What follows belongs to an exercise in optimizing a design on an open flow for small area; a production flow would make more cautious choices. In this exercise RTL edits were held to simulation tests only and were not proved equivalent to the original. Not every run is shown, and edits may drop behaviour that the tests do not exercise. The clock port is modelled as an ideal driver; clocking choices that lean on that would not hold on a real chip.

run_1/met1.png
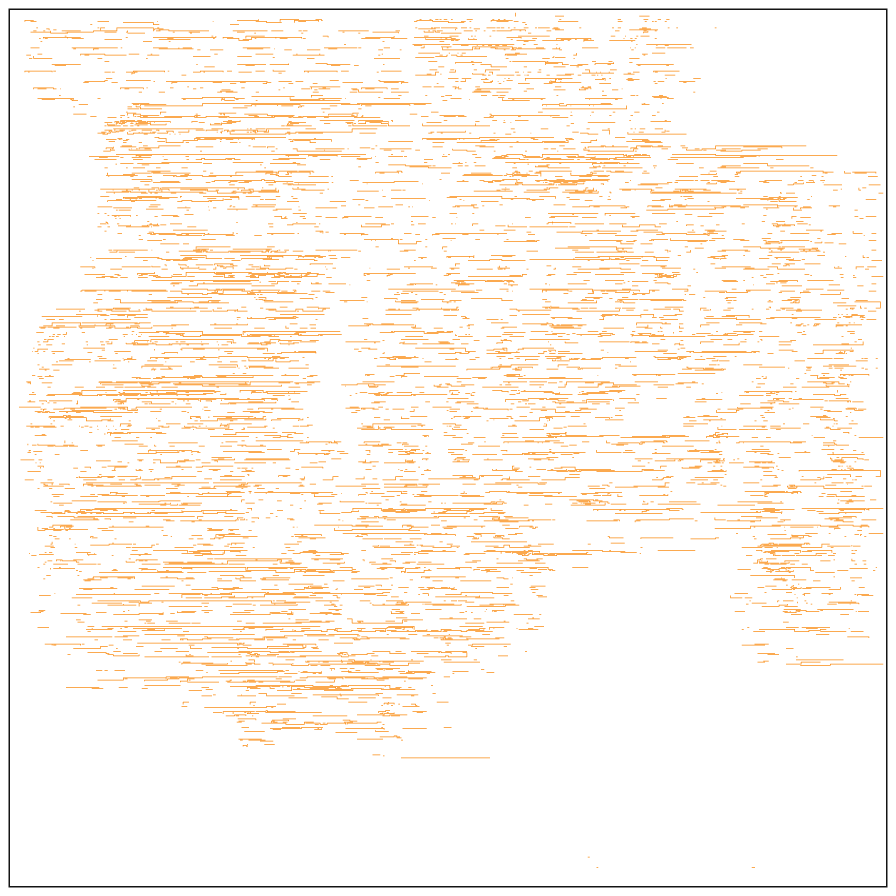
run_1/met2.png
The bar under the picture is 100 um long.
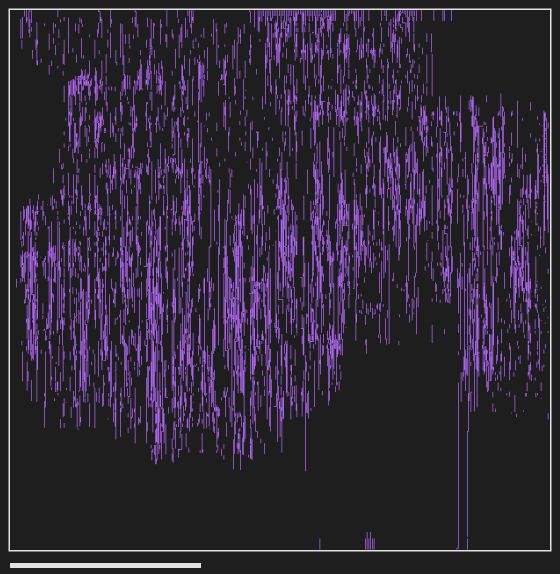
run_1/met3.png
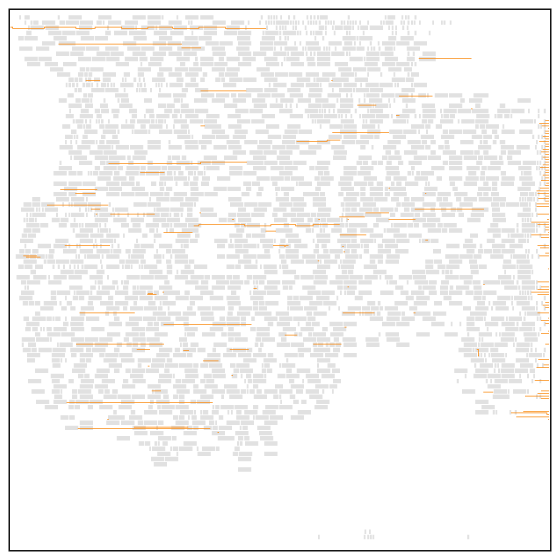
run_1/met4.png
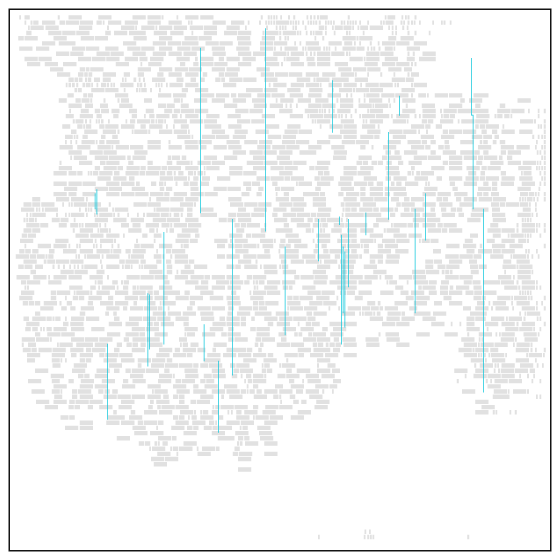
==> flow/design.v, too long to show whole: its modules and the start of the top module <==
// module cordic: 2630 lines
module cordic(input clk,
              input signed [7:0] x_in,
              input signed [7:0] y_in,
              output signed [31:0] r,
              output signed [31:0] phi,
              output signed [31:0] dummy1,
              output signed [31:0] dummy2,
              output signed [31:0] dummy3);
  // ...
==> flow/flow/run.sh <==
#!/bin/bash
set -euo pipefail
export BUFFER_PORTS_ARGS="-buffer_cell sky130_fd_sc_hd__buf_1"
export CTS_ARGS="-sink_clustering_enable -repair_clock_nets -dont_use_dummy_load -buf_list sky130_fd_sc_hd__clkbuf_16 -sink_clustering_size 30 -sink_clustering_max_diameter 80"
bash standard.sh > standard_flow.log 2>&1
==> flow/standard.sh <==
#!/bin/bash
# synth_recipe.tcl (not shown) runs the flow's synth.tcl, then flattens the netlist and writes it again
# the make line also repeats each setting of config.mk as NAME=value (left out here)
make -C /OpenROAD-flow-scripts/flow DESIGN_CONFIG=/design/flow/config.mk WORK_HOME=/design/flow/orfs CLKGATE_MAP_FILE= SYNTH_SCRIPT=/design/flow/synth_recipe.tcl "${@:-finish}"
==> flow/config.mk <==
export PLATFORM = sky130hd
export DESIGN_NAME = cordic
export DESIGN_NICKNAME = cordic
export VERILOG_FILES = /design/flow/design.v
export SDC_FILE = /design/flow/constraint.sdc
export NUM_CORES = 4
export LEC_CHECK = 0
export CAP_MARGIN = 20
export CORE_MARGIN = 2
export CORE_UTILIZATION = 40
export CTS_BUF_LIST = sky130_fd_sc_hd__clkbuf_16
export CTS_CLUSTER_DIAMETER = 80
export CTS_CLUSTER_SIZE = 30
export SLEW_MARGIN = 20
==> flow/constraint.sdc <==
create_clock -name core_clock -period 10.0 [get_ports {clk}]
set_input_delay 2.0000 -clock core_clock [delete_from_list [all_inputs] [get_ports {clk}]]
set_output_delay 2.0000 -clock core_clock [all_outputs]
set_load 0.01 [all_outputs]
==> summary.md, run 1 <==
| Metric | Value |
|---|---|
| Placer's final routability congestion estimate | `0.868` |
| CTS H-tree lvls | `1` |
| Router iterations before antenna repair | `4` |
| I/O pins | `between 150 and 200` |
| Tightest Pin Transition | `0.875 ns` |
| Vias per cell | `4.20` |
| Hold slack final | `0.318 ns` |
| CTS tree | `done` |
| R2R setup slack | `~0.37 ns` |
| Vias post-DR | `14,500` |
| Setup-failing EPs final | `0` |
| Initial Util | `between 40% and 50%` |
| Cts bufs inserted | `29` |
| Synth unique cells | `64` |
| Top sig layer | `met4` |
| Initial antenna violation count | `0` |
| Area contributors post-synth | `dfxtp_1 41%, fa_1 29%, ha_1 6.9%, xnor2_1 5.7%, inv_1 5.2%` |
| R2R depth | `25` |
| HP Class | `reg -> reg` |
| DP Area | `0.0319 mm^2` |
| Cell taking the most area after synthesis | `dfxtp_1` |
| Initial drt markers | `410` |
| Post-synth top area share | `41.0%` |
| Synthesized instance count | `~2,400` |
| Ys flop type | `dfxtp_1` |
| Critical path class | `reg -> reg` |
| Final WL | `51,400 um` |
| Critical path capture point type | `register` |
| Status | `no timing/DRC/antenna violations` |
| Clock Skews | `0.0531 ns` |
| Yosys reg bits | `about 640` |
| Share of cells above drive strength 1 | `2.88%` |
| ANT cells | `0` |
| Postcts setup bufs | `0` |
| Area grow syn2layout | `5.12%` |
| Max Fclk | `just over 0.1 GHz` |
| Per-cell routed wire length | `14.8 um` |
Notes on met1.png above:
wire length on this layer: 21.3 mm
main direction: horizontal
longest straight run: 80.5 um
nets with wire on the layer: 2,832
share of all routed wire: 41%

Notes on met2.png above:
nets with wire on the layer: 2,663
wire length on this layer: 27.5 mm
main direction: vertical

Notes on met3.png above:
main direction: horizontal
wire length on this layer: 1,460 um
longest straight run: 76.4 um
share of all routed wire: 2.8%

Notes on met4.png above:
nets with wire on the layer: 16
share of all routed wire: 2.2%

-- run 1: critical path, stage by stage (launching register included) --
cell	delay, ns
dfxtp_1	0.61
xnor2_1	0.17
fa_1	0.43
fa_1	0.39
fa_1	0.39
fa_1	0.40
fa_1	0.40
fa_1	0.41
fa_1	0.61
nand4_1	0.14
o31ai_2	0.54
xor2_1	0.18
fa_1	0.46
fa_1	0.40
fa_1	0.39
fa_1	0.39
fa_1	0.39
fa_1	0.40
fa_1	0.41
fa_1	0.41
fa_1	0.40
fa_1	0.40
fa_1	0.52
nand4_1	0.10
nor2_1	0.10
nand4_1	0.10
-- run 1: per-stage QoR --
step / std cells / utilization [%] / setup slack, ns
after detailed placement: 3439 / 41.3 / 0.239
after global placement: 3439 / 41.3 / 0.403
final: 3468 / 42.3 / 0.373
after CTS: 3468 / 42.2 / 0.206
after floorplan: 2414 / - / 0.609
after global routing: 3468 / 42.3 / 0.0123
-- run 1: area by class of cell --
cell class | instances | area [um^2] | area share, %
Multi-Input combinational cell | 1160 | 15600 | 47.7
Clock buffer | 29 | 726 | 2.22
Sequential cell | 636 | 12700 | 39.0
Timing Repair Buffer | 168 | 687 | 2.10
Tap cell | 1040 | 1300 | 3.98
Inverter | 435 | 1650 | 5.04
-- run 1: cell families (layout without fill, tap and decap cells) --
logic type	Yosys count	count (layout)	synth area share (%)
flops	636	636	41.0
other cells	1	23	0.0121
mux	21	21	0.757
xor+xnor	356	356	10.2
simple gates	98	98	1.86
buf+inv	618	632	9.38
compound gates	42	42	1.00
fa+ha+maj	620	620	35.8
-- run 1: layer usage --
| layer | vias to the layer above | track usage, % |
|---|---|---|
| li1 | 6996 | - |
| met1 | 7317 | 15.9 |
| met2 | 174 | 25.0 |
| met3 | 62 | 1.55 |
| met4 | 0 | 2.90 |
| met5 | - | 0 |
-- run 1: Yosys cell counts (5+ instances only) --
library cell / number
dfxtp_1: 636
fa_1: 448
inv_1: 432
xnor2_1: 201
ha_1: 171
buf_4: 150
xor2_1: 150
nand4_1: 24
nand2_1: 16
nor2_1: 13
clkbuf_1: 12
mux2i_1: 12
buf_2: 10
buf_1: 9
o21ai_0: 9
a21oi_1: 7
mux2_2: 7
nand4b_1: 6
and4_1: 5
nand3_1: 5
nor4_1: 5
==> run 2: too many edits to list; what changed since run 1 <==
flow/design.v: 2630 -> 2636 lines; modules unchanged: 0
  cordic: edited, 2630 -> 2636 lines
==> flow/flow/run.sh (replaced) <==
#!/bin/bash
set -euo pipefail
export BUFFER_PORTS_ARGS="-buffer_cell sky130_fd_sc_hd__buf_1"
export CTS_ARGS="-sink_clustering_enable -repair_clock_nets -dont_use_dummy_load -buf_list sky130_fd_sc_hd__clkbuf_16 -sink_clustering_size 35 -sink_clustering_max_diameter 80"
bash standard.sh > standard_flow.log 2>&1
run_2/met4.png
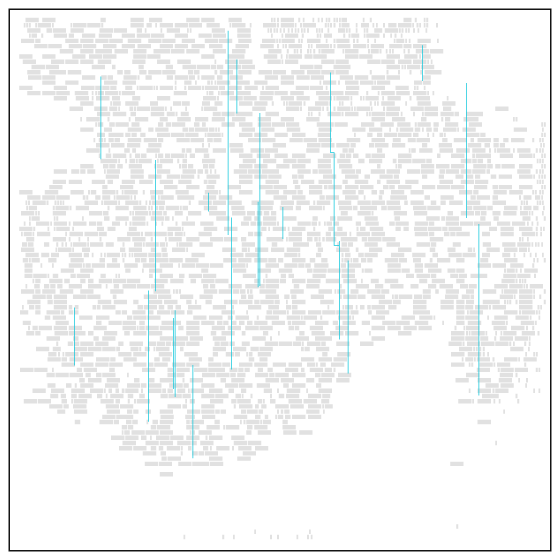
longest straight run: 106 um
main direction: vertical
nets with wire on the layer: 11
share of all routed wire: 2.2%

run_2/final_placement.png
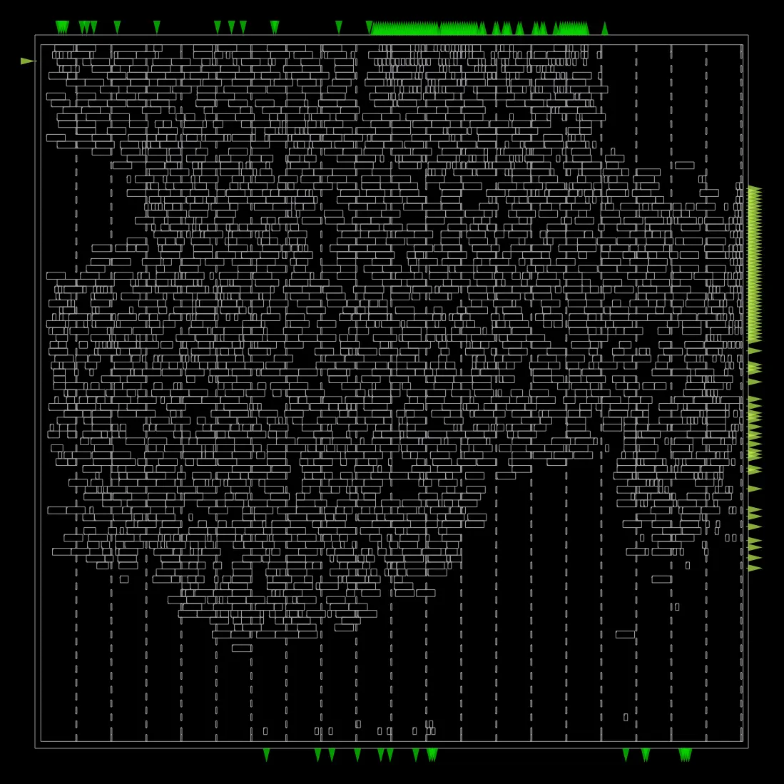
Post-Route Utilization: 42.4%
sequential share of cell area: 39.0%
tap cells: 1,030

==> run 2 against run 1 <==
  * Flip-flop and latch count down 7
  * Via count down 2.5%
  * Routed wire length down 2.1%
  * Still clean on timing, DRC and antenna
==> summary.md, run 2 <==
| Metric | Value |
|---|---|
| Status | `no timing/DRC/antenna violations` |
| Postcts setup bufs | `0` |
| Crit-path leading delay family | `adder cells` |
| Levels on crit path | `34` |
| Hold slack final | `0.300 ns` |
| CTS tree | `done` |
| Tightest Pin Transition | `0.748 ns` |
| Area contributors post-synth | `dfxtp_1 41%, fa_1 29%, ha_1 6.6%, xnor2_1 5.9%, inv_1 5.3%` |
| Critical path class | `reg -> reg` |
| Most common cell in the netlist | `dfxtp_1` |
| Worst path max stage delay | `0.53 ns` |
| Initial Util | `40.4%` |
| Slowest CP cell | `fa_1` |
| Yosys reg bits | `629` |
| CTS H-tree lvls | `1` |
| Synthesized instance count | `2,355` |
| Placer's final routability congestion estimate | `approximately 0.85` |
| Vias per cell | `4.14` |
| Critical path capture point type | `register` |
| Initial antenna violation count | `0` |
| Cells after DPL | `about 3,400` |
| Per-cell routed wire length | `14.7 um` |
| Cts bufs inserted | `28` |
| Non-filler cells, final | `3,421` |
| Post-synth top area share | `40.9%` |
| Top sig layer | `met4` |
| ANT cells | `0` |
| Vias post-DR | `14,200` |
| Area grow syn2layout | `4.88%` |
| Cell taking the most area after synthesis | `dfxtp_1` |
| Final WL | `50,300 um` |
| Initial drt markers | `around 450` |
| Router iterations before antenna repair | `4` |
| Setup-failing EPs final | `0` |
| Bufs and invs on worst path | `4` |
| Ys flop type | `dfxtp_1` |
| Synth unique cells | `55` |
run_2/met3.png
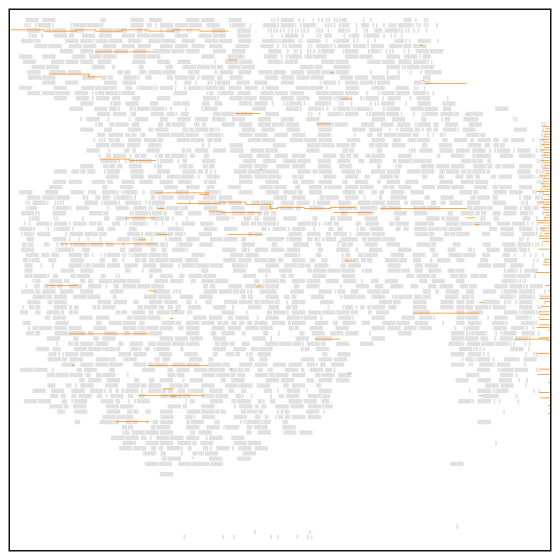
nets with wire on the layer: 92
main direction: horizontal

==> run 2: cell count changes in the layout (fill, tap and decap cells not counted), moves of 5 or more <==
cell     change
inv_2        +5
ha_1         -8
xnor2_1      +7
xor2_1      -16
dfxtp_1      -7
o21ai_0      -8
==> run 2: cell type report <==
| type | instances | area [um^2] | area share (%) |
|---|---|---|---|
| multi-input cells | 1122 | 15300 | 47.5 |
| flip-flops and latches | 629 | 12600 | 39.0 |
| inverters | 442 | 1660 | 5.16 |
| well taps | 1030 | 1290 | 4.00 |
| repair buffers | 170 | 702 | 2.18 |
| clock buffers | 28 | 701 | 2.17 |
==> run 2: repair_timing <==
action	4_1_cts	5_1_grt
gates resized for setup	0	3
hold endpoints to repair	0	0
endpoints found under the setup margin	0	2
==> run 2: kinds of logic (layout without fill, tap and decap cells) <==
group / Yosys count / in the layout / synth area share [%]
AOI/OAI and AO/OA: 25 / 25 / 0.643
xor gates and xnor gates: 348 / 348 / 10.1
adders and majority gates: 614 / 614 / 36.0
buffers and inverters: 626 / 640 / 9.63
DFF: 629 / 629 / 40.9
muxes: 28 / 28 / 1.04
other: 1 / 23 / 0.0122
and+or+nand+nor: 84 / 84 / 1.60
==> run 2: per-stage QoR <==
step / utilization, % / worst slack (ns) / cell area (um^2)
after detailed placement: 41.5 / 0.427 / 31500
after floorplan: - / 0.713 / 30800
final: 42.4 / 0.422 / 32300
after global placement: 41.5 / 0.528 / 31500
after global routing: 42.4 / 0.0437 / 32300
after CTS: 42.4 / 0.359 / 32200
==> run 2: routing by layer <==
metal  track usage (%)  up-vias
met5                 0        -
met4              2.78        0
met3              1.38       50
met2              24.7      140
met1              16.4     7133
li1                  -     6856
==> inputs of run 3 (changes only) <==
==> flow/flow/run.sh (replaced) <==
#!/bin/bash
set -euo pipefail
export BUFFER_PORTS_ARGS="-buffer_cell sky130_fd_sc_hd__buf_1"
export CTS_ARGS="-sink_clustering_enable -repair_clock_nets -dont_use_dummy_load -buf_list sky130_fd_sc_hd__clkbuf_16 -sink_clustering_size 30 -sink_clustering_max_diameter 160"
bash standard.sh > standard_flow.log 2>&1
run_3/met4.png
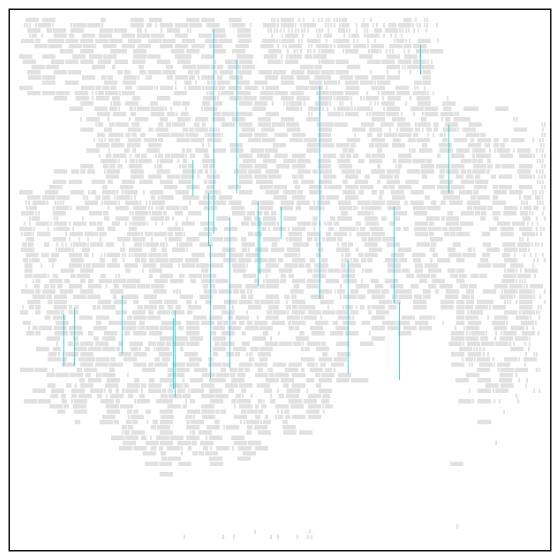
nets with wire on the layer: 13
longest straight run: 111 um
main direction: vertical
wire length on this layer: 936 um

run_3/met3.png
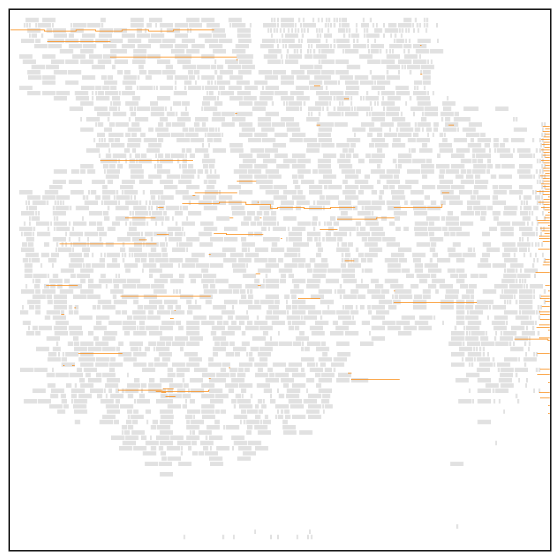
wire length on this layer: 1,090 um
nets with wire on the layer: 94

==> run 3 against run 2 <==
  * Sequential share of layout area increased by 0.12 points
  * Area after synthesis unchanged
  * Register-to-register slack about the same
  * Critical path depth unchanged
  * Fmax increased by 0.14%
  * Critical endpoint unchanged
==> summary.md, run 3 <==
| Metric | Value |
|---|---|
| Vias post-DR | `14,100` |
| ANT cells | `0` |
| Pre-CTS setup slack | `0.427 ns` |
| Commonest cells in the netlist | `629 x dfxtp_1, 452 x fa_1, 433 x inv_1` |
| Cts bufs inserted | `24` |
| Postcts setup bufs | `0` |
| Critical path class | `reg -> reg` |
| Status | `no timing/DRC/antenna violations` |
| Cell taking the most area after synthesis | `dfxtp_1` |
| Worst path max stage delay | `0.53 ns` |
| Final Instance Area | `0.0322 mm^2` |
| Yosys reg bits | `629` |
| Hold slack final | `0.330 ns` |
| Per-cell routed wire length | `about 15 um` |
| CTS resizes | `0` |
| Clock Skews | `approximately 0.04 ns` |
| Most common cell in the netlist | `dfxtp_1` |
| R2R setup slack | `0.44 ns` |
| Final worst slack | `roughly 0.44 ns` |
| I/O pins | `177` |
| Initial drt markers | `472` |
| Area grow syn2layout | `4.56%` |
| Post-synth top area share | `40.9%` |
| Synthesized instance count | `2,355` |
| DP Area | `approximately 0.032 mm^2` |
| HP Class | `reg -> reg` |
| Vias per cell | `4.13` |
| Post-Route Utilization | `42.3%` |
| Synth unique cells | `55` |
| CTS H-tree lvls | `1` |
| Max Fclk | `0.105 GHz` |
| Tightest Pin Transition | `0.754 ns` |
| Initial antenna violation count | `0` |
| Ys flop type | `dfxtp_1` |
| R2R depth | `34` |
run_3/met1.png
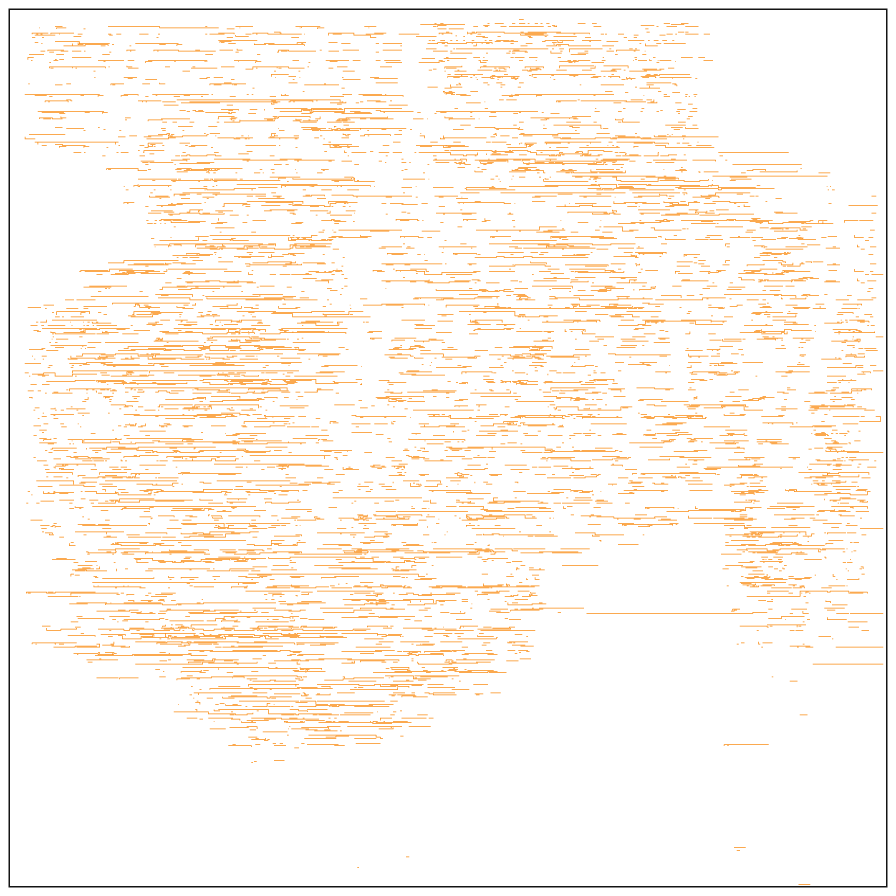
met1 Usage GRT: 16.4%
final WL: 50,100 um

run 3: changes by cell type in the layout (fill, tap and decap cells not counted):
cell / delta
clkbuf_16: -4
run 3: per-stage QoR:
stage	instances
global placement	3393
finish	3417
detailed placement	3393
global route	3417
CTS	3417
floorplan	2377
run 3: layer usage:
layer  up-vias  global-route usage [%]  part of all wire (%)
met1      7088                    16.4                    43
met3        46                    1.43                   2.2
met4         0                    2.56                   1.9
met5         -                       0                     0
li1       6842                       -                     -
met2       144                    24.8                    53
run 3: critical path, delay by kind of cell, from the launching register on:
kind,cells,cell delay [ns]
XOR/XNOR,4,0.97
AND/OR/NAND/NOR,1,0.36
flip-flops,1,0.33
AO/OA/AOI/OAI,1,0.32
adder cells (fa/ha/maj),24,7.28
buffers and inverters,4,0.28
run 3: logic make-up after synthesis:
group                      Yosys count  share of synthesized area (%)
DFF                                629                           40.9
buffers and inverters              626                           9.63
adders and majority gates          614                           36.0
xor gates and xnor gates           348                           10.1
and+or+nand+nor                     84                           1.60
muxes                               28                           1.04
AOI/OAI and AO/OA                   25                          0.643
other                                1                         0.0122
run 3: layout make-up:
class,count,area [um^2]
fill,7176,43900
multi-input combinational,1122,15300
sequential,629,12600
inverter,442,1660
tap,1030,1290
timing repair buffer,170,702
clock buffer,24,601
==> inputs of run 4 (changes only) <==
==> flow/flow/run.sh (replaced) <==
#!/bin/bash
set -euo pipefail
export BUFFER_PORTS_ARGS="-buffer_cell sky130_fd_sc_hd__buf_1"
export CTS_ARGS="-sink_clustering_enable -repair_clock_nets -dont_use_dummy_load -buf_list sky130_fd_sc_hd__clkbuf_16 -sink_clustering_size 30 -sink_clustering_max_diameter 80"
bash standard.sh > standard_flow.log 2>&1
run_4/final_placement.png
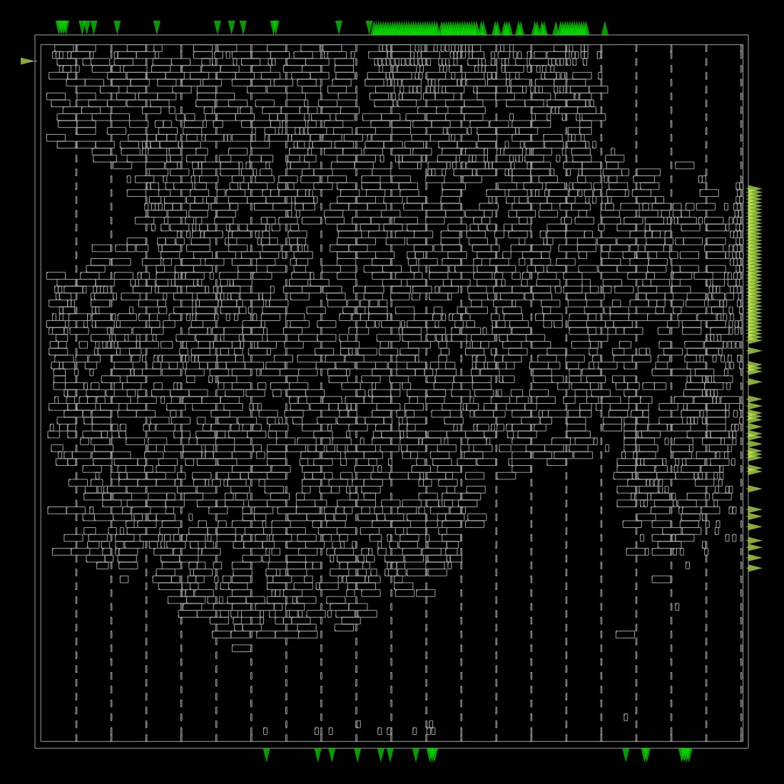
sequential share of cell area: 39.0%
num sequential: 629

run_4/met4.png
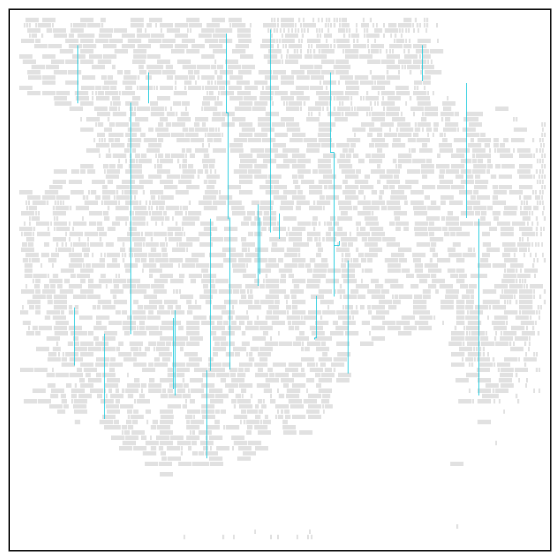
vias post-DR: 14,200
final WL: 50,400 um

==> run 4 against run 3 <==
  * Critical path depth unchanged
  * First-iteration DRC count grew 1.5%
  * Critical path type unchanged
  * Register-to-register slack is essentially flat
  * Still clean
  * Die area unchanged
  * Worst setup slack worse by 0.0073 ns
  * Final cell count is 0.15% higher
==> summary.md, run 4 <==
| Metric | Value |
|---|---|
| Status | `no timing/DRC/antenna violations` |
| Placer's final routability congestion estimate | `0.845` |
| ANT cells | `0` |
| Pre-CTS setup slack | `approximately 0.43 ns` |
| Worst-path clk slew | `0.10 ns` |
| Max Fclk | `roughly 0.10 GHz` |
| Cells after DPL | `around 3,400` |
| Router iterations before antenna repair | `4` |
| Cts bufs inserted | `29` |
| Non-filler cells, final | `3,422` |
| Post-synth top area share | `around two fifths` |
| Vias per cell | `4.14` |
| Post-Route Setup TNS | `0 ns` |
| R2R depth | `34` |
| Crit start category | `register` |
| Multi-input gate area | `approximately 0.015 mm^2` |
| Register area | `around 0.013 mm^2` |
| Synthesized instance count | `2,355` |
| Worst path max stage delay | `0.53 ns` |
| Slew HR | `between 50% and 60%` |
| Area grow syn2layout | `4.96%` |
| Critical path capture point type | `register` |
| Final worst slack | `0.429 ns` |
| Setup-failing EPs final | `0` |
| Slowest CP cell | `fa_1` |
| Yosys reg bits | `around 630` |
| Max cap viols | `0` |
| Cell taking the most area after synthesis | `dfxtp_1` |
| Clock Skews | `0.0520 ns` |
| Avg Cell Area, Syn | `~13 um^2` |
| Initial Util | `around two fifths` |
| Final hold violation count | `0` |
| DP Area | `between 0.03 and 0.04 mm^2` |
| Critical path class | `reg -> reg` |
| Clk Latency, worst-skew pair | `0.61 ns` |
| Fillers | `7,152` |
| Commonest cells in the netlist | `629 x dfxtp_1, 452 x fa_1, 433 x inv_1` |
| Tightest Pin Transition | `0.749 ns` |
| CTS tree | `done` |
| Area contributors post-synth | `dfxtp_1 41%, fa_1 29%, ha_1 6.6%, xnor2_1 5.9%, inv_1 5.3%` |
| Post-Route Utilization | `a little over two fifths` |
| Commonest cells after routing, fill and taps aside | `629 x dfxtp_1, 452 x fa_1, 433 x inv_1, 208 x xnor2_1, 162 x ha_1` |
| Most common cell in the netlist | `dfxtp_1` |
| Share of cells above drive strength 1 | `~3.2%` |
| Sequential-to-total area share from yosys stat | `about 40%` |
| Initial drt markers | `479` |
| CTS H-tree lvls | `1` |
| Per-cell routed wire length | `14.7 um` |
| R2R setup slack | `0.43 ns` |
| Initial antenna violation count | `0` |
| Ys flop type | `dfxtp_1` |
| HP Class | `reg -> reg` |
| Synth unique cells | `55` |
| Antenna-violating nets left | `0` |
| Final Instance Area | `0.0323 mm^2` |
| I/O pins | `between 150 and 200` |
| Root buffer cell | `clkbuf_16` |
| Crit path DAT | `10.08 ns` |
run_4/met3.png
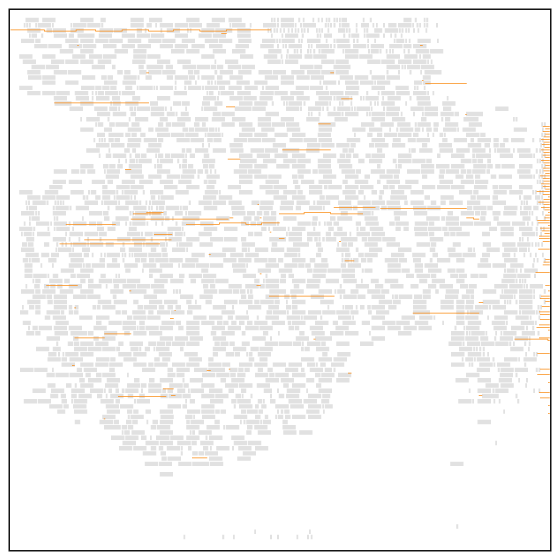
longest straight run: 52.0 um
wire length on this layer: 1,100 um
share of all routed wire: 2.2%
main direction: horizontal

-- run 4: changes by cell type in the layout (fill, tap and decap cells not counted) --
cell | before | now
clkbuf_16 | 24 | 29
-- run 4: final cells by class --
cell class / count / share of cell area (%)
flip-flops and latches: 629 / 39.0
well taps: 1030 / 3.99
repair buffers: 170 / 2.17
clock buffers: 29 / 2.25
multi-input cells: 1122 / 47.4
inverters: 442 / 5.16
-- run 4: cells by family (layout without fill, tap and decap cells) --
group / after synthesis / in the layout / synth area share [%]
DFF: 629 / 629 / 40.9
buffers and inverters: 626 / 641 / 9.63
adders and majority gates: 614 / 614 / 36.0
xor gates and xnor gates: 348 / 348 / 10.1
and+or+nand+nor: 84 / 84 / 1.60
muxes: 28 / 28 / 1.04
AOI/OAI and AO/OA: 25 / 25 / 0.643
other: 1 / 23 / 0.0122
-- run 4: worst max-delay path: cells and delay by family, from the launching register on --
kind / cells / cell delay [ns]
flip-flops: 1 / 0.32
buffers and inverters: 4 / 0.27
AO/OA/AOI/OAI: 1 / 0.32
adder cells (fa/ha/maj): 24 / 7.26
XOR/XNOR: 4 / 0.97
AND/OR/NAND/NOR: 1 / 0.36
-- run 4: routing by layer --
| layer | vias to the layer above | GRT usage [%] | wire length (um) |
|---|---|---|---|
| met5 | - | 0 | 0 |
| met3 | 58 | 1.33 | 1100 |
| met1 | 7120 | 16.5 | 21400 |
| li1 | 6862 | - | - |
| met2 | 142 | 24.7 | 26700 |
| met4 | 0 | 2.96 | 1200 |
-- run 4: timing repair --
item,in CTS,in global routing
gates resized for setup,0,3
buffers inserted,0,0
endpoints found under the setup margin,0,2
-- run 4: metrics by stage --
stage	hold slack [ns]
after floorplan	0.310
after global placement	0.310
after detailed placement	0.312
after CTS	0.325
after global routing	0.331
final	0.322
==> inputs of run 5 (changes only) <==
==> flow/flow/run.sh (replaced) <==
#!/bin/bash
set -euo pipefail
export BUFFER_PORTS_ARGS="-buffer_cell sky130_fd_sc_hd__buf_1"
export CTS_ARGS="-sink_clustering_enable -repair_clock_nets -dont_use_dummy_load -buf_list sky130_fd_sc_hd__clkbuf_16 -sink_clustering_size 30 -sink_clustering_max_diameter 110"
bash standard.sh > standard_flow.log 2>&1
run_5/met2.png
The bar under the picture is 100 um long.
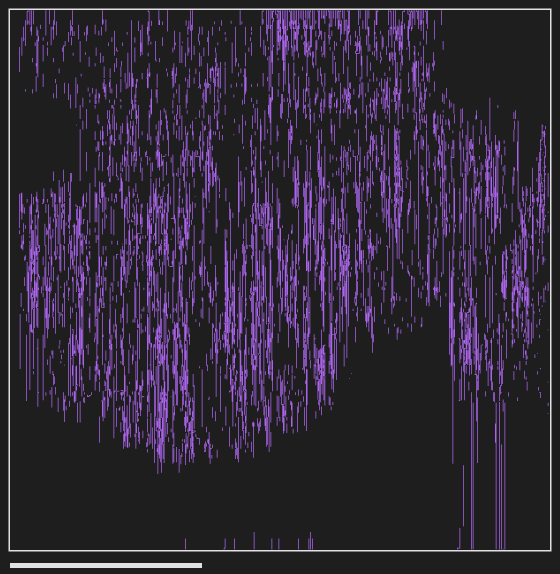
nets with wire on the layer: 2,600
longest straight run: 113 um

run_5/final_placement.png
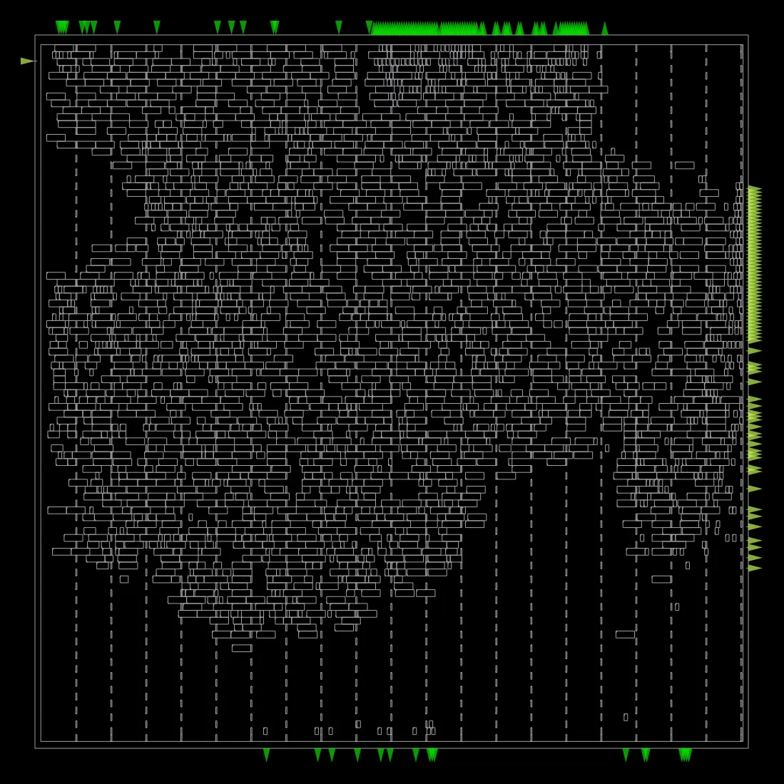
non-filler cells, final: 3,418
row cnt: 101
Core Area: 0.0761 mm^2
Post-Route Utilization: 42.3%
sequential share of cell area: 39.1%

==> run 5 against run 4 <==
  * Still clean on timing, DRC and antenna
  * Synthesized cell count is the same
  * Critical path depth did not move
  * Final cell count down 0.12%
  * Flip-flop and latch count stayed put
  * Worst setup slack lost 0.014 ns
  * Clock-buffer cell count fell by 4
  * Non-clock buffer count stayed put
  * Critical endpoint unchanged
==> summary.md, run 5 <==
| Metric | Value |
|---|---|
| Worst-path clk slew | `between 0.1 and 0.15 ns` |
| Vias per cell | `4.14` |
| Fillers | `7,171` |
| Clock Skews | `0.0653 ns` |
| Critical path capture point type | `register` |
| HP Class | `reg -> reg` |
| Initial antenna violation count | `0` |
| Root buffer cell | `clkbuf_16` |
| XOR/XNOR share of the synthesized area | `10.1%` |
| Sequential-to-total area share from yosys stat | `between 40 and 50%` |
| CTS resizes | `0` |
| Antenna-violating nets left | `0` |
| CTS H-tree lvls | `1` |
| Slew HR | `49.0%` |
| CTS tree | `done` |
| Area grow syn2layout | `4.63%` |
| Per-cell routed wire length | `14.7 um` |
| Final hold violation count | `0` |
| Synth unique cells | `55` |
| Placer's final routability congestion estimate | `0.845` |
| Share of cells above drive strength 1 | `~3.0%` |
| R2R depth | `34` |
| Critical path class | `reg -> reg` |
| Router iterations before antenna repair | `4` |
| Max Fclk | `about 0.10 GHz` |
| Mux cell area share after synthesis | `between 1 and 1.5%` |
| Slowest CP cell | `fa_1` |
| Final worst slack | `about 0.41 ns` |
| ANT cells | `0` |
| Pre-CTS setup slack | `0.427 ns` |
| Synthesized instance count | `around 2,400` |
| Adder-Cell Fraction of Synth Area | `a little over a third` |
| Area fraction in compound gates after synthesis | `less than 1%` |
| Post-Synth Simple-Gate Area | `1.60%` |
| Initial drt markers | `426` |
| Main combinational cell family by area after synthesis | `adder cells` |
| Status | `no timing/DRC/antenna violations` |
| Post-synth top area share | `40.9%` |
| Clk Latency, worst-skew pair | `0.62 ns` |
| Crit start category | `register` |
| Crit path DAT | `10.11 ns` |
| Initial Util | `40.4%` |
| Avg Cell Area, Syn | `13.1 um^2` |
| Postcts setup bufs | `0` |
| Post-Route Setup TNS | `0 ns` |
| Commonest cells in the netlist | `629 x dfxtp_1, 452 x fa_1, 433 x inv_1` |
| Cell taking the most area after synthesis | `dfxtp_1` |
| Ys flop type | `dfxtp_1` |
| Max cap viols | `0` |
| Cts bufs inserted | `25` |
| Setup-failing EPs final | `0` |
run_5/met3.png
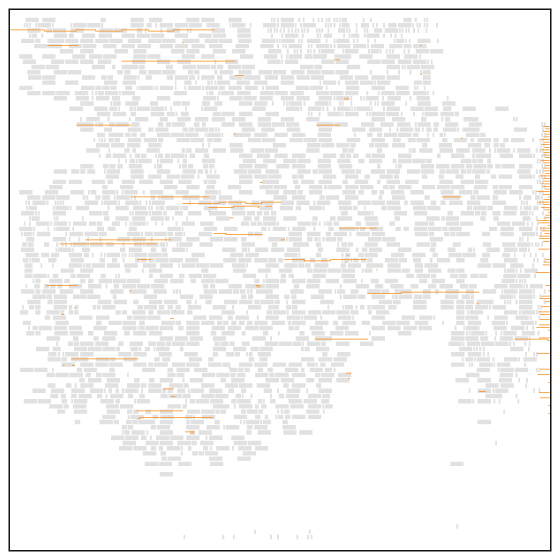
final WL: 50,200 um
met3 Usage GRT: 1.40%
vias post-DR: 14,100

[run 5: cell type report]
type | count | area [um^2] | area share (%)
Tap cell | 1030 | 1290 | 4.00
Multi-Input combinational cell | 1122 | 15300 | 47.6
Inverter | 442 | 1660 | 5.17
Clock buffer | 25 | 626 | 1.94
Timing Repair Buffer | 170 | 702 | 2.18
Sequential cell | 629 | 12600 | 39.1
[run 5: cells by family (layout without fill, tap and decap cells)]
group | count (synthesis) | count (layout)
flip-flops | 629 | 629
adder cells (fa/ha/maj) | 614 | 614
buffers and inverters | 626 | 637
other | 1 | 23
AND/OR/NAND/NOR | 84 | 84
XOR/XNOR | 348 | 348
multiplexers | 28 | 28
AO/OA/AOI/OAI | 25 | 25
[run 5: routing by layer]
layer | GRT usage [%] | part of all wire [%] | vias up
met1 | 16.4 | 42 | 7104
met5 | 0 | 0 | -
met3 | 1.40 | 2.1 | 59
met2 | 24.8 | 53 | 138
met4 | 2.89 | 2.3 | 0
li1 | - | - | 6842
[run 5: stage by stage]
step | instances | utilization [%] | instance area (um^2) | hold WS (ns)
finish | 3418 | 42.3 | 32200 | 0.328
global route | 3418 | 42.3 | 32200 | 0.333
CTS | 3418 | 42.3 | 32200 | 0.329
detailed placement | 3393 | 41.5 | 31500 | 0.312
global placement | 3393 | 41.5 | 31500 | 0.310
floorplan | 2377 | - | 30800 | 0.310
[run 5: critical path, delay by kind of cell (launching register included)]
kind / cells / cell delay [ns]
adders and majority gates: 24 / 7.29
xor gates and xnor gates: 4 / 0.99
and+or+nand+nor: 1 / 0.36
AOI/OAI and AO/OA: 1 / 0.33
DFF: 1 / 0.32
buffers and inverters: 4 / 0.28
==> inputs of run 6 (changes only) <==
==> flow/flow/run.sh (replaced) <==
#!/bin/bash
set -euo pipefail
export BUFFER_PORTS_ARGS="-buffer_cell sky130_fd_sc_hd__buf_1"
export CTS_ARGS="-sink_clustering_enable -repair_clock_nets -dont_use_dummy_load -buf_list sky130_fd_sc_hd__clkbuf_16 -sink_clustering_size 30 -sink_clustering_max_diameter 110"
bash standard.sh synth > synth_flow.log 2>&1
R=orfs/results/sky130hd/cordic/base
cp "$R/1_2_yosys.v" "$R/1_2_yosys_standard.v"
python3 flow/runflip.py "$R/1_2_yosys_standard.v" "$R/1_2_yosys_flipped.v" > flip.log 2>&1
sleep 1
cp "$R/1_2_yosys_flipped.v" "$R/1_2_yosys.v"
bash standard.sh > standard_flow.log 2>&1
==> flow/flow/flip.py (new file) <==
import sys
from nl import Netlist
INV = 'sky130_fd_sc_hd__inv_1'
def is_inv(nl, c): return nl.cells[c][0].startswith('sky130_fd_sc_hd__inv_') or nl.cells[c][0].startswith('sky130_fd_sc_hd__clkinv_')
def count_inv(nl): return sum(1 for c in nl.cells if is_inv(nl, c))

def inv_of(nl, n):
    """existing inverter cell whose input is n"""
    for (c, p) in nl.loads.get(n, []):
        if is_inv(nl, c) and p == 'A': return c
    return None

def gain(nl, f):
    typ, pm = nl.cells[f]
    g = 0
    for p in ('A', 'B', 'CIN'):
        n = pm[p]
        d = nl.drv.get(n)
        if d and is_inv(nl, d[0]):
            # can use inverter input; inverter removable if this is its only load
            if len(nl.loads[n]) == 1: g += 1
        else:
            if inv_of(nl, n) is None: g -= 1
    for p in ('SUM', 'COUT'):
        n = pm[p]
        ls = nl.loads.get(n, [])
        invl = [c for c, q in ls if is_inv(nl, c)]
        other = [c for c, q in ls if not is_inv(nl, c)]
        if n in nl.ports_out: other.append('PORT')
        g += len(invl)          # those inverters disappear (their loads take new net)
        if other: g -= 1        # one new inverter for the rest
    return g

def flip(nl, f):
    typ, pm = nl.cells[f]
    for p in ('A', 'B', 'CIN'):
        n = pm[p]
        d = nl.drv.get(n)
        if d and is_inv(nl, d[0]):
            src = nl.cells[d[0]][1]['A']
            pm[p] = src
            if len(nl.loads[n]) == 1:
                del nl.cells[d[0]]
        else:
            e = inv_of(nl, n)
            if e is not None:
                pm[p] = nl.cells[e][1]['Y']
            else:
                nn = nl.newnet()
                nl.newcell(INV, {'A': n, 'Y': nn})
                pm[p] = nn
        nl.rebuild()
    for p in ('SUM', 'COUT'):
        n = pm[p]
        ls = list(nl.loads.get(n, []))
        invl = [c for c, q in ls if is_inv(nl, c)]
        other = [(c, q) for c, q in ls if not is_inv(nl, c)]
        newn = nl.newnet()
        pm[p] = newn       # fa now drives ~old value on newn
        # inverter loads: their output nets now driven by ... they computed ~old = new value
        for c in invl:
            y = nl.cells[c][1]['Y']
            # reconnect loads of y to newn ; if y is a port net, keep a buffer-free alias not possible -> keep inverter as buffer? handle: if port, skip
            for (c2, q2) in list(nl.loads.get(y, [])):
                nl.cells[c2][1][q2] = newn
            if y in nl.ports_out:
                raise Exception('port')
            del nl.cells[c]
        if other or n in nl.ports_out:
            nl.newcell(INV, {'A': newn, 'Y': n})   # n keeps its name, now driven by inverter
        nl.rebuild()

def run(nl, maxit=20):
    for it in range(maxit):
        changed = 0
        fas = [c for c in list(nl.cells) if c in nl.cells and nl.cells[c][0].startswith('sky130_fd_sc_hd__fa_')]
        for f in fas:
            if f not in nl.cells: continue
            if gain(nl, f) > 0:
                try:
                    flip(nl, f); changed += 1
                except Exception as e:
                    pass
        print('iter', it, 'flipped', changed, 'inverters', count_inv(nl), file=sys.stderr)
        if not changed: break

if __name__ == '__main__':
    nl = Netlist(open(sys.argv[1]).read())
    print('inverters before', count_inv(nl), file=sys.stderr)
    run(nl)
    open(sys.argv[2], 'w').write(nl.write())

COMP = {'sky130_fd_sc_hd__xor2_1': 'sky130_fd_sc_hd__xnor2_1', 'sky130_fd_sc_hd__xnor2_1': 'sky130_fd_sc_hd__xor2_1',
        'sky130_fd_sc_hd__xor3_1': 'sky130_fd_sc_hd__xnor3_1', 'sky130_fd_sc_hd__xnor3_1': 'sky130_fd_sc_hd__xor3_1'}
XORT = ('sky130_fd_sc_hd__xor2_1', 'sky130_fd_sc_hd__xnor2_1')
OPIN = {'sky130_fd_sc_hd__xor2_1': 'X', 'sky130_fd_sc_hd__xnor2_1': 'Y', 'sky130_fd_sc_hd__xor3_1': 'X', 'sky130_fd_sc_hd__xnor3_1': 'X'}
def swap(nl, c):
    t = nl.cells[c][0]; nt = COMP[t]
    pm = nl.cells[c][1]
    o = pm.pop(OPIN[t])
    pm[OPIN[nt]] = o
    nl.cells[c][0] = nt

def absorb(nl):
    """remove inverters: (a) driver is xor/xnor with the inverter as its only load -> swap driver type;
    (b) inverter whose loads are all xor2/xnor2 inputs -> swap those gates; (c) inv->inv pairs."""
    n_rm = 0
    for c in list(nl.cells):
        if c not in nl.cells or not is_inv(nl, c): continue
        a = nl.cells[c][1]['A']; y = nl.cells[c][1]['Y']
        if y in nl.ports_out or a in nl.ports_in and False: continue
        d = nl.drv.get(a)
        if d and d[0] in nl.cells and nl.cells[d[0]][0] in COMP and len(nl.loads[a]) == 1 and a not in nl.ports_out:
            swap(nl, d[0])
            nl.cells[d[0]][1][OPIN[nl.cells[d[0]][0]]] = y
            del nl.cells[c]; nl.rebuild(); n_rm += 1; continue
        ls = nl.loads.get(y, [])
        if ls and all(nl.cells[l][0] in XORT for l, p in ls) and y not in nl.ports_out:
            for l, p in ls:
                swap(nl, l)
                nl.cells[l][1][p] = a
            del nl.cells[c]; nl.rebuild(); n_rm += 1; continue
        if d and d[0] in nl.cells and is_inv(nl, d[0]) and y not in nl.ports_out:
            src = nl.cells[d[0]][1]['A']
            for l, p in list(ls):
                nl.cells[l][1][p] = src
            del nl.cells[c]
            nl.rebuild()
            if not nl.loads.get(a) and a not in nl.ports_out:
                del nl.cells[d[0]]
            nl.rebuild(); n_rm += 1; continue
    return n_rm

def run2(nl):
    for r in range(5):
        run(nl)
        k = absorb(nl)
        print('absorbed', k, 'inverters', count_inv(nl), file=sys.stderr)
        if k == 0: break

if __name__ == '__main__' and len(sys.argv) > 3:
    pass
==> flow/flow/nl.py (new file) <==
import re, sys
from collections import defaultdict

OUTPINS = {'X', 'Y', 'Q', 'SUM', 'COUT', 'HI', 'LO'}

class Netlist:
    def __init__(self, text):
        self.text = text
        m = re.search(r'module\s+(\w+)\s*\((.*?)\);', text, re.S)
        self.modname = m.group(1)
        self.header_end = m.end()
        body = text[m.end():text.rindex('endmodule')]
        self.decls = []
        self.cells = {}   # name -> [type, {pin: net}]
        self.order = []
        # declarations
        for d in re.finditer(r'^\s*(input|output|wire)\s+(\[\d+:\d+\]\s*)?([^;]+);', body, re.M):
            self.decls.append((d.group(1), (d.group(2) or '').strip(), d.group(3).strip()))
        for c in re.finditer(r'(sky130_fd_sc_hd__\w+)\s+(\S+)\s*\((.*?)\);', body, re.S):
            typ, name, pins = c.group(1), c.group(2), c.group(3)
            pm = {}
            for p, n in re.findall(r'\.(\w+)\(([^()]*)\)', pins):
                pm[p] = n.strip()
            self.cells[name] = [typ, pm]
            self.order.append(name)
        self.assigns = re.findall(r'^\s*assign\s+(.*?);', body, re.M)
        self.nid = 0
        self.ports_in = set(); self.ports_out = set()
        for kind, rng, names in self.decls:
            if kind in ('input', 'output'):
                for nm in names.split(','):
                    nm = nm.strip()
                    if rng:
                        hi, lo = map(int, re.findall(r'\d+', rng))
                        for i in range(lo, hi + 1):
                            (self.ports_in if kind == 'input' else self.ports_out).add('%s[%d]' % (nm, i))
                    else:
                        (self.ports_in if kind == 'input' else self.ports_out).add(nm)
        self.rebuild()

    def rebuild(self):
        self.drv = {}; self.loads = defaultdict(list)
        for name, (typ, pm) in self.cells.items():
            for p, n in pm.items():
                if p in OUTPINS: self.drv[n] = (name, p)
                else: self.loads[n].append((name, p))

    def newnet(self):
        self.nid += 1
        n = '_nopt%d_' % self.nid
        self.decls.append(('wire', '', n))
        return n

    def newcell(self, typ, pm):
        self.nid += 1
        name = '_noptc%d_' % self.nid
        self.cells[name] = [typ, pm]
        self.order.append(name)
        return name

    def write(self):
        out = [self.text[:self.header_end], '']
        for kind, rng, names in self.decls:
            out.append('  %s %s%s;' % (kind, (rng + ' ') if rng else '', names))
        for a in self.assigns:
            out.append('  assign %s;' % a)
        for name in self.order:
            if name not in self.cells: continue
            typ, pm = self.cells[name]
            out.append('  %s %s (' % (typ, name))
            out.append(',\n'.join('    .%s(%s)' % (p, n) for p, n in pm.items()))
            out.append('  );')
        out.append('endmodule')
        return '\n'.join(out) + '\n'
==> flow/flow/runflip.py (new file) <==
import sys
sys.path.insert(0, __import__("os").path.dirname(__import__("os").path.abspath(__file__)))
import flip
from nl import Netlist
nl = Netlist(open(sys.argv[1]).read())
b = flip.count_inv(nl)
flip.run2(nl)
print('inverters %d -> %d' % (b, flip.count_inv(nl)))
open(sys.argv[2], 'w').write(nl.write())
run_6/met3.png
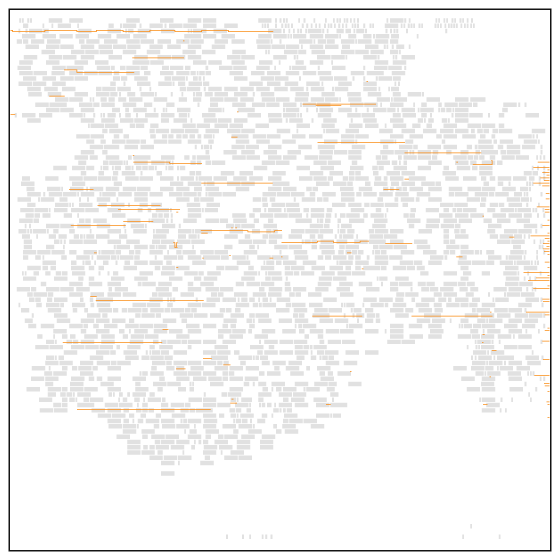
nets with wire on the layer: 78
wire length on this layer: 1,130 um
share of all routed wire: 2.3%

run_6/met1.png
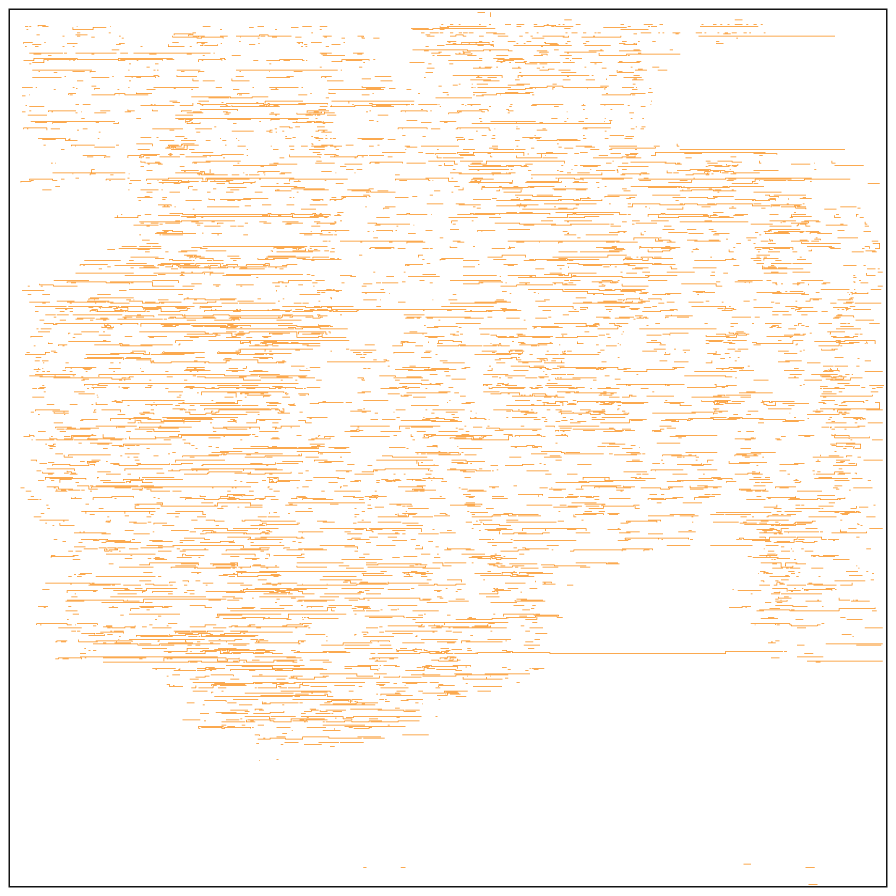
met1 Usage GRT: 16.6%
final WL: 49,600 um
vias post-DR: 13,700

==> run 6 against run 5 <==
  * Fmax about the same
  * Area after synthesis is 1.8% lower
  * Non-clock buffer count is 1 lower
  * Hold slack got worse by 0.019 ns
  * Global-route usage up 0.089 points
  * Design area down 2.0%
  * Routed wire length fell by 1.2%
  * Clock skew is 0.017 ns higher
==> summary.md, run 6 <==
| Metric | Value |
|---|---|
| Bufs and invs on worst path | `1` |
| Levels on crit path | `26` |
| Crit path DAT | `10.04 ns` |
| Tightest Pin Transition | `0.721 ns` |
| R2R depth | `26` |
| Final hold violation count | `0` |
| Synthesized instance count | `2,206` |
| Post-synthesis cell area | `0.0302 mm^2` |
| Vias per cell | `4.27` |
| Non-filler cells, final | `3,207` |
| Per-cell routed wire length | `15.5 um` |
| Pre-CTS setup slack | `0.385 ns` |
| CTS tree | `done` |
| Clk Latency, worst-skew pair | `0.61 ns` |
| CP most frequent cell | `fa_1` |
| Max Fclk | `between 0.1 and 0.15 GHz` |
| Post-Route Setup TNS | `0 ns` |
| HP Class | `reg -> reg` |
| Router iterations before antenna repair | `4` |
| Crit start category | `register` |
| Initial drt markers | `503` |
| Max cap viols | `0` |
| CTS H-tree lvls | `1` |
| Status | `no timing/DRC/antenna violations` |
| Critical path class | `reg -> reg` |
| Root buffer cell | `clkbuf_16` |
| Cells after DPL | `3,182` |
| Placer's final routability congestion estimate | `approximately 0.84` |
| Avg Cell Area, Syn | `13.7 um^2` |
| Area grow syn2layout | `4.44%` |
| Cts bufs inserted | `25` |
| Clock Skews | `0.0824 ns` |
| Worst-path clk slew | `~0.11 ns` |
| I/O pins | `~180` |
| R2R setup slack | `about 0.41 ns` |
| Share of cells above drive strength 1 | `roughly 3.3%` |
| Postcts setup bufs | `0` |
| Worst path max stage delay | `0.61 ns` |
| Setup-failing EPs final | `0` |
| Slowest CP cell | `fa_1` |
| Commonest cells after routing, fill and taps aside | `628 x dfxtp_1, 452 x fa_1, 284 x inv_1, 200 x xnor2_1, 162 x ha_1` |
| Crit-path leading delay family | `adder cells` |
| Final worst slack | `between 0.4 and 0.5 ns` |
run_6/final_placement.png
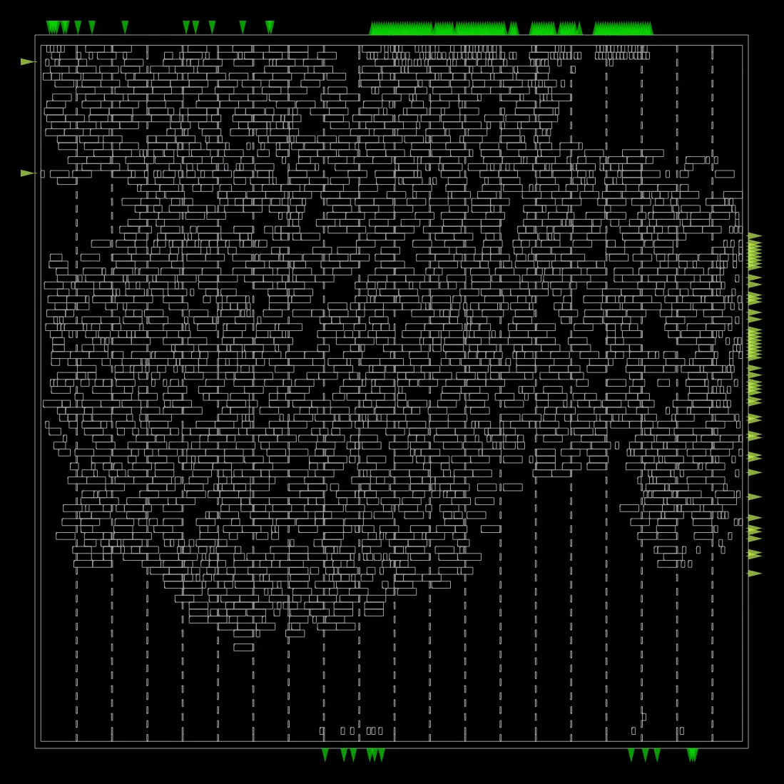
row cnt: 100
Core Area: 0.0746 mm^2
Post-Route Utilization: 42.3%
Fillers: 6,951
sequential share of cell area: 39.9%

run 6: through the flow:
stage / cell area, um^2 / hold WS (ns) / utilization [%]
2_1_floorplan: 30300 / 0.310 / -
4_1_cts: 31500 / 0.311 / 42.3
6_report: 31500 / 0.309 / 42.3
3_5_place_dp: 30900 / 0.312 / 41.4
5_1_grt: 31500 / 0.318 / 42.3
3_3_place_gp: 30900 / 0.310 / 41.4
run 6: timing repair:
| item | in CTS | in global routing |
|---|---|---|
| gates resized for setup | 0 | 3 |
| endpoints found under the setup margin | 0 | 14 |
| hold endpoints to repair | 0 | 0 |
run 6: layout make-up:
| type | instances | area (um^2) | area share (%) |
|---|---|---|---|
| multi-input combinational | 1122 | 15300 | 48.5 |
| sequential | 629 | 12600 | 39.9 |
| tap | 969 | 1210 | 3.84 |
| inverter | 293 | 1100 | 3.50 |
| timing repair buffer | 169 | 694 | 2.20 |
| clock buffer | 25 | 626 | 1.98 |
run 6: worst reg2reg max path, stage by stage (launching register included):
cell and delay [ns]:
dfxtp_1 0.32, inv_1 0.05, fa_1 0.40, fa_1 0.39, fa_1 0.39, fa_1 0.39, fa_1 0.40, fa_1 0.39
fa_1 0.40, fa_1 0.61, nand4_1 0.14, o31ai_2 0.53, xor2_1 0.19, fa_1 0.46, fa_1 0.41, fa_1 0.41
fa_1 0.42, fa_1 0.40, fa_1 0.40, fa_1 0.39, fa_1 0.40, fa_1 0.40, fa_1 0.40, fa_1 0.53
nand4_1 0.08, nor2_1 0.11, nand4_1 0.09
run 6: metal layers:
| layer | share of wire (%) | vias up | wire [um] | global-route usage, % |
|---|---|---|---|---|
| met5 | 0 | - | 0 | 0 |
| met4 | 2.1 | 0 | 1070 | 2.83 |
| met3 | 2.3 | 57 | 1130 | 1.48 |
| met2 | 54 | 133 | 26700 | 24.8 |
| met1 | 42 | 6946 | 20800 | 16.6 |
| li1 | - | 6545 | - | - |
==> inputs of run 7 (changes only) <==
--- a/flow/flow/flip.py
+++ b/flow/flow/flip.py
@@ -141,2 +141,63 @@
 if __name__ == '__main__' and len(sys.argv) > 3:
     pass
+
+def dedupe(nl):
+    """merge inverters that share the same input net"""
+    k = 0
+    for n in list(nl.loads):
+        invs = [c for c, p in nl.loads.get(n, []) if c in nl.cells and is_inv(nl, c) and p == 'A']
+        if len(invs) < 2: continue
+        keep = invs[0]; ky = nl.cells[keep][1]['Y']
+        for c in invs[1:]:
+            y = nl.cells[c][1]['Y']
+            if y in nl.ports_out: continue
+            for (c2, q2) in list(nl.loads.get(y, [])):
+                nl.cells[c2][1][q2] = ky
+            del nl.cells[c]; k += 1
+        nl.rebuild()
+    return k
+
+def run3(nl, rounds=8, seed=1):
+    import random
+    rnd = random.Random(seed)
+    run2(nl)
+    for r in range(rounds):
+        fas = sorted(c for c in nl.cells if nl.cells[c][0].startswith('sky130_fd_sc_hd__fa_'))
+        rnd.shuffle(fas)
+        for f in fas:
+            if f in nl.cells and gain(nl, f) == 0 and rnd.random() < 0.5:
+                try:
+                    flip(nl, f)
+                except Exception:
+                    pass
+        run2(nl)
+        print('round', r, 'inverters', count_inv(nl), file=sys.stderr)
+
+def cleanup(nl):
+    """(1) remove dead inverters; (2) ha(~a,~b) -> xor2(a,b) + nor2(a,b) when both input inverters
+    are present (the inverters stay if they have other loads)."""
+    k = 0
+    for c in list(nl.cells):
+        if c in nl.cells and is_inv(nl, c):
+            y = nl.cells[c][1]['Y']
+            if not nl.loads.get(y) and y not in nl.ports_out:
+                del nl.cells[c]; k += 1
+    nl.rebuild()
+    for c in list(nl.cells):
+        if c not in nl.cells or not nl.cells[c][0].startswith('sky130_fd_sc_hd__ha_1'): continue
+        pm = nl.cells[c][1]
+        da = nl.drv.get(pm['A']); db = nl.drv.get(pm['B'])
+        if not (da and db and is_inv(nl, da[0]) and is_inv(nl, db[0])): continue
+        a = nl.cells[da[0]][1]['A']; b = nl.cells[db[0]][1]['A']
+        s, co = pm.get('SUM'), pm.get('COUT')
+        del nl.cells[c]
+        if s is not None:
+            nl.newcell('sky130_fd_sc_hd__xor2_1', {'A': a, 'B': b, 'X': s})
+        if co is not None:
+            nl.newcell('sky130_fd_sc_hd__nor2_1', {'A': a, 'B': b, 'Y': co})
+        nl.rebuild()
+        for d in (da[0], db[0]):
+            if d in nl.cells and not nl.loads.get(nl.cells[d][1]['Y']) and nl.cells[d][1]['Y'] not in nl.ports_out:
+                del nl.cells[d]
+        nl.rebuild(); k += 1
+    return k
==> flow/flow/runflip.py (replaced) <==
import sys
sys.path.insert(0, __import__('os').path.dirname(__import__('os').path.abspath(__file__)))
import flip
from nl import Netlist
nl = Netlist(open(sys.argv[1]).read())
b = flip.count_inv(nl)
flip.run3(nl)
print("cleanup", flip.cleanup(nl), file=sys.stderr)
print('inverters %d -> %d' % (b, flip.count_inv(nl)))
open(sys.argv[2], 'w').write(nl.write())
run_7/met1.png
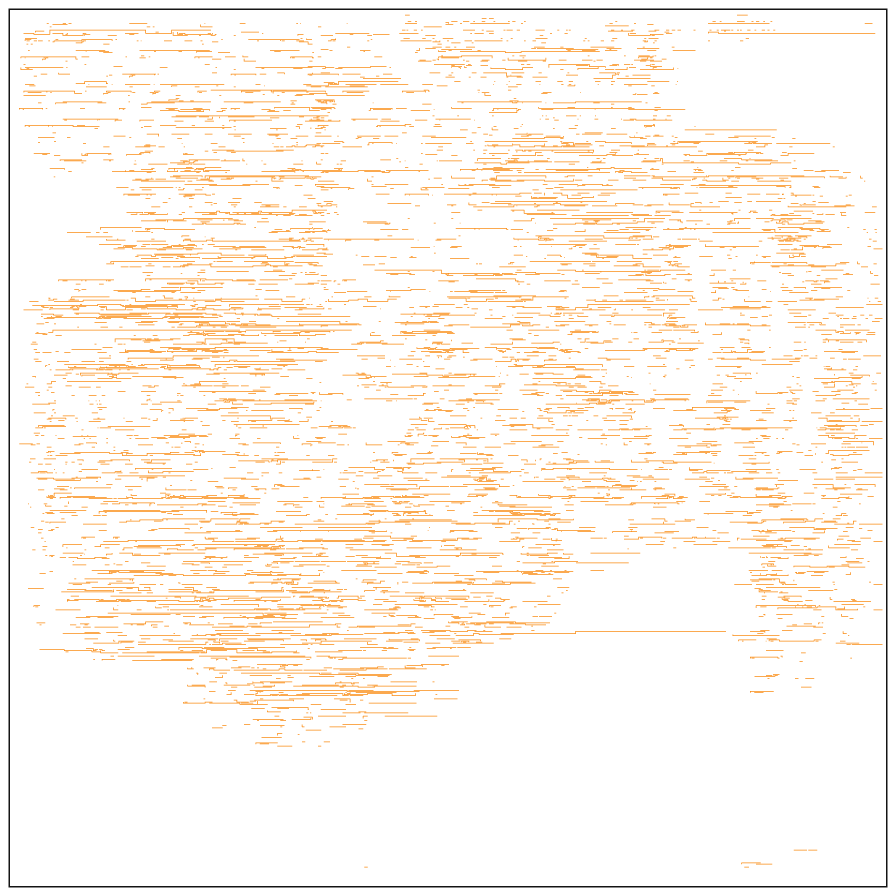
nets with wire on the layer: 2,608
wire length on this layer: 20.6 mm
share of all routed wire: 42%
longest straight run: 59.3 um
main direction: horizontal

run_7/met3.png
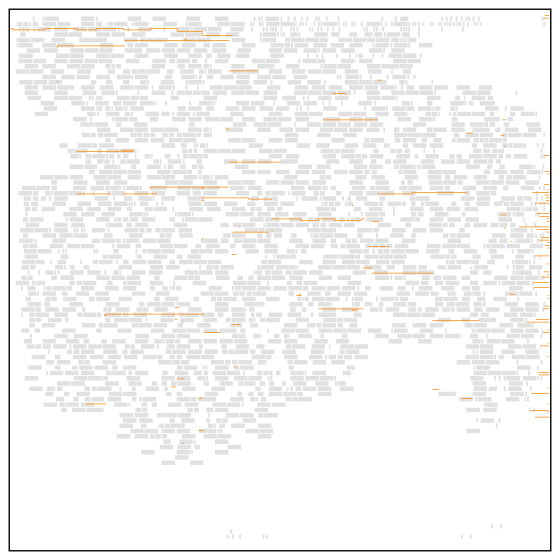
final WL: 49,400 um
vias post-DR: 13,600
met3 Usage GRT: 1.42%

==> run 7 against run 6 <==
  * Still clean on timing, DRC and antenna
  * First-iteration DRC count is 23% lower
  * Via count shrank 0.57%
  * Global-route usage fell by 0.15 points
  * Hold slack lost 0.017 ns
  * Flip-flop and latch count unchanged
  * Register-to-register slack worse by 0.03 ns
==> summary.md, run 7 <==
| Metric | Value |
|---|---|
| Tightest Pin Transition | `0.747 ns` |
| Commonest cells after routing, fill and taps aside | `629 x dfxtp_1, 452 x fa_1, 237 x inv_1, 201 x xnor2_1, 159 x xor2_1` |
| Max cap viols | `0` |
| Per-cell routed wire length | `15.6 um` |
| Vias per cell | `approximately 4.3` |
| Avg Cell Area, Syn | `~14 um^2` |
| Post-synthesis cell area | `0.0300 mm^2` |
| Crit start category | `register` |
| Setup-failing EPs final | `0` |
| Postcts setup bufs | `0` |
| Top sig layer | `met4` |
| R2R depth | `26` |
| Met1 WL | `20,600 um` |
| Crit path DAT | `10.06 ns` |
| Root buffer cell | `clkbuf_16` |
| Row cnt | `100` |
| Initial drt markers | `between 300 and 400` |
| Area grow syn2layout | `4.57%` |
| Antenna-violating nets left | `0` |
| Clock Skews | `0.0879 ns` |
| Initial antenna violation count | `0` |
| Met2 wire len | `26,700 um` |
| Final hold violation count | `0` |
| Critical path capture point type | `register` |
| Status | `no timing/DRC/antenna violations` |
| Share of cells above drive strength 1 | `3.44%` |
| Placer's final routability congestion estimate | `0.879` |
| Core Area | `0.0743 mm^2` |
| ANT cells | `0` |
| CTS tree | `done` |
| Slew HR | `between 50% and 60%` |
| Cells after DPL | `3,152` |
| Max Fclk | `a little over 0.1 GHz` |
run_7/met2.png
The bar under the picture is 100 um long.
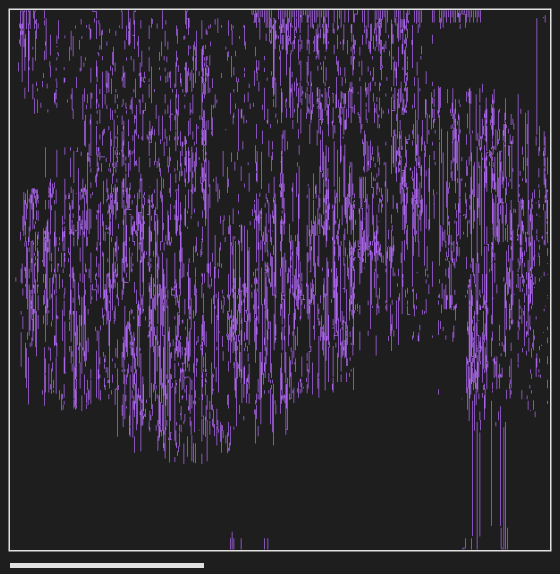
wire length on this layer: 26.7 mm
share of all routed wire: 54%

## run 7: timing repair
item                                    4_1_cts  5_1_grt
resized for setup                             0        2
hold buffers                                  0        0
endpoints found under the setup margin        0        2
## run 7: routing by layer
| metal | vias to the layer above | GRT usage [%] |
|---|---|---|
| li1 | 6488 | - |
| met5 | - | 0 |
| met2 | 125 | 25.1 |
| met4 | 0 | 2.97 |
| met3 | 57 | 1.42 |
| met1 | 6933 | 15.9 |
## run 7: metrics by stage
stage | instance area, um^2 | worst slack (ns) | TNS [ns] | hold WS (ns) | util [%]
finish | 31400 | 0.373 | 0 | 0.292 | 42.2
global route | 31400 | -0.0330 | -0.0330 | 0.296 | 42.2
global placement | 30700 | 0.599 | 0 | 0.310 | 41.3
CTS | 31400 | 0.252 | 0 | 0.285 | 42.2
detailed placement | 30700 | 0.336 | 0 | 0.312 | 41.3
floorplan | 30100 | 0.462 | 0 | 0.310 | -
## run 7: final cells by class
type                       instances  area (um^2)
sequential                       629        12600
inverter                         246          928
clock buffer                      25          626
timing repair buffer             173          724
tap                              969         1210
multi-input combinational       1135        15300
fill                            6904        43000
## run 7: worst max-delay path, cell delays in order, from the launching register on
cell and delay, ns:
dfxtp_1 0.33, xnor3_2 0.50, a41o_4 0.33, inv_6 0.16
xnor2_1 0.11, fa_1 0.42, fa_1 0.40, fa_1 0.39
fa_1 0.39, fa_1 0.39, fa_1 0.39, fa_1 0.39
fa_1 0.39, fa_1 0.39, fa_1 0.40, fa_1 0.39
fa_1 0.37, inv_1 0.07, fa_1 0.45, nand4bb_1 0.28
o41ai_2 0.46, mux2i_4 0.21, xnor2_1 0.19, fa_1 0.41
fa_1 0.39, fa_1 0.39, fa_1 0.43
## Run 8: large edit since run 7, in outline
flow/design.v: 2636 -> 2634 lines; modules unchanged: 0
  cordic: edited, 2636 -> 2634 lines
run_8/final_placement.png
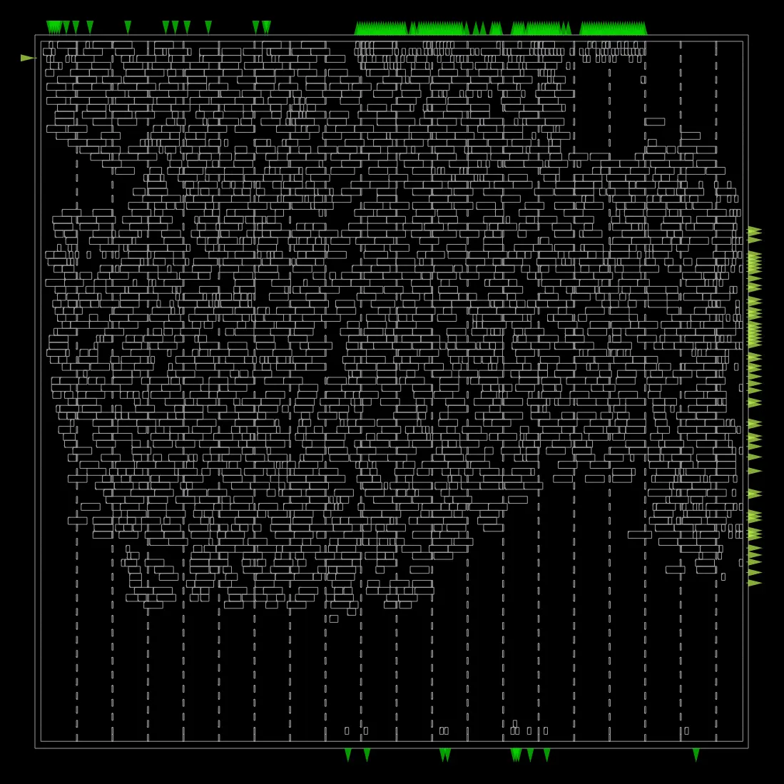
num sequential: 627
tap cells: 969
Post-Route Utilization: 42.2%
non-filler cells, final: 3,168
Core Area: 0.0742 mm^2

run_8/met1.png
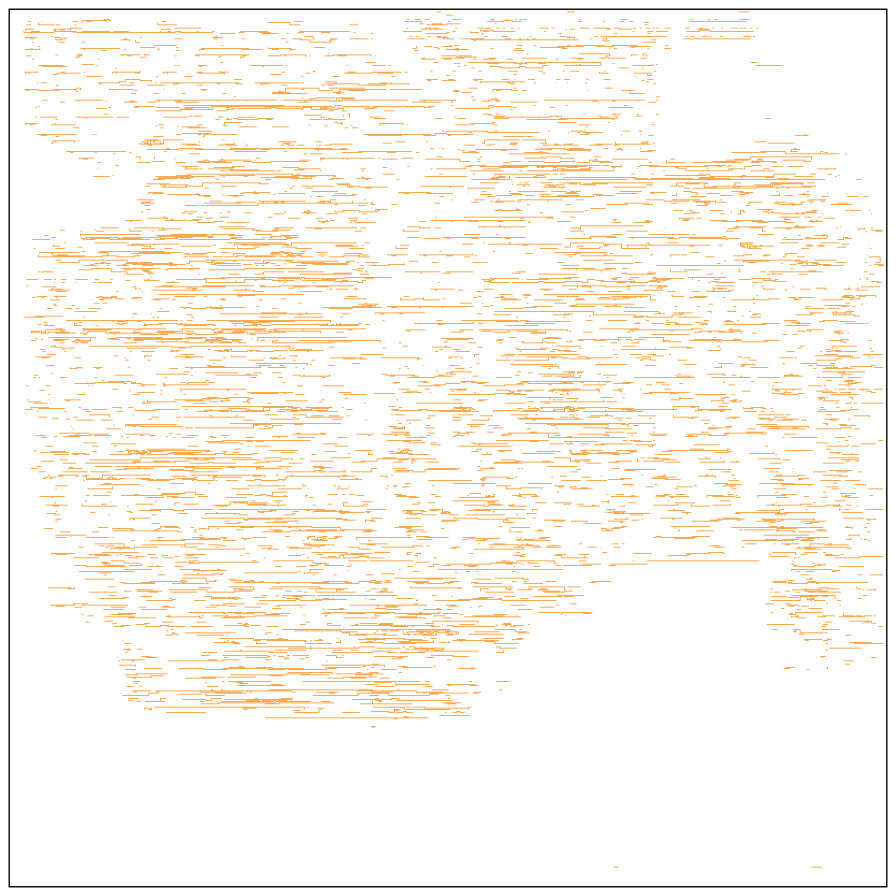
nets with wire on the layer: 2,587
wire length on this layer: 20.8 mm

==> run 8 against run 7 <==
  * Via count hardly changed
  * Register-to-register slack gained 0.06 ns
  * Final cell count is 0.28% lower
  * Flip-flop and latch count decreased by 2
  * Clock-buffer cell count is the same
  * Utilization about the same
  * Highest routed layer unchanged
==> summary.md, run 8 <==
| Metric | Value |
|---|---|
| Status | `no timing/DRC/antenna violations` |
| I/O pins | `177` |
| Pre-CTS setup slack | `0.355 ns` |
| CTS tree | `done` |
| Root buffer cell | `clkbuf_16` |
| Crit path DAT | `10.03 ns` |
| Per-cell routed wire length | `15.6 um` |
| Critical path class | `reg -> reg` |
| R2R depth | `26` |
| Final Instance Area | `roughly 0.031 mm^2` |
| Post-Route Setup TNS | `0 ns` |
| Crit start category | `register` |
| Router iterations before antenna repair | `4` |
| Synthesized instance count | `2,158` |
| Worst-path clk slew | `0.11 ns` |
| HP Class | `reg -> reg` |
| Share of cells above drive strength 1 | `3.55%` |
| Setup-failing EPs final | `0` |
| Slew HR | `42.6%` |
| ANT cells | `0` |
| Vias per cell | `4.29` |
| Row cnt | `100` |
| Tightest Pin Transition | `0.860 ns` |
| Final worst slack | `0.431 ns` |
| Commonest cells after routing, fill and taps aside | `627 x dfxtp_1, 450 x fa_1, 227 x inv_1, 201 x xnor2_1, 161 x xor2_1` |
| Area grow syn2layout | `4.87%` |
| Cts bufs inserted | `25` |
| Avg Cell Area, Syn | `13.8 um^2` |
| Initial drt markers | `406` |
| Clk Latency, worst-skew pair | `0.59 ns` |
| Final hold violation count | `0` |
| Final WL | `49,400 um` |
| Max Fclk | `0.105 GHz` |
| Post-synthesis cell area | `roughly 0.030 mm^2` |
| DP Area | `0.0306 mm^2` |
run_8/met4.png
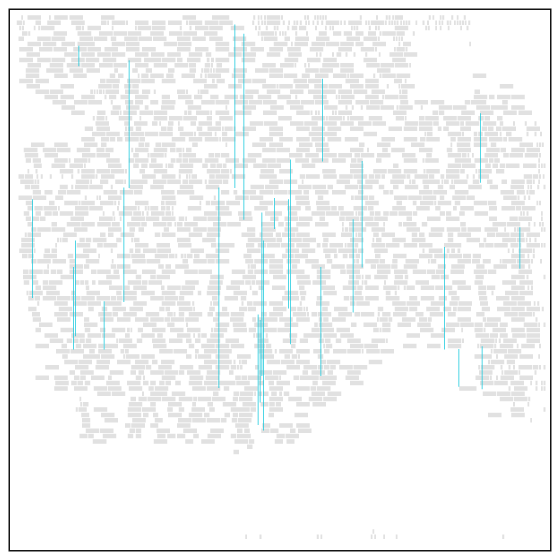
share of all routed wire: 2.8%
longest straight run: 103 um
main direction: vertical
nets with wire on the layer: 16

run 8: routing by layer:
metal / track usage, % / share of wire [%]
met1: 16.4 / 42
met2: 24.5 / 52
met3: 1.62 / 2.6
met4: 3.48 / 2.8
met5: 0 / 0
run 8: metrics by stage:
step / std cells
after floorplan: 2180
after global placement: 3143
after detailed placement: 3143
after CTS: 3168
after global routing: 3168
final: 3168
run 8: cell type report:
type	instances	area, um^2	area share (%)
Clock buffer	25	626	2.00
Timing Repair Buffer	174	732	2.34
Multi-Input combinational cell	1145	15300	49.0
Sequential cell	627	12600	40.1
Inverter	228	856	2.73
Tap cell	969	1210	3.87
run 8: worst max-delay path, cell delays in order, from the launching register on:
cell and delay (ns):
dfxtp_1 0.34, xor2_1 0.17, fa_1 0.41, fa_1 0.39
fa_1 0.39, fa_1 0.40, fa_1 0.39, fa_1 0.39
fa_1 0.40, fa_1 0.40, fa_1 0.40, fa_1 0.40
xnor2_1 0.36, xnor2_4 0.20, inv_1 0.13, o41ai_2 0.09
buf_4 0.20, mux2_2 0.29, fa_1 0.39, fa_1 0.41
fa_1 0.41, fa_1 0.40, fa_1 0.40, fa_1 0.42
fa_1 0.40, fa_1 0.41, fa_1 0.44
run 8: what timing repair did:
action                                  CTS  global route
hold buffers                              0             0
endpoints found under the setup margin    0             4
setup buffers                             0             0
resized for setup                         0             7
==> inputs of run 9 (changes only) <==
--- a/flow/flow/flip.py
+++ b/flow/flow/flip.py
@@ -202,2 +202,62 @@
         nl.rebuild(); k += 1
     return k
+
+def harewrite(nl):
+    """re-implement half adders as xor/xnor + a 2-input gate when that absorbs inverters on their
+    inputs (sole-load inverters) or outputs (inverters that are the output's only load) and is smaller."""
+    AREA = {'ha': 12.512, 'inv': 3.7536, 'x': 8.7584}
+    k = 0
+    for c in list(nl.cells):
+        if c not in nl.cells or not nl.cells[c][0].startswith('sky130_fd_sc_hd__ha_1'): continue
+        pm = nl.cells[c][1]
+        ins = {}
+        rm_inv = []
+        for p in ('A', 'B'):
+            n = pm[p]; d = nl.drv.get(n)
+            if d and is_inv(nl, d[0]) and len(nl.loads[n]) == 1 and n not in nl.ports_out:
+                ins[p] = (nl.cells[d[0]][1]['A'], 1); rm_inv.append(d[0])
+            else:
+                ins[p] = (n, 0)
+        outs = {}
+        for p in ('SUM', 'COUT'):
+            n = pm.get(p)
+            if n is None or (not nl.loads.get(n) and n not in nl.ports_out):
+                outs[p] = None; continue
+            ls = nl.loads.get(n, [])
+            if len(ls) == 1 and is_inv(nl, ls[0][0]) and n not in nl.ports_out:
+                outs[p] = (nl.cells[ls[0][0]][1]['Y'], 1); rm_inv.append(ls[0][0])
+            else:
+                outs[p] = (n, 0)
+        (a, pa), (b, pb) = ins['A'], ins['B']
+        new = []
+        cost = 0.0
+        if outs['SUM'] is not None:
+            sn, qs = outs['SUM']
+            if (pa ^ pb ^ qs) == 0:
+                new.append(('sky130_fd_sc_hd__xor2_1', {'A': a, 'B': b, 'X': sn}))
+            else:
+                new.append(('sky130_fd_sc_hd__xnor2_1', {'A': a, 'B': b, 'Y': sn}))
+            cost += 8.7584
+        if outs['COUT'] is not None:
+            cn, qc = outs['COUT']
+            key = (pa, pb, qc)
+            tab = {(0, 0, 0): ('sky130_fd_sc_hd__and2_1', {'A': a, 'B': b, 'X': cn}, 6.256),
+                   (0, 0, 1): ('sky130_fd_sc_hd__nand2_1', {'A': a, 'B': b, 'Y': cn}, 3.7536),
+                   (1, 0, 0): ('sky130_fd_sc_hd__nor2b_1', {'A': a, 'B_N': b, 'Y': cn}, 6.256),
+                   (0, 1, 0): ('sky130_fd_sc_hd__nor2b_1', {'A': b, 'B_N': a, 'Y': cn}, 6.256),
+                   (1, 0, 1): ('sky130_fd_sc_hd__nand2b_1', {'A_N': a, 'B': b, 'Y': cn}, 6.256),
+                   (0, 1, 1): ('sky130_fd_sc_hd__nand2b_1', {'A_N': b, 'B': a, 'Y': cn}, 6.256),
+                   (1, 1, 0): ('sky130_fd_sc_hd__nor2_1', {'A': a, 'B': b, 'Y': cn}, 3.7536),
+                   (1, 1, 1): ('sky130_fd_sc_hd__or2_1', {'A': a, 'B': b, 'X': cn}, 6.256)}
+            t, pmn, ar = tab[key]
+            new.append((t, pmn)); cost += ar
+        old = AREA['ha'] + AREA['inv'] * len(rm_inv)
+        if cost + 0.01 >= old:
+            continue
+        del nl.cells[c]
+        for i in rm_inv:
+            if i in nl.cells: del nl.cells[i]
+        for t, pmn in new:
+            nl.newcell(t, pmn)
+        nl.rebuild(); k += 1
+    return k
--- a/flow/flow/runflip.py
+++ b/flow/flow/runflip.py
@@ -7,4 +7,7 @@
 flip.run3(nl)
 print("cleanup", flip.cleanup(nl), file=sys.stderr)
+print("ha rewrite", flip.harewrite(nl), file=sys.stderr)
+flip.run2(nl)
+print("cleanup", flip.cleanup(nl), "ha rewrite", flip.harewrite(nl), file=sys.stderr)
 print('inverters %d -> %d' % (b, flip.count_inv(nl)))
 open(sys.argv[2], 'w').write(nl.write())
run_9/met4.png
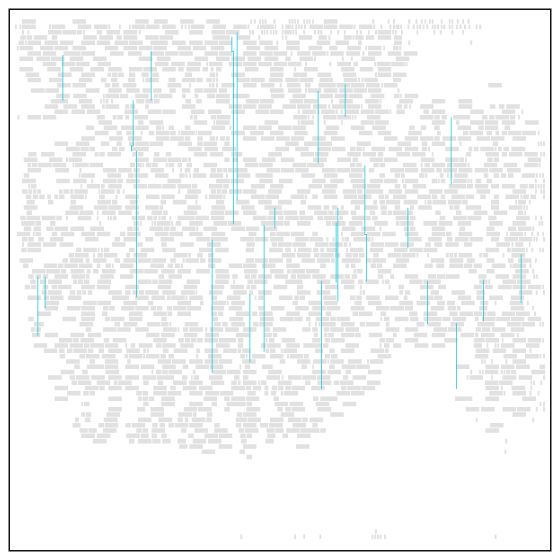
longest straight run: 88.4 um
main direction: vertical
nets with wire on the layer: 14
share of all routed wire: 1.9%
wire length on this layer: 957 um

run_9/met3.png
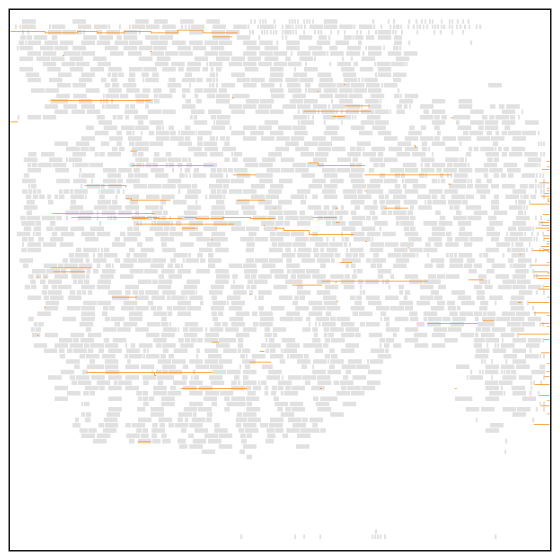
vias post-DR: 13,600
final WL: 50,300 um
met3 Usage GRT: 1.53%

==> run 9 against run 8 <==
  * Via count grew 0.23%
  * Non-clock buffer count is the same
  * Utilization grew 0.37 points
  * Fmax shrank 1.1%
  * Critical path type unchanged
==> summary.md, run 9 <==
| Metric | Value |
|---|---|
| Clk Latency, worst-skew pair | `0.61 ns` |
| Levels on crit path | `28` |
| Critical path capture point type | `register` |
| Crit path DAT | `10.17 ns` |
| Hold slack final | `between 0.3 and 0.4 ns` |
| Final hold violation count | `0` |
| Root buffer cell | `clkbuf_16` |
| Initial Util | `40.6%` |
| Max cap viols | `0` |
| Initial drt markers | `433` |
| Share of cells above drive strength 1 | `3.53%` |
| Placer's final routability congestion estimate | `roughly 0.86` |
| Fillers | `roughly 6,700` |
| Clock Skews | `around 0.072 ns` |
| Final Instance Area | `0.0312 mm^2` |
| DP Area | `0.0305 mm^2` |
| Worst path max stage delay | `around 0.43 ns` |
| HP Class | `reg -> reg` |
| Initial antenna violation count | `0` |
| Antenna-violating nets left | `0` |
| Setup-failing EPs final | `0` |
| Vias per cell | `4.34` |
| Per-cell routed wire length | `16.0 um` |
| R2R depth | `28` |
| Cts bufs inserted | `25` |
| R2R setup slack | `0.32 ns` |
| Post-Route Utilization | `42.6%` |
| I/O pins | `177` |
| Max Fclk | `roughly 0.10 GHz` |
| Multi-input gate area | `0.0154 mm^2` |
| Critical path class | `reg -> reg` |
| Area grow syn2layout | `4.87%` |
| CTS tree | `done` |
| Bufs and invs on worst path | `0` |
| Tightest Pin Transition | `approximately 0.84 ns` |
| Post-synthesis cell area | `0.0297 mm^2` |
| Router iterations before antenna repair | `4` |
| Row cnt | `about 100` |
| Slowest CP cell | `fa_1` |
| Worst-path clk slew | `between 0.1 and 0.15 ns` |
| Status | `no timing/DRC/antenna violations` |
| Post-Route Setup TNS | `0 ns` |
| Crit-path leading delay family | `adder cells` |
| CTS H-tree lvls | `1` |
| Crit start category | `register` |
| Synthesized instance count | `2,141` |
| Slew HR | `between 40% and 50%` |
run_9/met2.png
The bar under the picture is 100 um long.
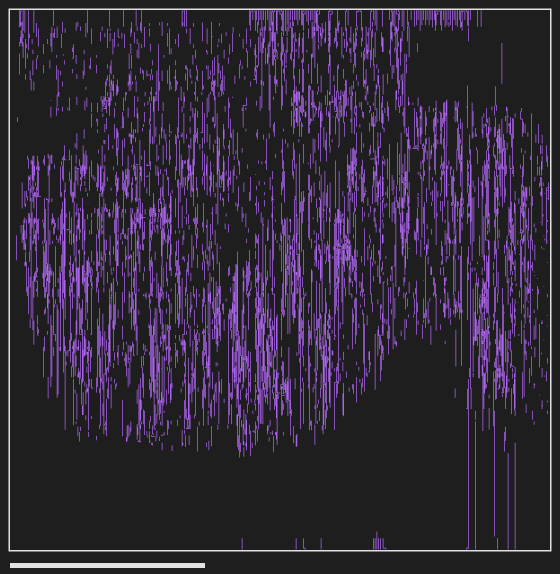
share of all routed wire: 54%
main direction: vertical

[run 9: layout make-up]
cell class / instances / area share (%)
clock buffers: 25 / 2.01
inverters: 173 / 2.08
multi-input cells: 1183 / 49.4
flip-flops and latches: 627 / 40.3
well taps: 959 / 3.85
repair buffers: 174 / 2.35
[run 9: repair_timing]
action | 4_1_cts | 5_1_grt
gates resized for setup | 0 | 6
hold buffers | 0 | 0
setup buffers | 0 | 0
endpoints found under the hold margin | 0 | 0
endpoints found under the setup margin | 0 | 8
[run 9: per-stage QoR]
| step | worst slack, ns | cells |
|---|---|---|
| 2_1_floorplan | 0.389 | 2163 |
| 3_3_place_gp | 0.466 | 3116 |
| 3_5_place_dp | 0.244 | 3116 |
| 4_1_cts | 0.213 | 3141 |
| 5_1_grt | -0.0408 | 3141 |
| 6_report | 0.320 | 3141 |
[run 9: per-layer routing]
| layer | vias to the layer above | share of wire, % | GRT usage, % |
|---|---|---|---|
| li1 | 6448 | - | - |
| met1 | 6982 | 42 | 16.5 |
| met2 | 135 | 54 | 25.9 |
| met3 | 59 | 2.4 | 1.53 |
| met4 | 0 | 1.9 | 2.51 |
| met5 | - | 0 | 0 |
[run 9: worst register-to-register path: cells and delay by family (launching register included)]
family,cells,cell delay (ns)
XOR/XNOR,4,0.89
flip-flops,1,0.36
AND/OR/NAND/NOR,2,0.35
adder cells (fa/ha/maj),22,7.99
## Run 10: large edit since run 9, in outline
flow/design.v: 2634 -> 2613 lines; modules unchanged: 0
  cordic: edited, 2634 -> 2613 lines
--- a/flow/flow/flip.py
+++ b/flow/flow/flip.py
@@ -11,6 +11,17 @@
     return None
 
+def flippable(nl, f):
+    typ, pm = nl.cells[f]
+    for p in ('SUM', 'COUT'):
+        n = pm.get(p)
+        if n is None: return False
+        for c, q in nl.loads.get(n, []):
+            if is_inv(nl, c) and nl.cells[c][1]['Y'] in nl.ports_out:
+                return False
+    return True
+
 def gain(nl, f):
     typ, pm = nl.cells[f]
+    if not flippable(nl, f): return -99
     g = 0
     for p in ('A', 'B', 'CIN'):
@@ -19,5 +30,5 @@
         if d and is_inv(nl, d[0]):
             # can use inverter input; inverter removable if this is its only load
-            if len(nl.loads[n]) == 1: g += 1
+            if len(nl.loads[n]) == 1 and n not in nl.ports_out: g += 1
         else:
             if inv_of(nl, n) is None: g -= 1
@@ -34,4 +45,5 @@
 def flip(nl, f):
     typ, pm = nl.cells[f]
+    if not flippable(nl, f): return
     for p in ('A', 'B', 'CIN'):
         n = pm[p]
@@ -40,5 +52,5 @@
             src = nl.cells[d[0]][1]['A']
             pm[p] = src
-            if len(nl.loads[n]) == 1:
+            if len(nl.loads[n]) == 1 and n not in nl.ports_out:
                 del nl.cells[d[0]]
         else:
==> flow/flow/runflip.py (replaced) <==
import sys, os
sys.path.insert(0, os.path.dirname(os.path.abspath(__file__)))
import flip
from nl import Netlist

def sane(nl, regs0):
    nl.rebuild()
    drivers = {}
    for name, (typ, pm) in nl.cells.items():
        for p, n in pm.items():
            if p in ('X', 'Y', 'Q', 'SUM', 'COUT', 'HI', 'LO'):
                if n in drivers: return 'net %s has two drivers' % n
                drivers[n] = name
    for n in nl.ports_out:
        if n not in drivers and n not in nl.ports_in: return 'output %s undriven' % n
    for n, ls in nl.loads.items():
        if ls and n not in drivers and n not in nl.ports_in and n not in ("1'b0", "1'b1"):
            return 'net %s has loads but no driver' % n
    regs = {c: t for c, (t, pm) in nl.cells.items() if 'dfxtp' in t}
    if regs != regs0: return 'registers changed'
    return None

src = open(sys.argv[1]).read()
nl = Netlist(src)
regs0 = {c: t for c, (t, pm) in nl.cells.items() if 'dfxtp' in t}
err = sane(nl, regs0)
if err:
    print('input netlist not handled (%s); left unchanged' % err)
    open(sys.argv[2], 'w').write(src); sys.exit(0)
b = flip.count_inv(nl)
flip.run3(nl)
print("cleanup", flip.cleanup(nl), file=sys.stderr)
print("ha rewrite", flip.harewrite(nl), file=sys.stderr)
flip.run2(nl)
print("cleanup", flip.cleanup(nl), "ha rewrite", flip.harewrite(nl), file=sys.stderr)
err = sane(nl, regs0)
if err:
    print('check failed (%s); netlist left unchanged' % err)
    open(sys.argv[2], 'w').write(src); sys.exit(0)
print('inverters %d -> %d' % (b, flip.count_inv(nl)))
open(sys.argv[2], 'w').write(nl.write())
run_10/met3.png
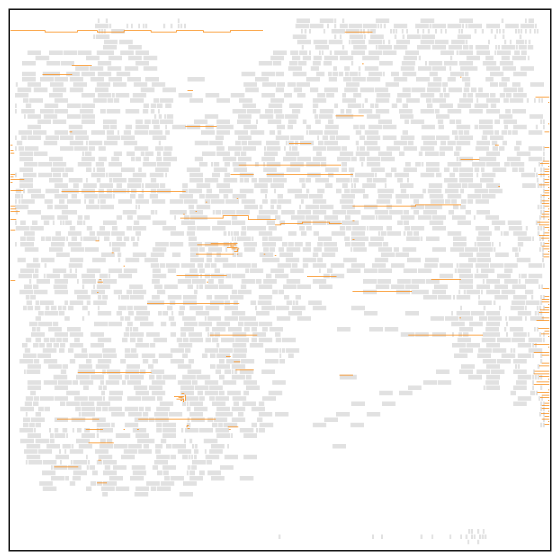
wire length on this layer: 1,270 um
main direction: horizontal
share of all routed wire: 2.5%
longest straight run: 63.3 um
nets with wire on the layer: 134

run_10/met1.png
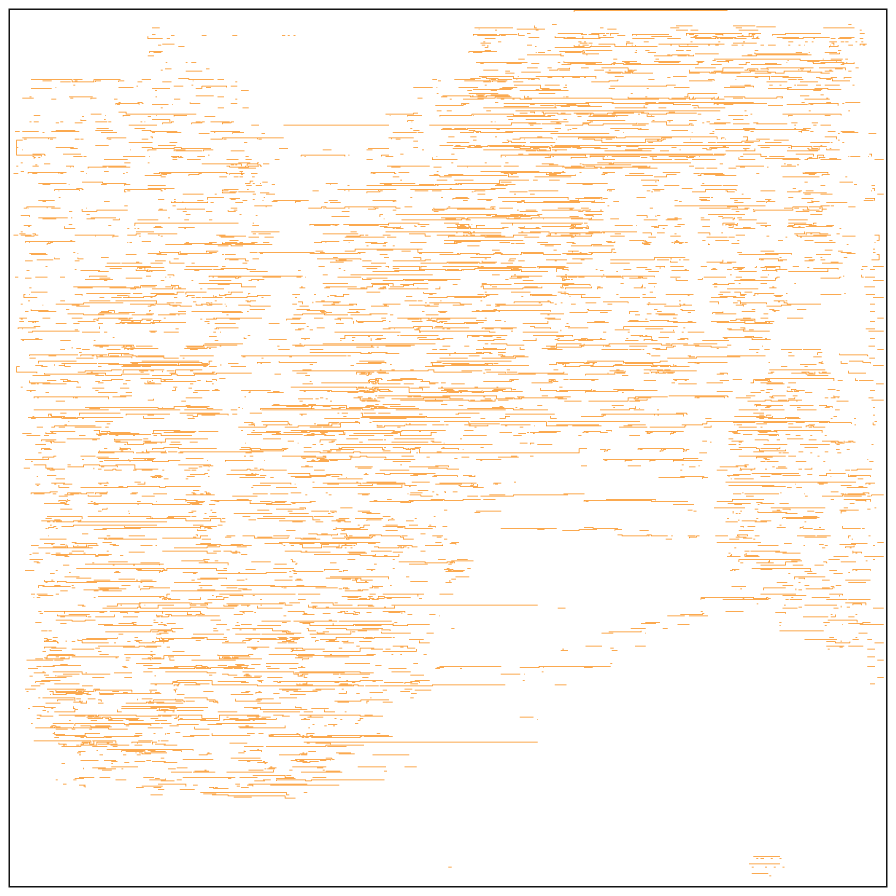
nets with wire on the layer: 2,504
main direction: horizontal
share of all routed wire: 43%

==> run 10 against run 9 <==
  * Highest routed layer unchanged
  * Critical path type is now reg -> out
  * Sequential share of layout area rose by 0.056 points
  * Fmax grew 0.66%
  * Critical path depth decreased by 8
==> summary.md, run 10 <==
| Metric | Value |
|---|---|
| Core Area | `between 0.07 and 0.08 mm^2` |
| Max cap viols | `0` |
| Share of cells above drive strength 1 | `3.59%` |
| Clk Latency, worst-skew pair | `roughly 0.6 ns` |
| Fillers | `6,771` |
| Levels on crit path | `20` |
| Row cnt | `99` |
| Synthesized instance count | `2,127` |
| Worst path max stage delay | `0.45 ns` |
| Status | `no timing/DRC/antenna violations` |
| Crit path DAT | `7.62 ns` |
| Slowest CP cell | `fa_1` |
| Commonest cells after routing, fill and taps aside | `624 x dfxtp_1, 450 x fa_1, 229 x xnor2_1, 178 x inv_1, 167 x xor2_1` |
| Initial drt markers | `372` |
| Initial Util | `40.5%` |
| Root buffer cell | `clkbuf_16` |
| Cts bufs inserted | `25` |
| Final hold violation count | `0` |
| ANT cells | `0` |
| Non-filler cells, final | `3,133` |
| Register area | `0.0125 mm^2` |
| Post-synthesis cell area | `around 0.030 mm^2` |
| Final WL | `about 52,000 um` |
| Antenna-violating nets left | `0` |
| DP Area | `0.0304 mm^2` |
| Bufs and invs on worst path | `3` |
| R2R setup slack | `0.39 ns` |
| CTS H-tree lvls | `1` |
| Critical path capture point type | `primary output` |
| Tightest Pin Transition | `between 0.7 and 0.8 ns` |
| Crit start category | `register` |
| Avg Cell Area, Syn | `roughly 14 um^2` |
| HP Class | `reg -> reg` |
| I/O pins | `177` |
| Hold slack final | `0.307 ns` |
| CP most frequent cell | `fa_1` |
| Vias per cell | `4.32` |
| Cells after DPL | `between 3,000 and 4,000` |
| Crit-path leading delay family | `adder cells` |
| Vias post-DR | `13,500` |
| Router iterations before antenna repair | `4` |
| Initial antenna violation count | `1` |
| Critical path class | `reg -> out` |
| Per-cell routed wire length | `roughly 16 um` |
| Clock Skews | `about 0.055 ns` |
| Worst-path clk slew | `approximately 0.11 ns` |
| Setup-failing EPs final | `0` |
run_10/met4.png
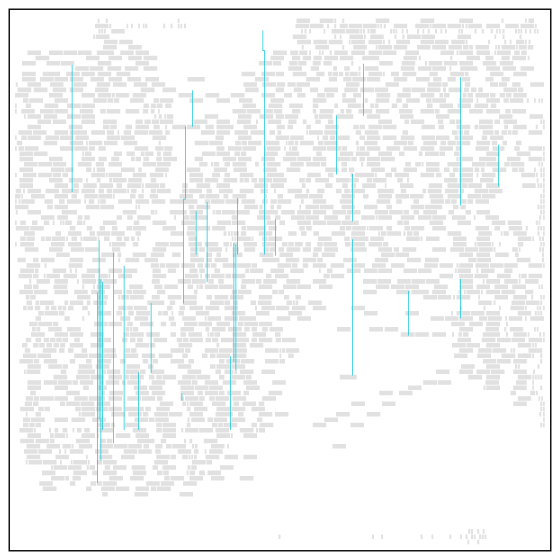
share of all routed wire: 2.8%
nets with wire on the layer: 19

-- run 10: cell type report --
cell class,count,share of cell area [%]
Tap cell,959,3.86
Timing Repair Buffer,174,2.36
Multi-Input combinational cell,1170,49.3
Clock buffer,25,2.01
Inverter,179,2.16
Sequential cell,626,40.3
-- run 10: per-layer routing --
metal  global-route usage (%)  wire (um)
met1                     17.4      22000
met2                     26.0      26900
met3                     1.55       1270
met4                     3.70       1440
met5                        0          0
-- run 10: through the flow --
step                      setup WS, ns  util, %
after detailed placement         0.144     41.6
after global routing           0.00683     42.5
after floorplan                  0.113        -
final                            0.384     42.5
after global placement           0.356     41.6
after CTS                        0.107     42.5
-- run 10: timing repair --
item / 4_1_cts / 5_1_grt
buffers inserted: 0 / 1
setup endpoints to repair: 0 / 15
endpoints found under the hold margin: 0 / 0
resized for setup: 0 / 6
==> inputs of run 11 (changes only) <==
--- a/flow/design.v
+++ b/flow/design.v
@@ -1947,18 +1947,18 @@
     assign n2465 = n9_r17 ^ n2422_r17;
     assign n2466 = n9_r17 & n2422_r17;
-    assign n2468 = (~n2425_r17) ^ n2463 ^ n2466;
-    assign n2469 = ((~n2425_r17) & n2463) | ((~n2425_r17) & n2466) | (n2463 & n2466);
-    assign n2471 = (~n2428_r17) ^ n2464 ^ n2469;
-    assign n2472 = ((~n2428_r17) & n2464) | ((~n2428_r17) & n2469) | (n2464 & n2469);
-    assign n2474 = (~n2431_r17) ^ n2464 ^ n2472;
-    assign n2475 = ((~n2431_r17) & n2464) | ((~n2431_r17) & n2472) | (n2464 & n2472);
-    assign n2477 = (~n2434_r17) ^ n2464 ^ n2475;
-    assign n2478 = ((~n2434_r17) & n2464) | ((~n2434_r17) & n2475) | (n2464 & n2475);
-    assign n2480 = (~n2437_r17) ^ n2463 ^ n2478;
-    assign n2481 = ((~n2437_r17) & n2463) | ((~n2437_r17) & n2478) | (n2463 & n2478);
+    assign n2468 = n2425_r17 ^ n2463 ^ n2466;
+    assign n2469 = (n2425_r17 & n2463) | (n2425_r17 & n2466) | (n2463 & n2466);
+    assign n2471 = n2428_r17 ^ n2464 ^ n2469;
+    assign n2472 = (n2428_r17 & n2464) | (n2428_r17 & n2469) | (n2464 & n2469);
+    assign n2474 = n2431_r17 ^ n2464 ^ n2472;
+    assign n2475 = (n2431_r17 & n2464) | (n2431_r17 & n2472) | (n2464 & n2472);
+    assign n2477 = n2434_r17 ^ n2464 ^ n2475;
+    assign n2478 = (n2434_r17 & n2464) | (n2434_r17 & n2475) | (n2464 & n2475);
+    assign n2480 = n2437_r17 ^ n2463 ^ n2478;
+    assign n2481 = (n2437_r17 & n2463) | (n2437_r17 & n2478) | (n2463 & n2478);
     assign n2483 = n2439_r17 ^ n2464 ^ n2481;
     assign n2484 = (n2439_r17 & n2464) | (n2439_r17 & n2481) | (n2464 & n2481);
-    assign n2486 = (~n2442_r17) ^ n2464 ^ n2484;
-    assign n2487 = ((~n2442_r17) & n2464) | ((~n2442_r17) & n2484) | (n2464 & n2484);
+    assign n2486 = n2442_r17 ^ n2464 ^ n2484;
+    assign n2487 = (n2442_r17 & n2464) | (n2442_r17 & n2484) | (n2464 & n2484);
     assign n2489 = n2445 ^ n2464 ^ n2487;
     assign n2490 = (n2445 & n2464) | (n2445 & n2487) | (n2464 & n2487);
@@ -2545,12 +2545,12 @@
         n1906_r16 <= n1906;
         n1915_r16 <= n1915;
-        n1990_r17 <= ~n1990;
-        n1993_r17 <= ~n1993;
-        n1996_r17 <= ~n1996;
-        n1999_r17 <= ~n1999;
-        n2002_r17 <= ~n2002;
-        n2005_r17 <= ~n2005;
-        n2008_r17 <= ~n2008;
-        n2011_r17 <= ~n2011;
+        n1990_r17 <= n1990;
+        n1993_r17 <= n1993;
+        n1996_r17 <= n1996;
+        n1999_r17 <= n1999;
+        n2002_r17 <= n2002;
+        n2005_r17 <= n2005;
+        n2008_r17 <= n2008;
+        n2011_r17 <= n2011;
         n2013_r17 <= n2013;
         n2015_r17 <= n2015;
@@ -2582,32 +2582,32 @@
         n2154_r17 <= n2154;
         n2194_r17 <= n2194;
-        n2198_r17 <= ~n2198;
-        n2201_r17 <= ~n2201;
-        n2204_r17 <= ~n2204;
-        n2207_r17 <= ~n2207;
-        n2210_r17 <= ~n2210;
+        n2198_r17 <= n2198;
+        n2201_r17 <= n2201;
+        n2204_r17 <= n2204;
+        n2207_r17 <= n2207;
+        n2210_r17 <= n2210;
         n2211_r17 <= n2211;
         n2266_r17 <= n2266;
         n2323_r17 <= n2323;
-        n2328_r17 <= ~n2328;
-        n2370_r17 <= ~n2370;
+        n2328_r17 <= n2328;
+        n2370_r17 <= n2370;
         n2395_r17 <= n2395;
         n2414_r17 <= n2414;
         n2416_r17 <= n2416;
-        n2420_r17 <= ~n2420;
+        n2420_r17 <= n2420;
         n2422_r17 <= n2422;
-        n2425_r17 <= ~n2425;
-        n2428_r17 <= ~n2428;
-        n2431_r17 <= ~n2431;
-        n2434_r17 <= ~n2434;
-        n2437_r17 <= ~n2437;
+        n2425_r17 <= n2425;
+        n2428_r17 <= n2428;
+        n2431_r17 <= n2431;
+        n2434_r17 <= n2434;
+        n2437_r17 <= n2437;
         n2439_r17 <= n2439;
-        n2442_r17 <= ~n2442;
+        n2442_r17 <= n2442;
         n2443_r17 <= n2443;
     end
     assign dummy1 = {1'b0, 1'b0, 1'b0, 1'b0, 1'b0, 1'b0, 1'b0, 1'b0, 1'b0, 1'b0, n2065, n2062_r17, n2060_r17, n2058_r17, n2056_r17, n2054_r17, n2052_r17, n2050_r17, n2048_r17, n2046_r17, n2044_r17, n2042_r17, n2040_r17, n2038_r17, n2036_r17, n2025_r17, n2023_r17, n2021_r17, n2019_r17, n2017_r17, n2015_r17, n2013_r17};
-    assign dummy2 = {(~n2011_r17), (~n2011_r17), (~n2011_r17), (~n2011_r17), (~n2011_r17), (~n2011_r17), (~n2011_r17), (~n2011_r17), (~n2011_r17), (~n2011_r17), (~n2011_r17), (~n2011_r17), (~n2011_r17), (~n2011_r17), (~n2011_r17), (~n2011_r17), (~n2011_r17), (~n2011_r17), (~n2011_r17), (~n2011_r17), (~n2011_r17), (~n2011_r17), (~n2011_r17), (~n2011_r17), (~n2011_r17), (~n2008_r17), (~n2005_r17), (~n2002_r17), (~n1999_r17), (~n1996_r17), (~n1993_r17), (~n1990_r17)};
-    assign r = {1'b0, 1'b0, 1'b0, 1'b0, 1'b0, 1'b0, 1'b0, 1'b0, 1'b0, 1'b0, 1'b0, n2251, n2249, n2246, n2243, n2240, n2237, n2234, n2231, n2228, n2225, n2222, n2219, n2216, n2213, (~n2210_r17), (~n2207_r17), (~n2204_r17), (~n2201_r17), (~n2198_r17), n2195, n2192};
-    assign dummy3 = {n2462, n2462, n2462, n2462, n2462, n2462, n2462, n2462, n2462, n2462, n2462, n2462, n2460, n2457, n2454, n2451, n2448, n2445, (~n2442_r17), n2439_r17, (~n2437_r17), (~n2434_r17), (~n2431_r17), (~n2428_r17), (~n2425_r17), n2422_r17, (~n2420_r17), n2417, n2414_r17, (~n2370_r17), (~n2328_r17), 1'b0};
-    assign phi = {n2510, n2510, n2510, n2510, n2510, n2510, n2510, n2510, n2510, n2510, n2510, n2507, n2504, n2501, n2498, n2495, n2492, n2489, n2486, n2483, n2480, n2477, n2474, n2471, n2468, n2465, (~n2420_r17), n2417, n2414_r17, (~n2370_r17), (~n2328_r17), 1'b0};
+    assign dummy2 = {n2011_r17, n2011_r17, n2011_r17, n2011_r17, n2011_r17, n2011_r17, n2011_r17, n2011_r17, n2011_r17, n2011_r17, n2011_r17, n2011_r17, n2011_r17, n2011_r17, n2011_r17, n2011_r17, n2011_r17, n2011_r17, n2011_r17, n2011_r17, n2011_r17, n2011_r17, n2011_r17, n2011_r17, n2011_r17, n2008_r17, n2005_r17, n2002_r17, n1999_r17, n1996_r17, n1993_r17, n1990_r17};
+    assign r = {1'b0, 1'b0, 1'b0, 1'b0, 1'b0, 1'b0, 1'b0, 1'b0, 1'b0, 1'b0, 1'b0, n2251, n2249, n2246, n2243, n2240, n2237, n2234, n2231, n2228, n2225, n2222, n2219, n2216, n2213, n2210_r17, n2207_r17, n2204_r17, n2201_r17, n2198_r17, n2195, n2192};
+    assign dummy3 = {n2462, n2462, n2462, n2462, n2462, n2462, n2462, n2462, n2462, n2462, n2462, n2462, n2460, n2457, n2454, n2451, n2448, n2445, n2442_r17, n2439_r17, n2437_r17, n2434_r17, n2431_r17, n2428_r17, n2425_r17, n2422_r17, n2420_r17, n2417, n2414_r17, n2370_r17, n2328_r17, 1'b0};
+    assign phi = {n2510, n2510, n2510, n2510, n2510, n2510, n2510, n2510, n2510, n2510, n2510, n2507, n2504, n2501, n2498, n2495, n2492, n2489, n2486, n2483, n2480, n2477, n2474, n2471, n2468, n2465, n2420_r17, n2417, n2414_r17, n2370_r17, n2328_r17, 1'b0};
 endmodule
run_11/met3.png
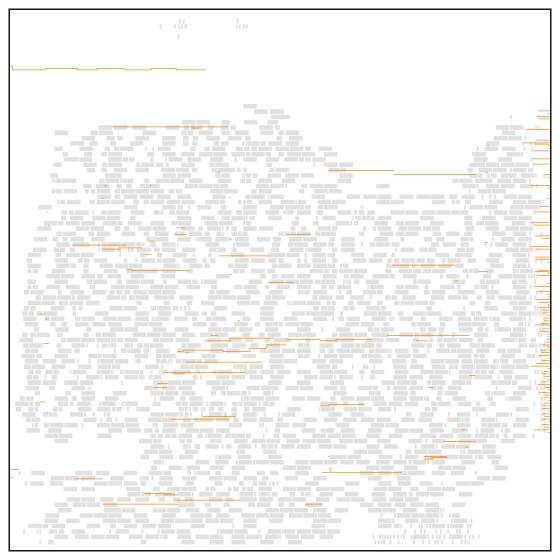
wire length on this layer: 1,380 um
main direction: horizontal

run_11/met2.png
The bar under the picture is 100 um long.
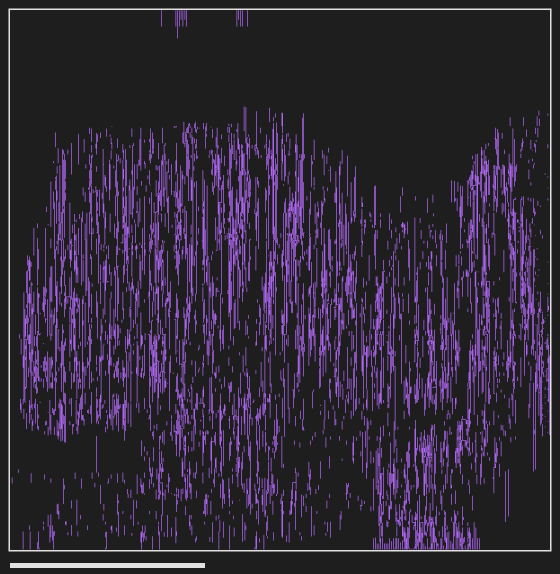
wire length on this layer: 25.4 mm
longest straight run: 65.6 um
main direction: vertical

==> run 11 against run 10 <==
  * Routed wire length is 3.5% lower
  * Area after synthesis rose by 0.22%
  * Fmax is 0.34% lower
  * Die area up 0.21%
  * Global-route usage shrank 0.51 points
  * Clock-buffer cell count unchanged
  * Still clean on timing, DRC and antenna
  * Register-to-register slack improved by 0.03 ns
  * Worst setup slack got worse by 0.032 ns
  * Flip-flop and latch count did not move
==> summary.md, run 11 <==
| Metric | Value |
|---|---|
| Status | `no timing/DRC/antenna violations` |
| ANT cells | `0` |
| # hold bufs at CTS | `0` |
| Avg Cell Area, Syn | `around 14 um^2` |
| Worst-path clk slew | `0.11 ns` |
| Clock Skews | `~0.054 ns` |
| Final hold violation count | `0` |
| Crit start category | `register` |
| Placer's final routability congestion estimate | `0.836` |
| I/O pins | `177` |
| Vias post-DR | `13,400` |
| Vias per cell | `4.31` |
| CP most frequent cell | `fa_1` |
| Bufs and invs on worst path | `3` |
| Tightest Pin Transition | `0.750 ns` |
| Commonest cells after routing, fill and taps aside | `621 x dfxtp_1, 447 x fa_1, 231 x xnor2_1, 169 x xor2_1, 156 x inv_1` |
| Root buffer cell | `clkbuf_16` |
| Cts bufs inserted | `25` |
| Post-synthesis cell area | `between 0.02 and 0.03 mm^2` |
| Per-cell routed wire length | `16.0 um` |
| Setup-failing EPs final | `0` |
| Slew HR | `49.9%` |
| Post-Route Setup TNS | `0 ns` |
run_11/final_placement.png
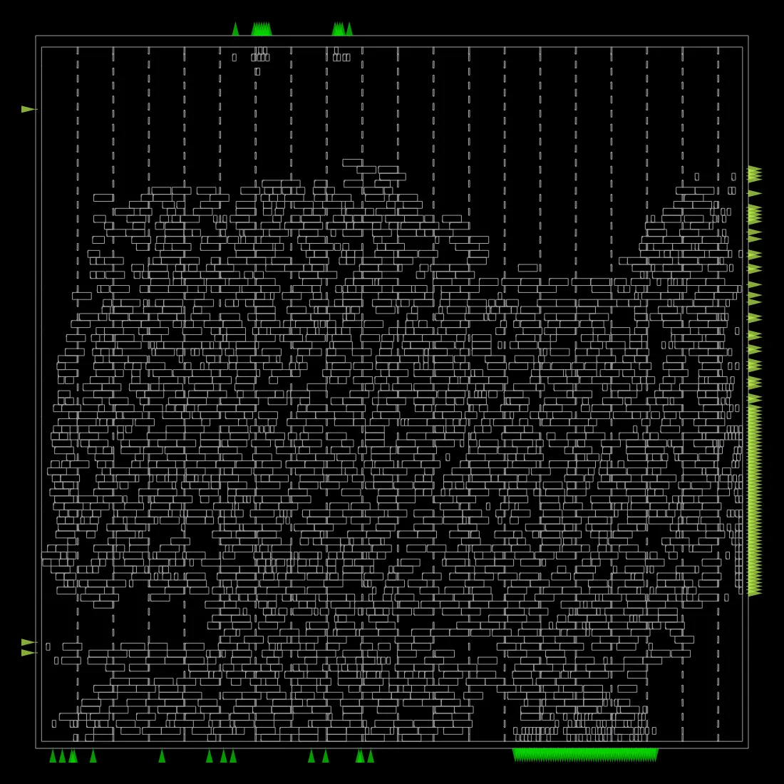
sequential share of cell area: 40.5%
Post-Route Utilization: 42.3%
Core Area: 0.0732 mm^2
non-filler cells, final: 3,110
Fillers: 6,744

## run 11: layout make-up
| cell class | count | area [um^2] |
|---|---|---|
| clock buffers | 25 | 626 |
| fillers | 6744 | 42200 |
| inverters | 157 | 589 |
| multi-input cells | 1172 | 15300 |
| flip-flops and latches | 626 | 12500 |
| well taps | 959 | 1200 |
| repair buffers | 171 | 709 |
## run 11: metrics by stage
stage | worst slack [ns]
after CTS | 0.195
after floorplan | 0.113
after global placement | 0.418
after detailed placement | 0.239
after global routing | -0.0136
final | 0.351
## run 11: routing by layer
metal / share of wire [%] / up-vias / GRT usage [%]
met2: 51 / 193 / 24.5
li1: - / 6359 / -
met5: 0 / - / 0
met1: 44 / 6809 / 17.3
met3: 2.8 / 57 / 1.65
met4: 2.3 / 0 / 3.28
## run 11: what timing repair did
| item | 4_1_cts | 5_1_grt |
|---|---|---|
| pin swaps | 0 | 2 |
| gates resized for setup | 1 | 11 |
| cloned | 0 | 0 |
| setup endpoints to repair | 4 | 16 |
| setup buffers | 0 | 1 |

==> static timing again, ports no longer ideal <==
No port has a modelled driver above. Below, the same layouts with a new extraction and two added sets of constraints. Step 1, drivers: a clkbuf_16 drives clk and a buf_2 each remaining input, both assumed. Step 2 also shifts input and output timing later by t, the mid clock arrival at the registers, as if the neighbouring blocks saw the same clock. a / b / c = ideal / step 1 / step 2; a / b = the first two.
run	shift t [ns]	slack for setup (ns)	hold WS [ns]	cell pins on the clock port's net
run 1	0.646	0.373 / 0.373 / 0.373	0.318 / 0.318 / 0.318	1
run 2	0.648	0.422 / 0.422 / 0.422	0.300 / 0.300 / 0.300	1
run 3	0.632	0.436 / 0.436 / 0.436	0.330 / 0.330 / 0.330	1
run 4	0.645	0.429 / 0.429 / 0.429	0.322 / 0.322 / 0.322	1
run 5	0.627	0.415 / 0.415 / 0.415	0.328 / 0.328 / 0.328	1
run 6	0.625	0.408 / 0.408 / 0.408	0.309 / 0.309 / 0.309	1
run 7	0.621	0.373 / 0.373 / 0.373	0.292 / 0.292 / 0.292	1
run 8	0.623	0.431 / 0.431 / 0.431	0.287 / 0.287 / 0.287	1
run 9	0.627	0.320 / 0.320 / 0.320	0.309 / 0.309 / 0.309	1
run 10	0.628	0.384 / 0.325 / 0.393	0.307 / 0.307 / 0.307	1
run 11	0.632	0.351 / 0.287 / 0.419	0.301 / 0.301 / 0.301	1
After both steps every run listed still meets setup and hold.
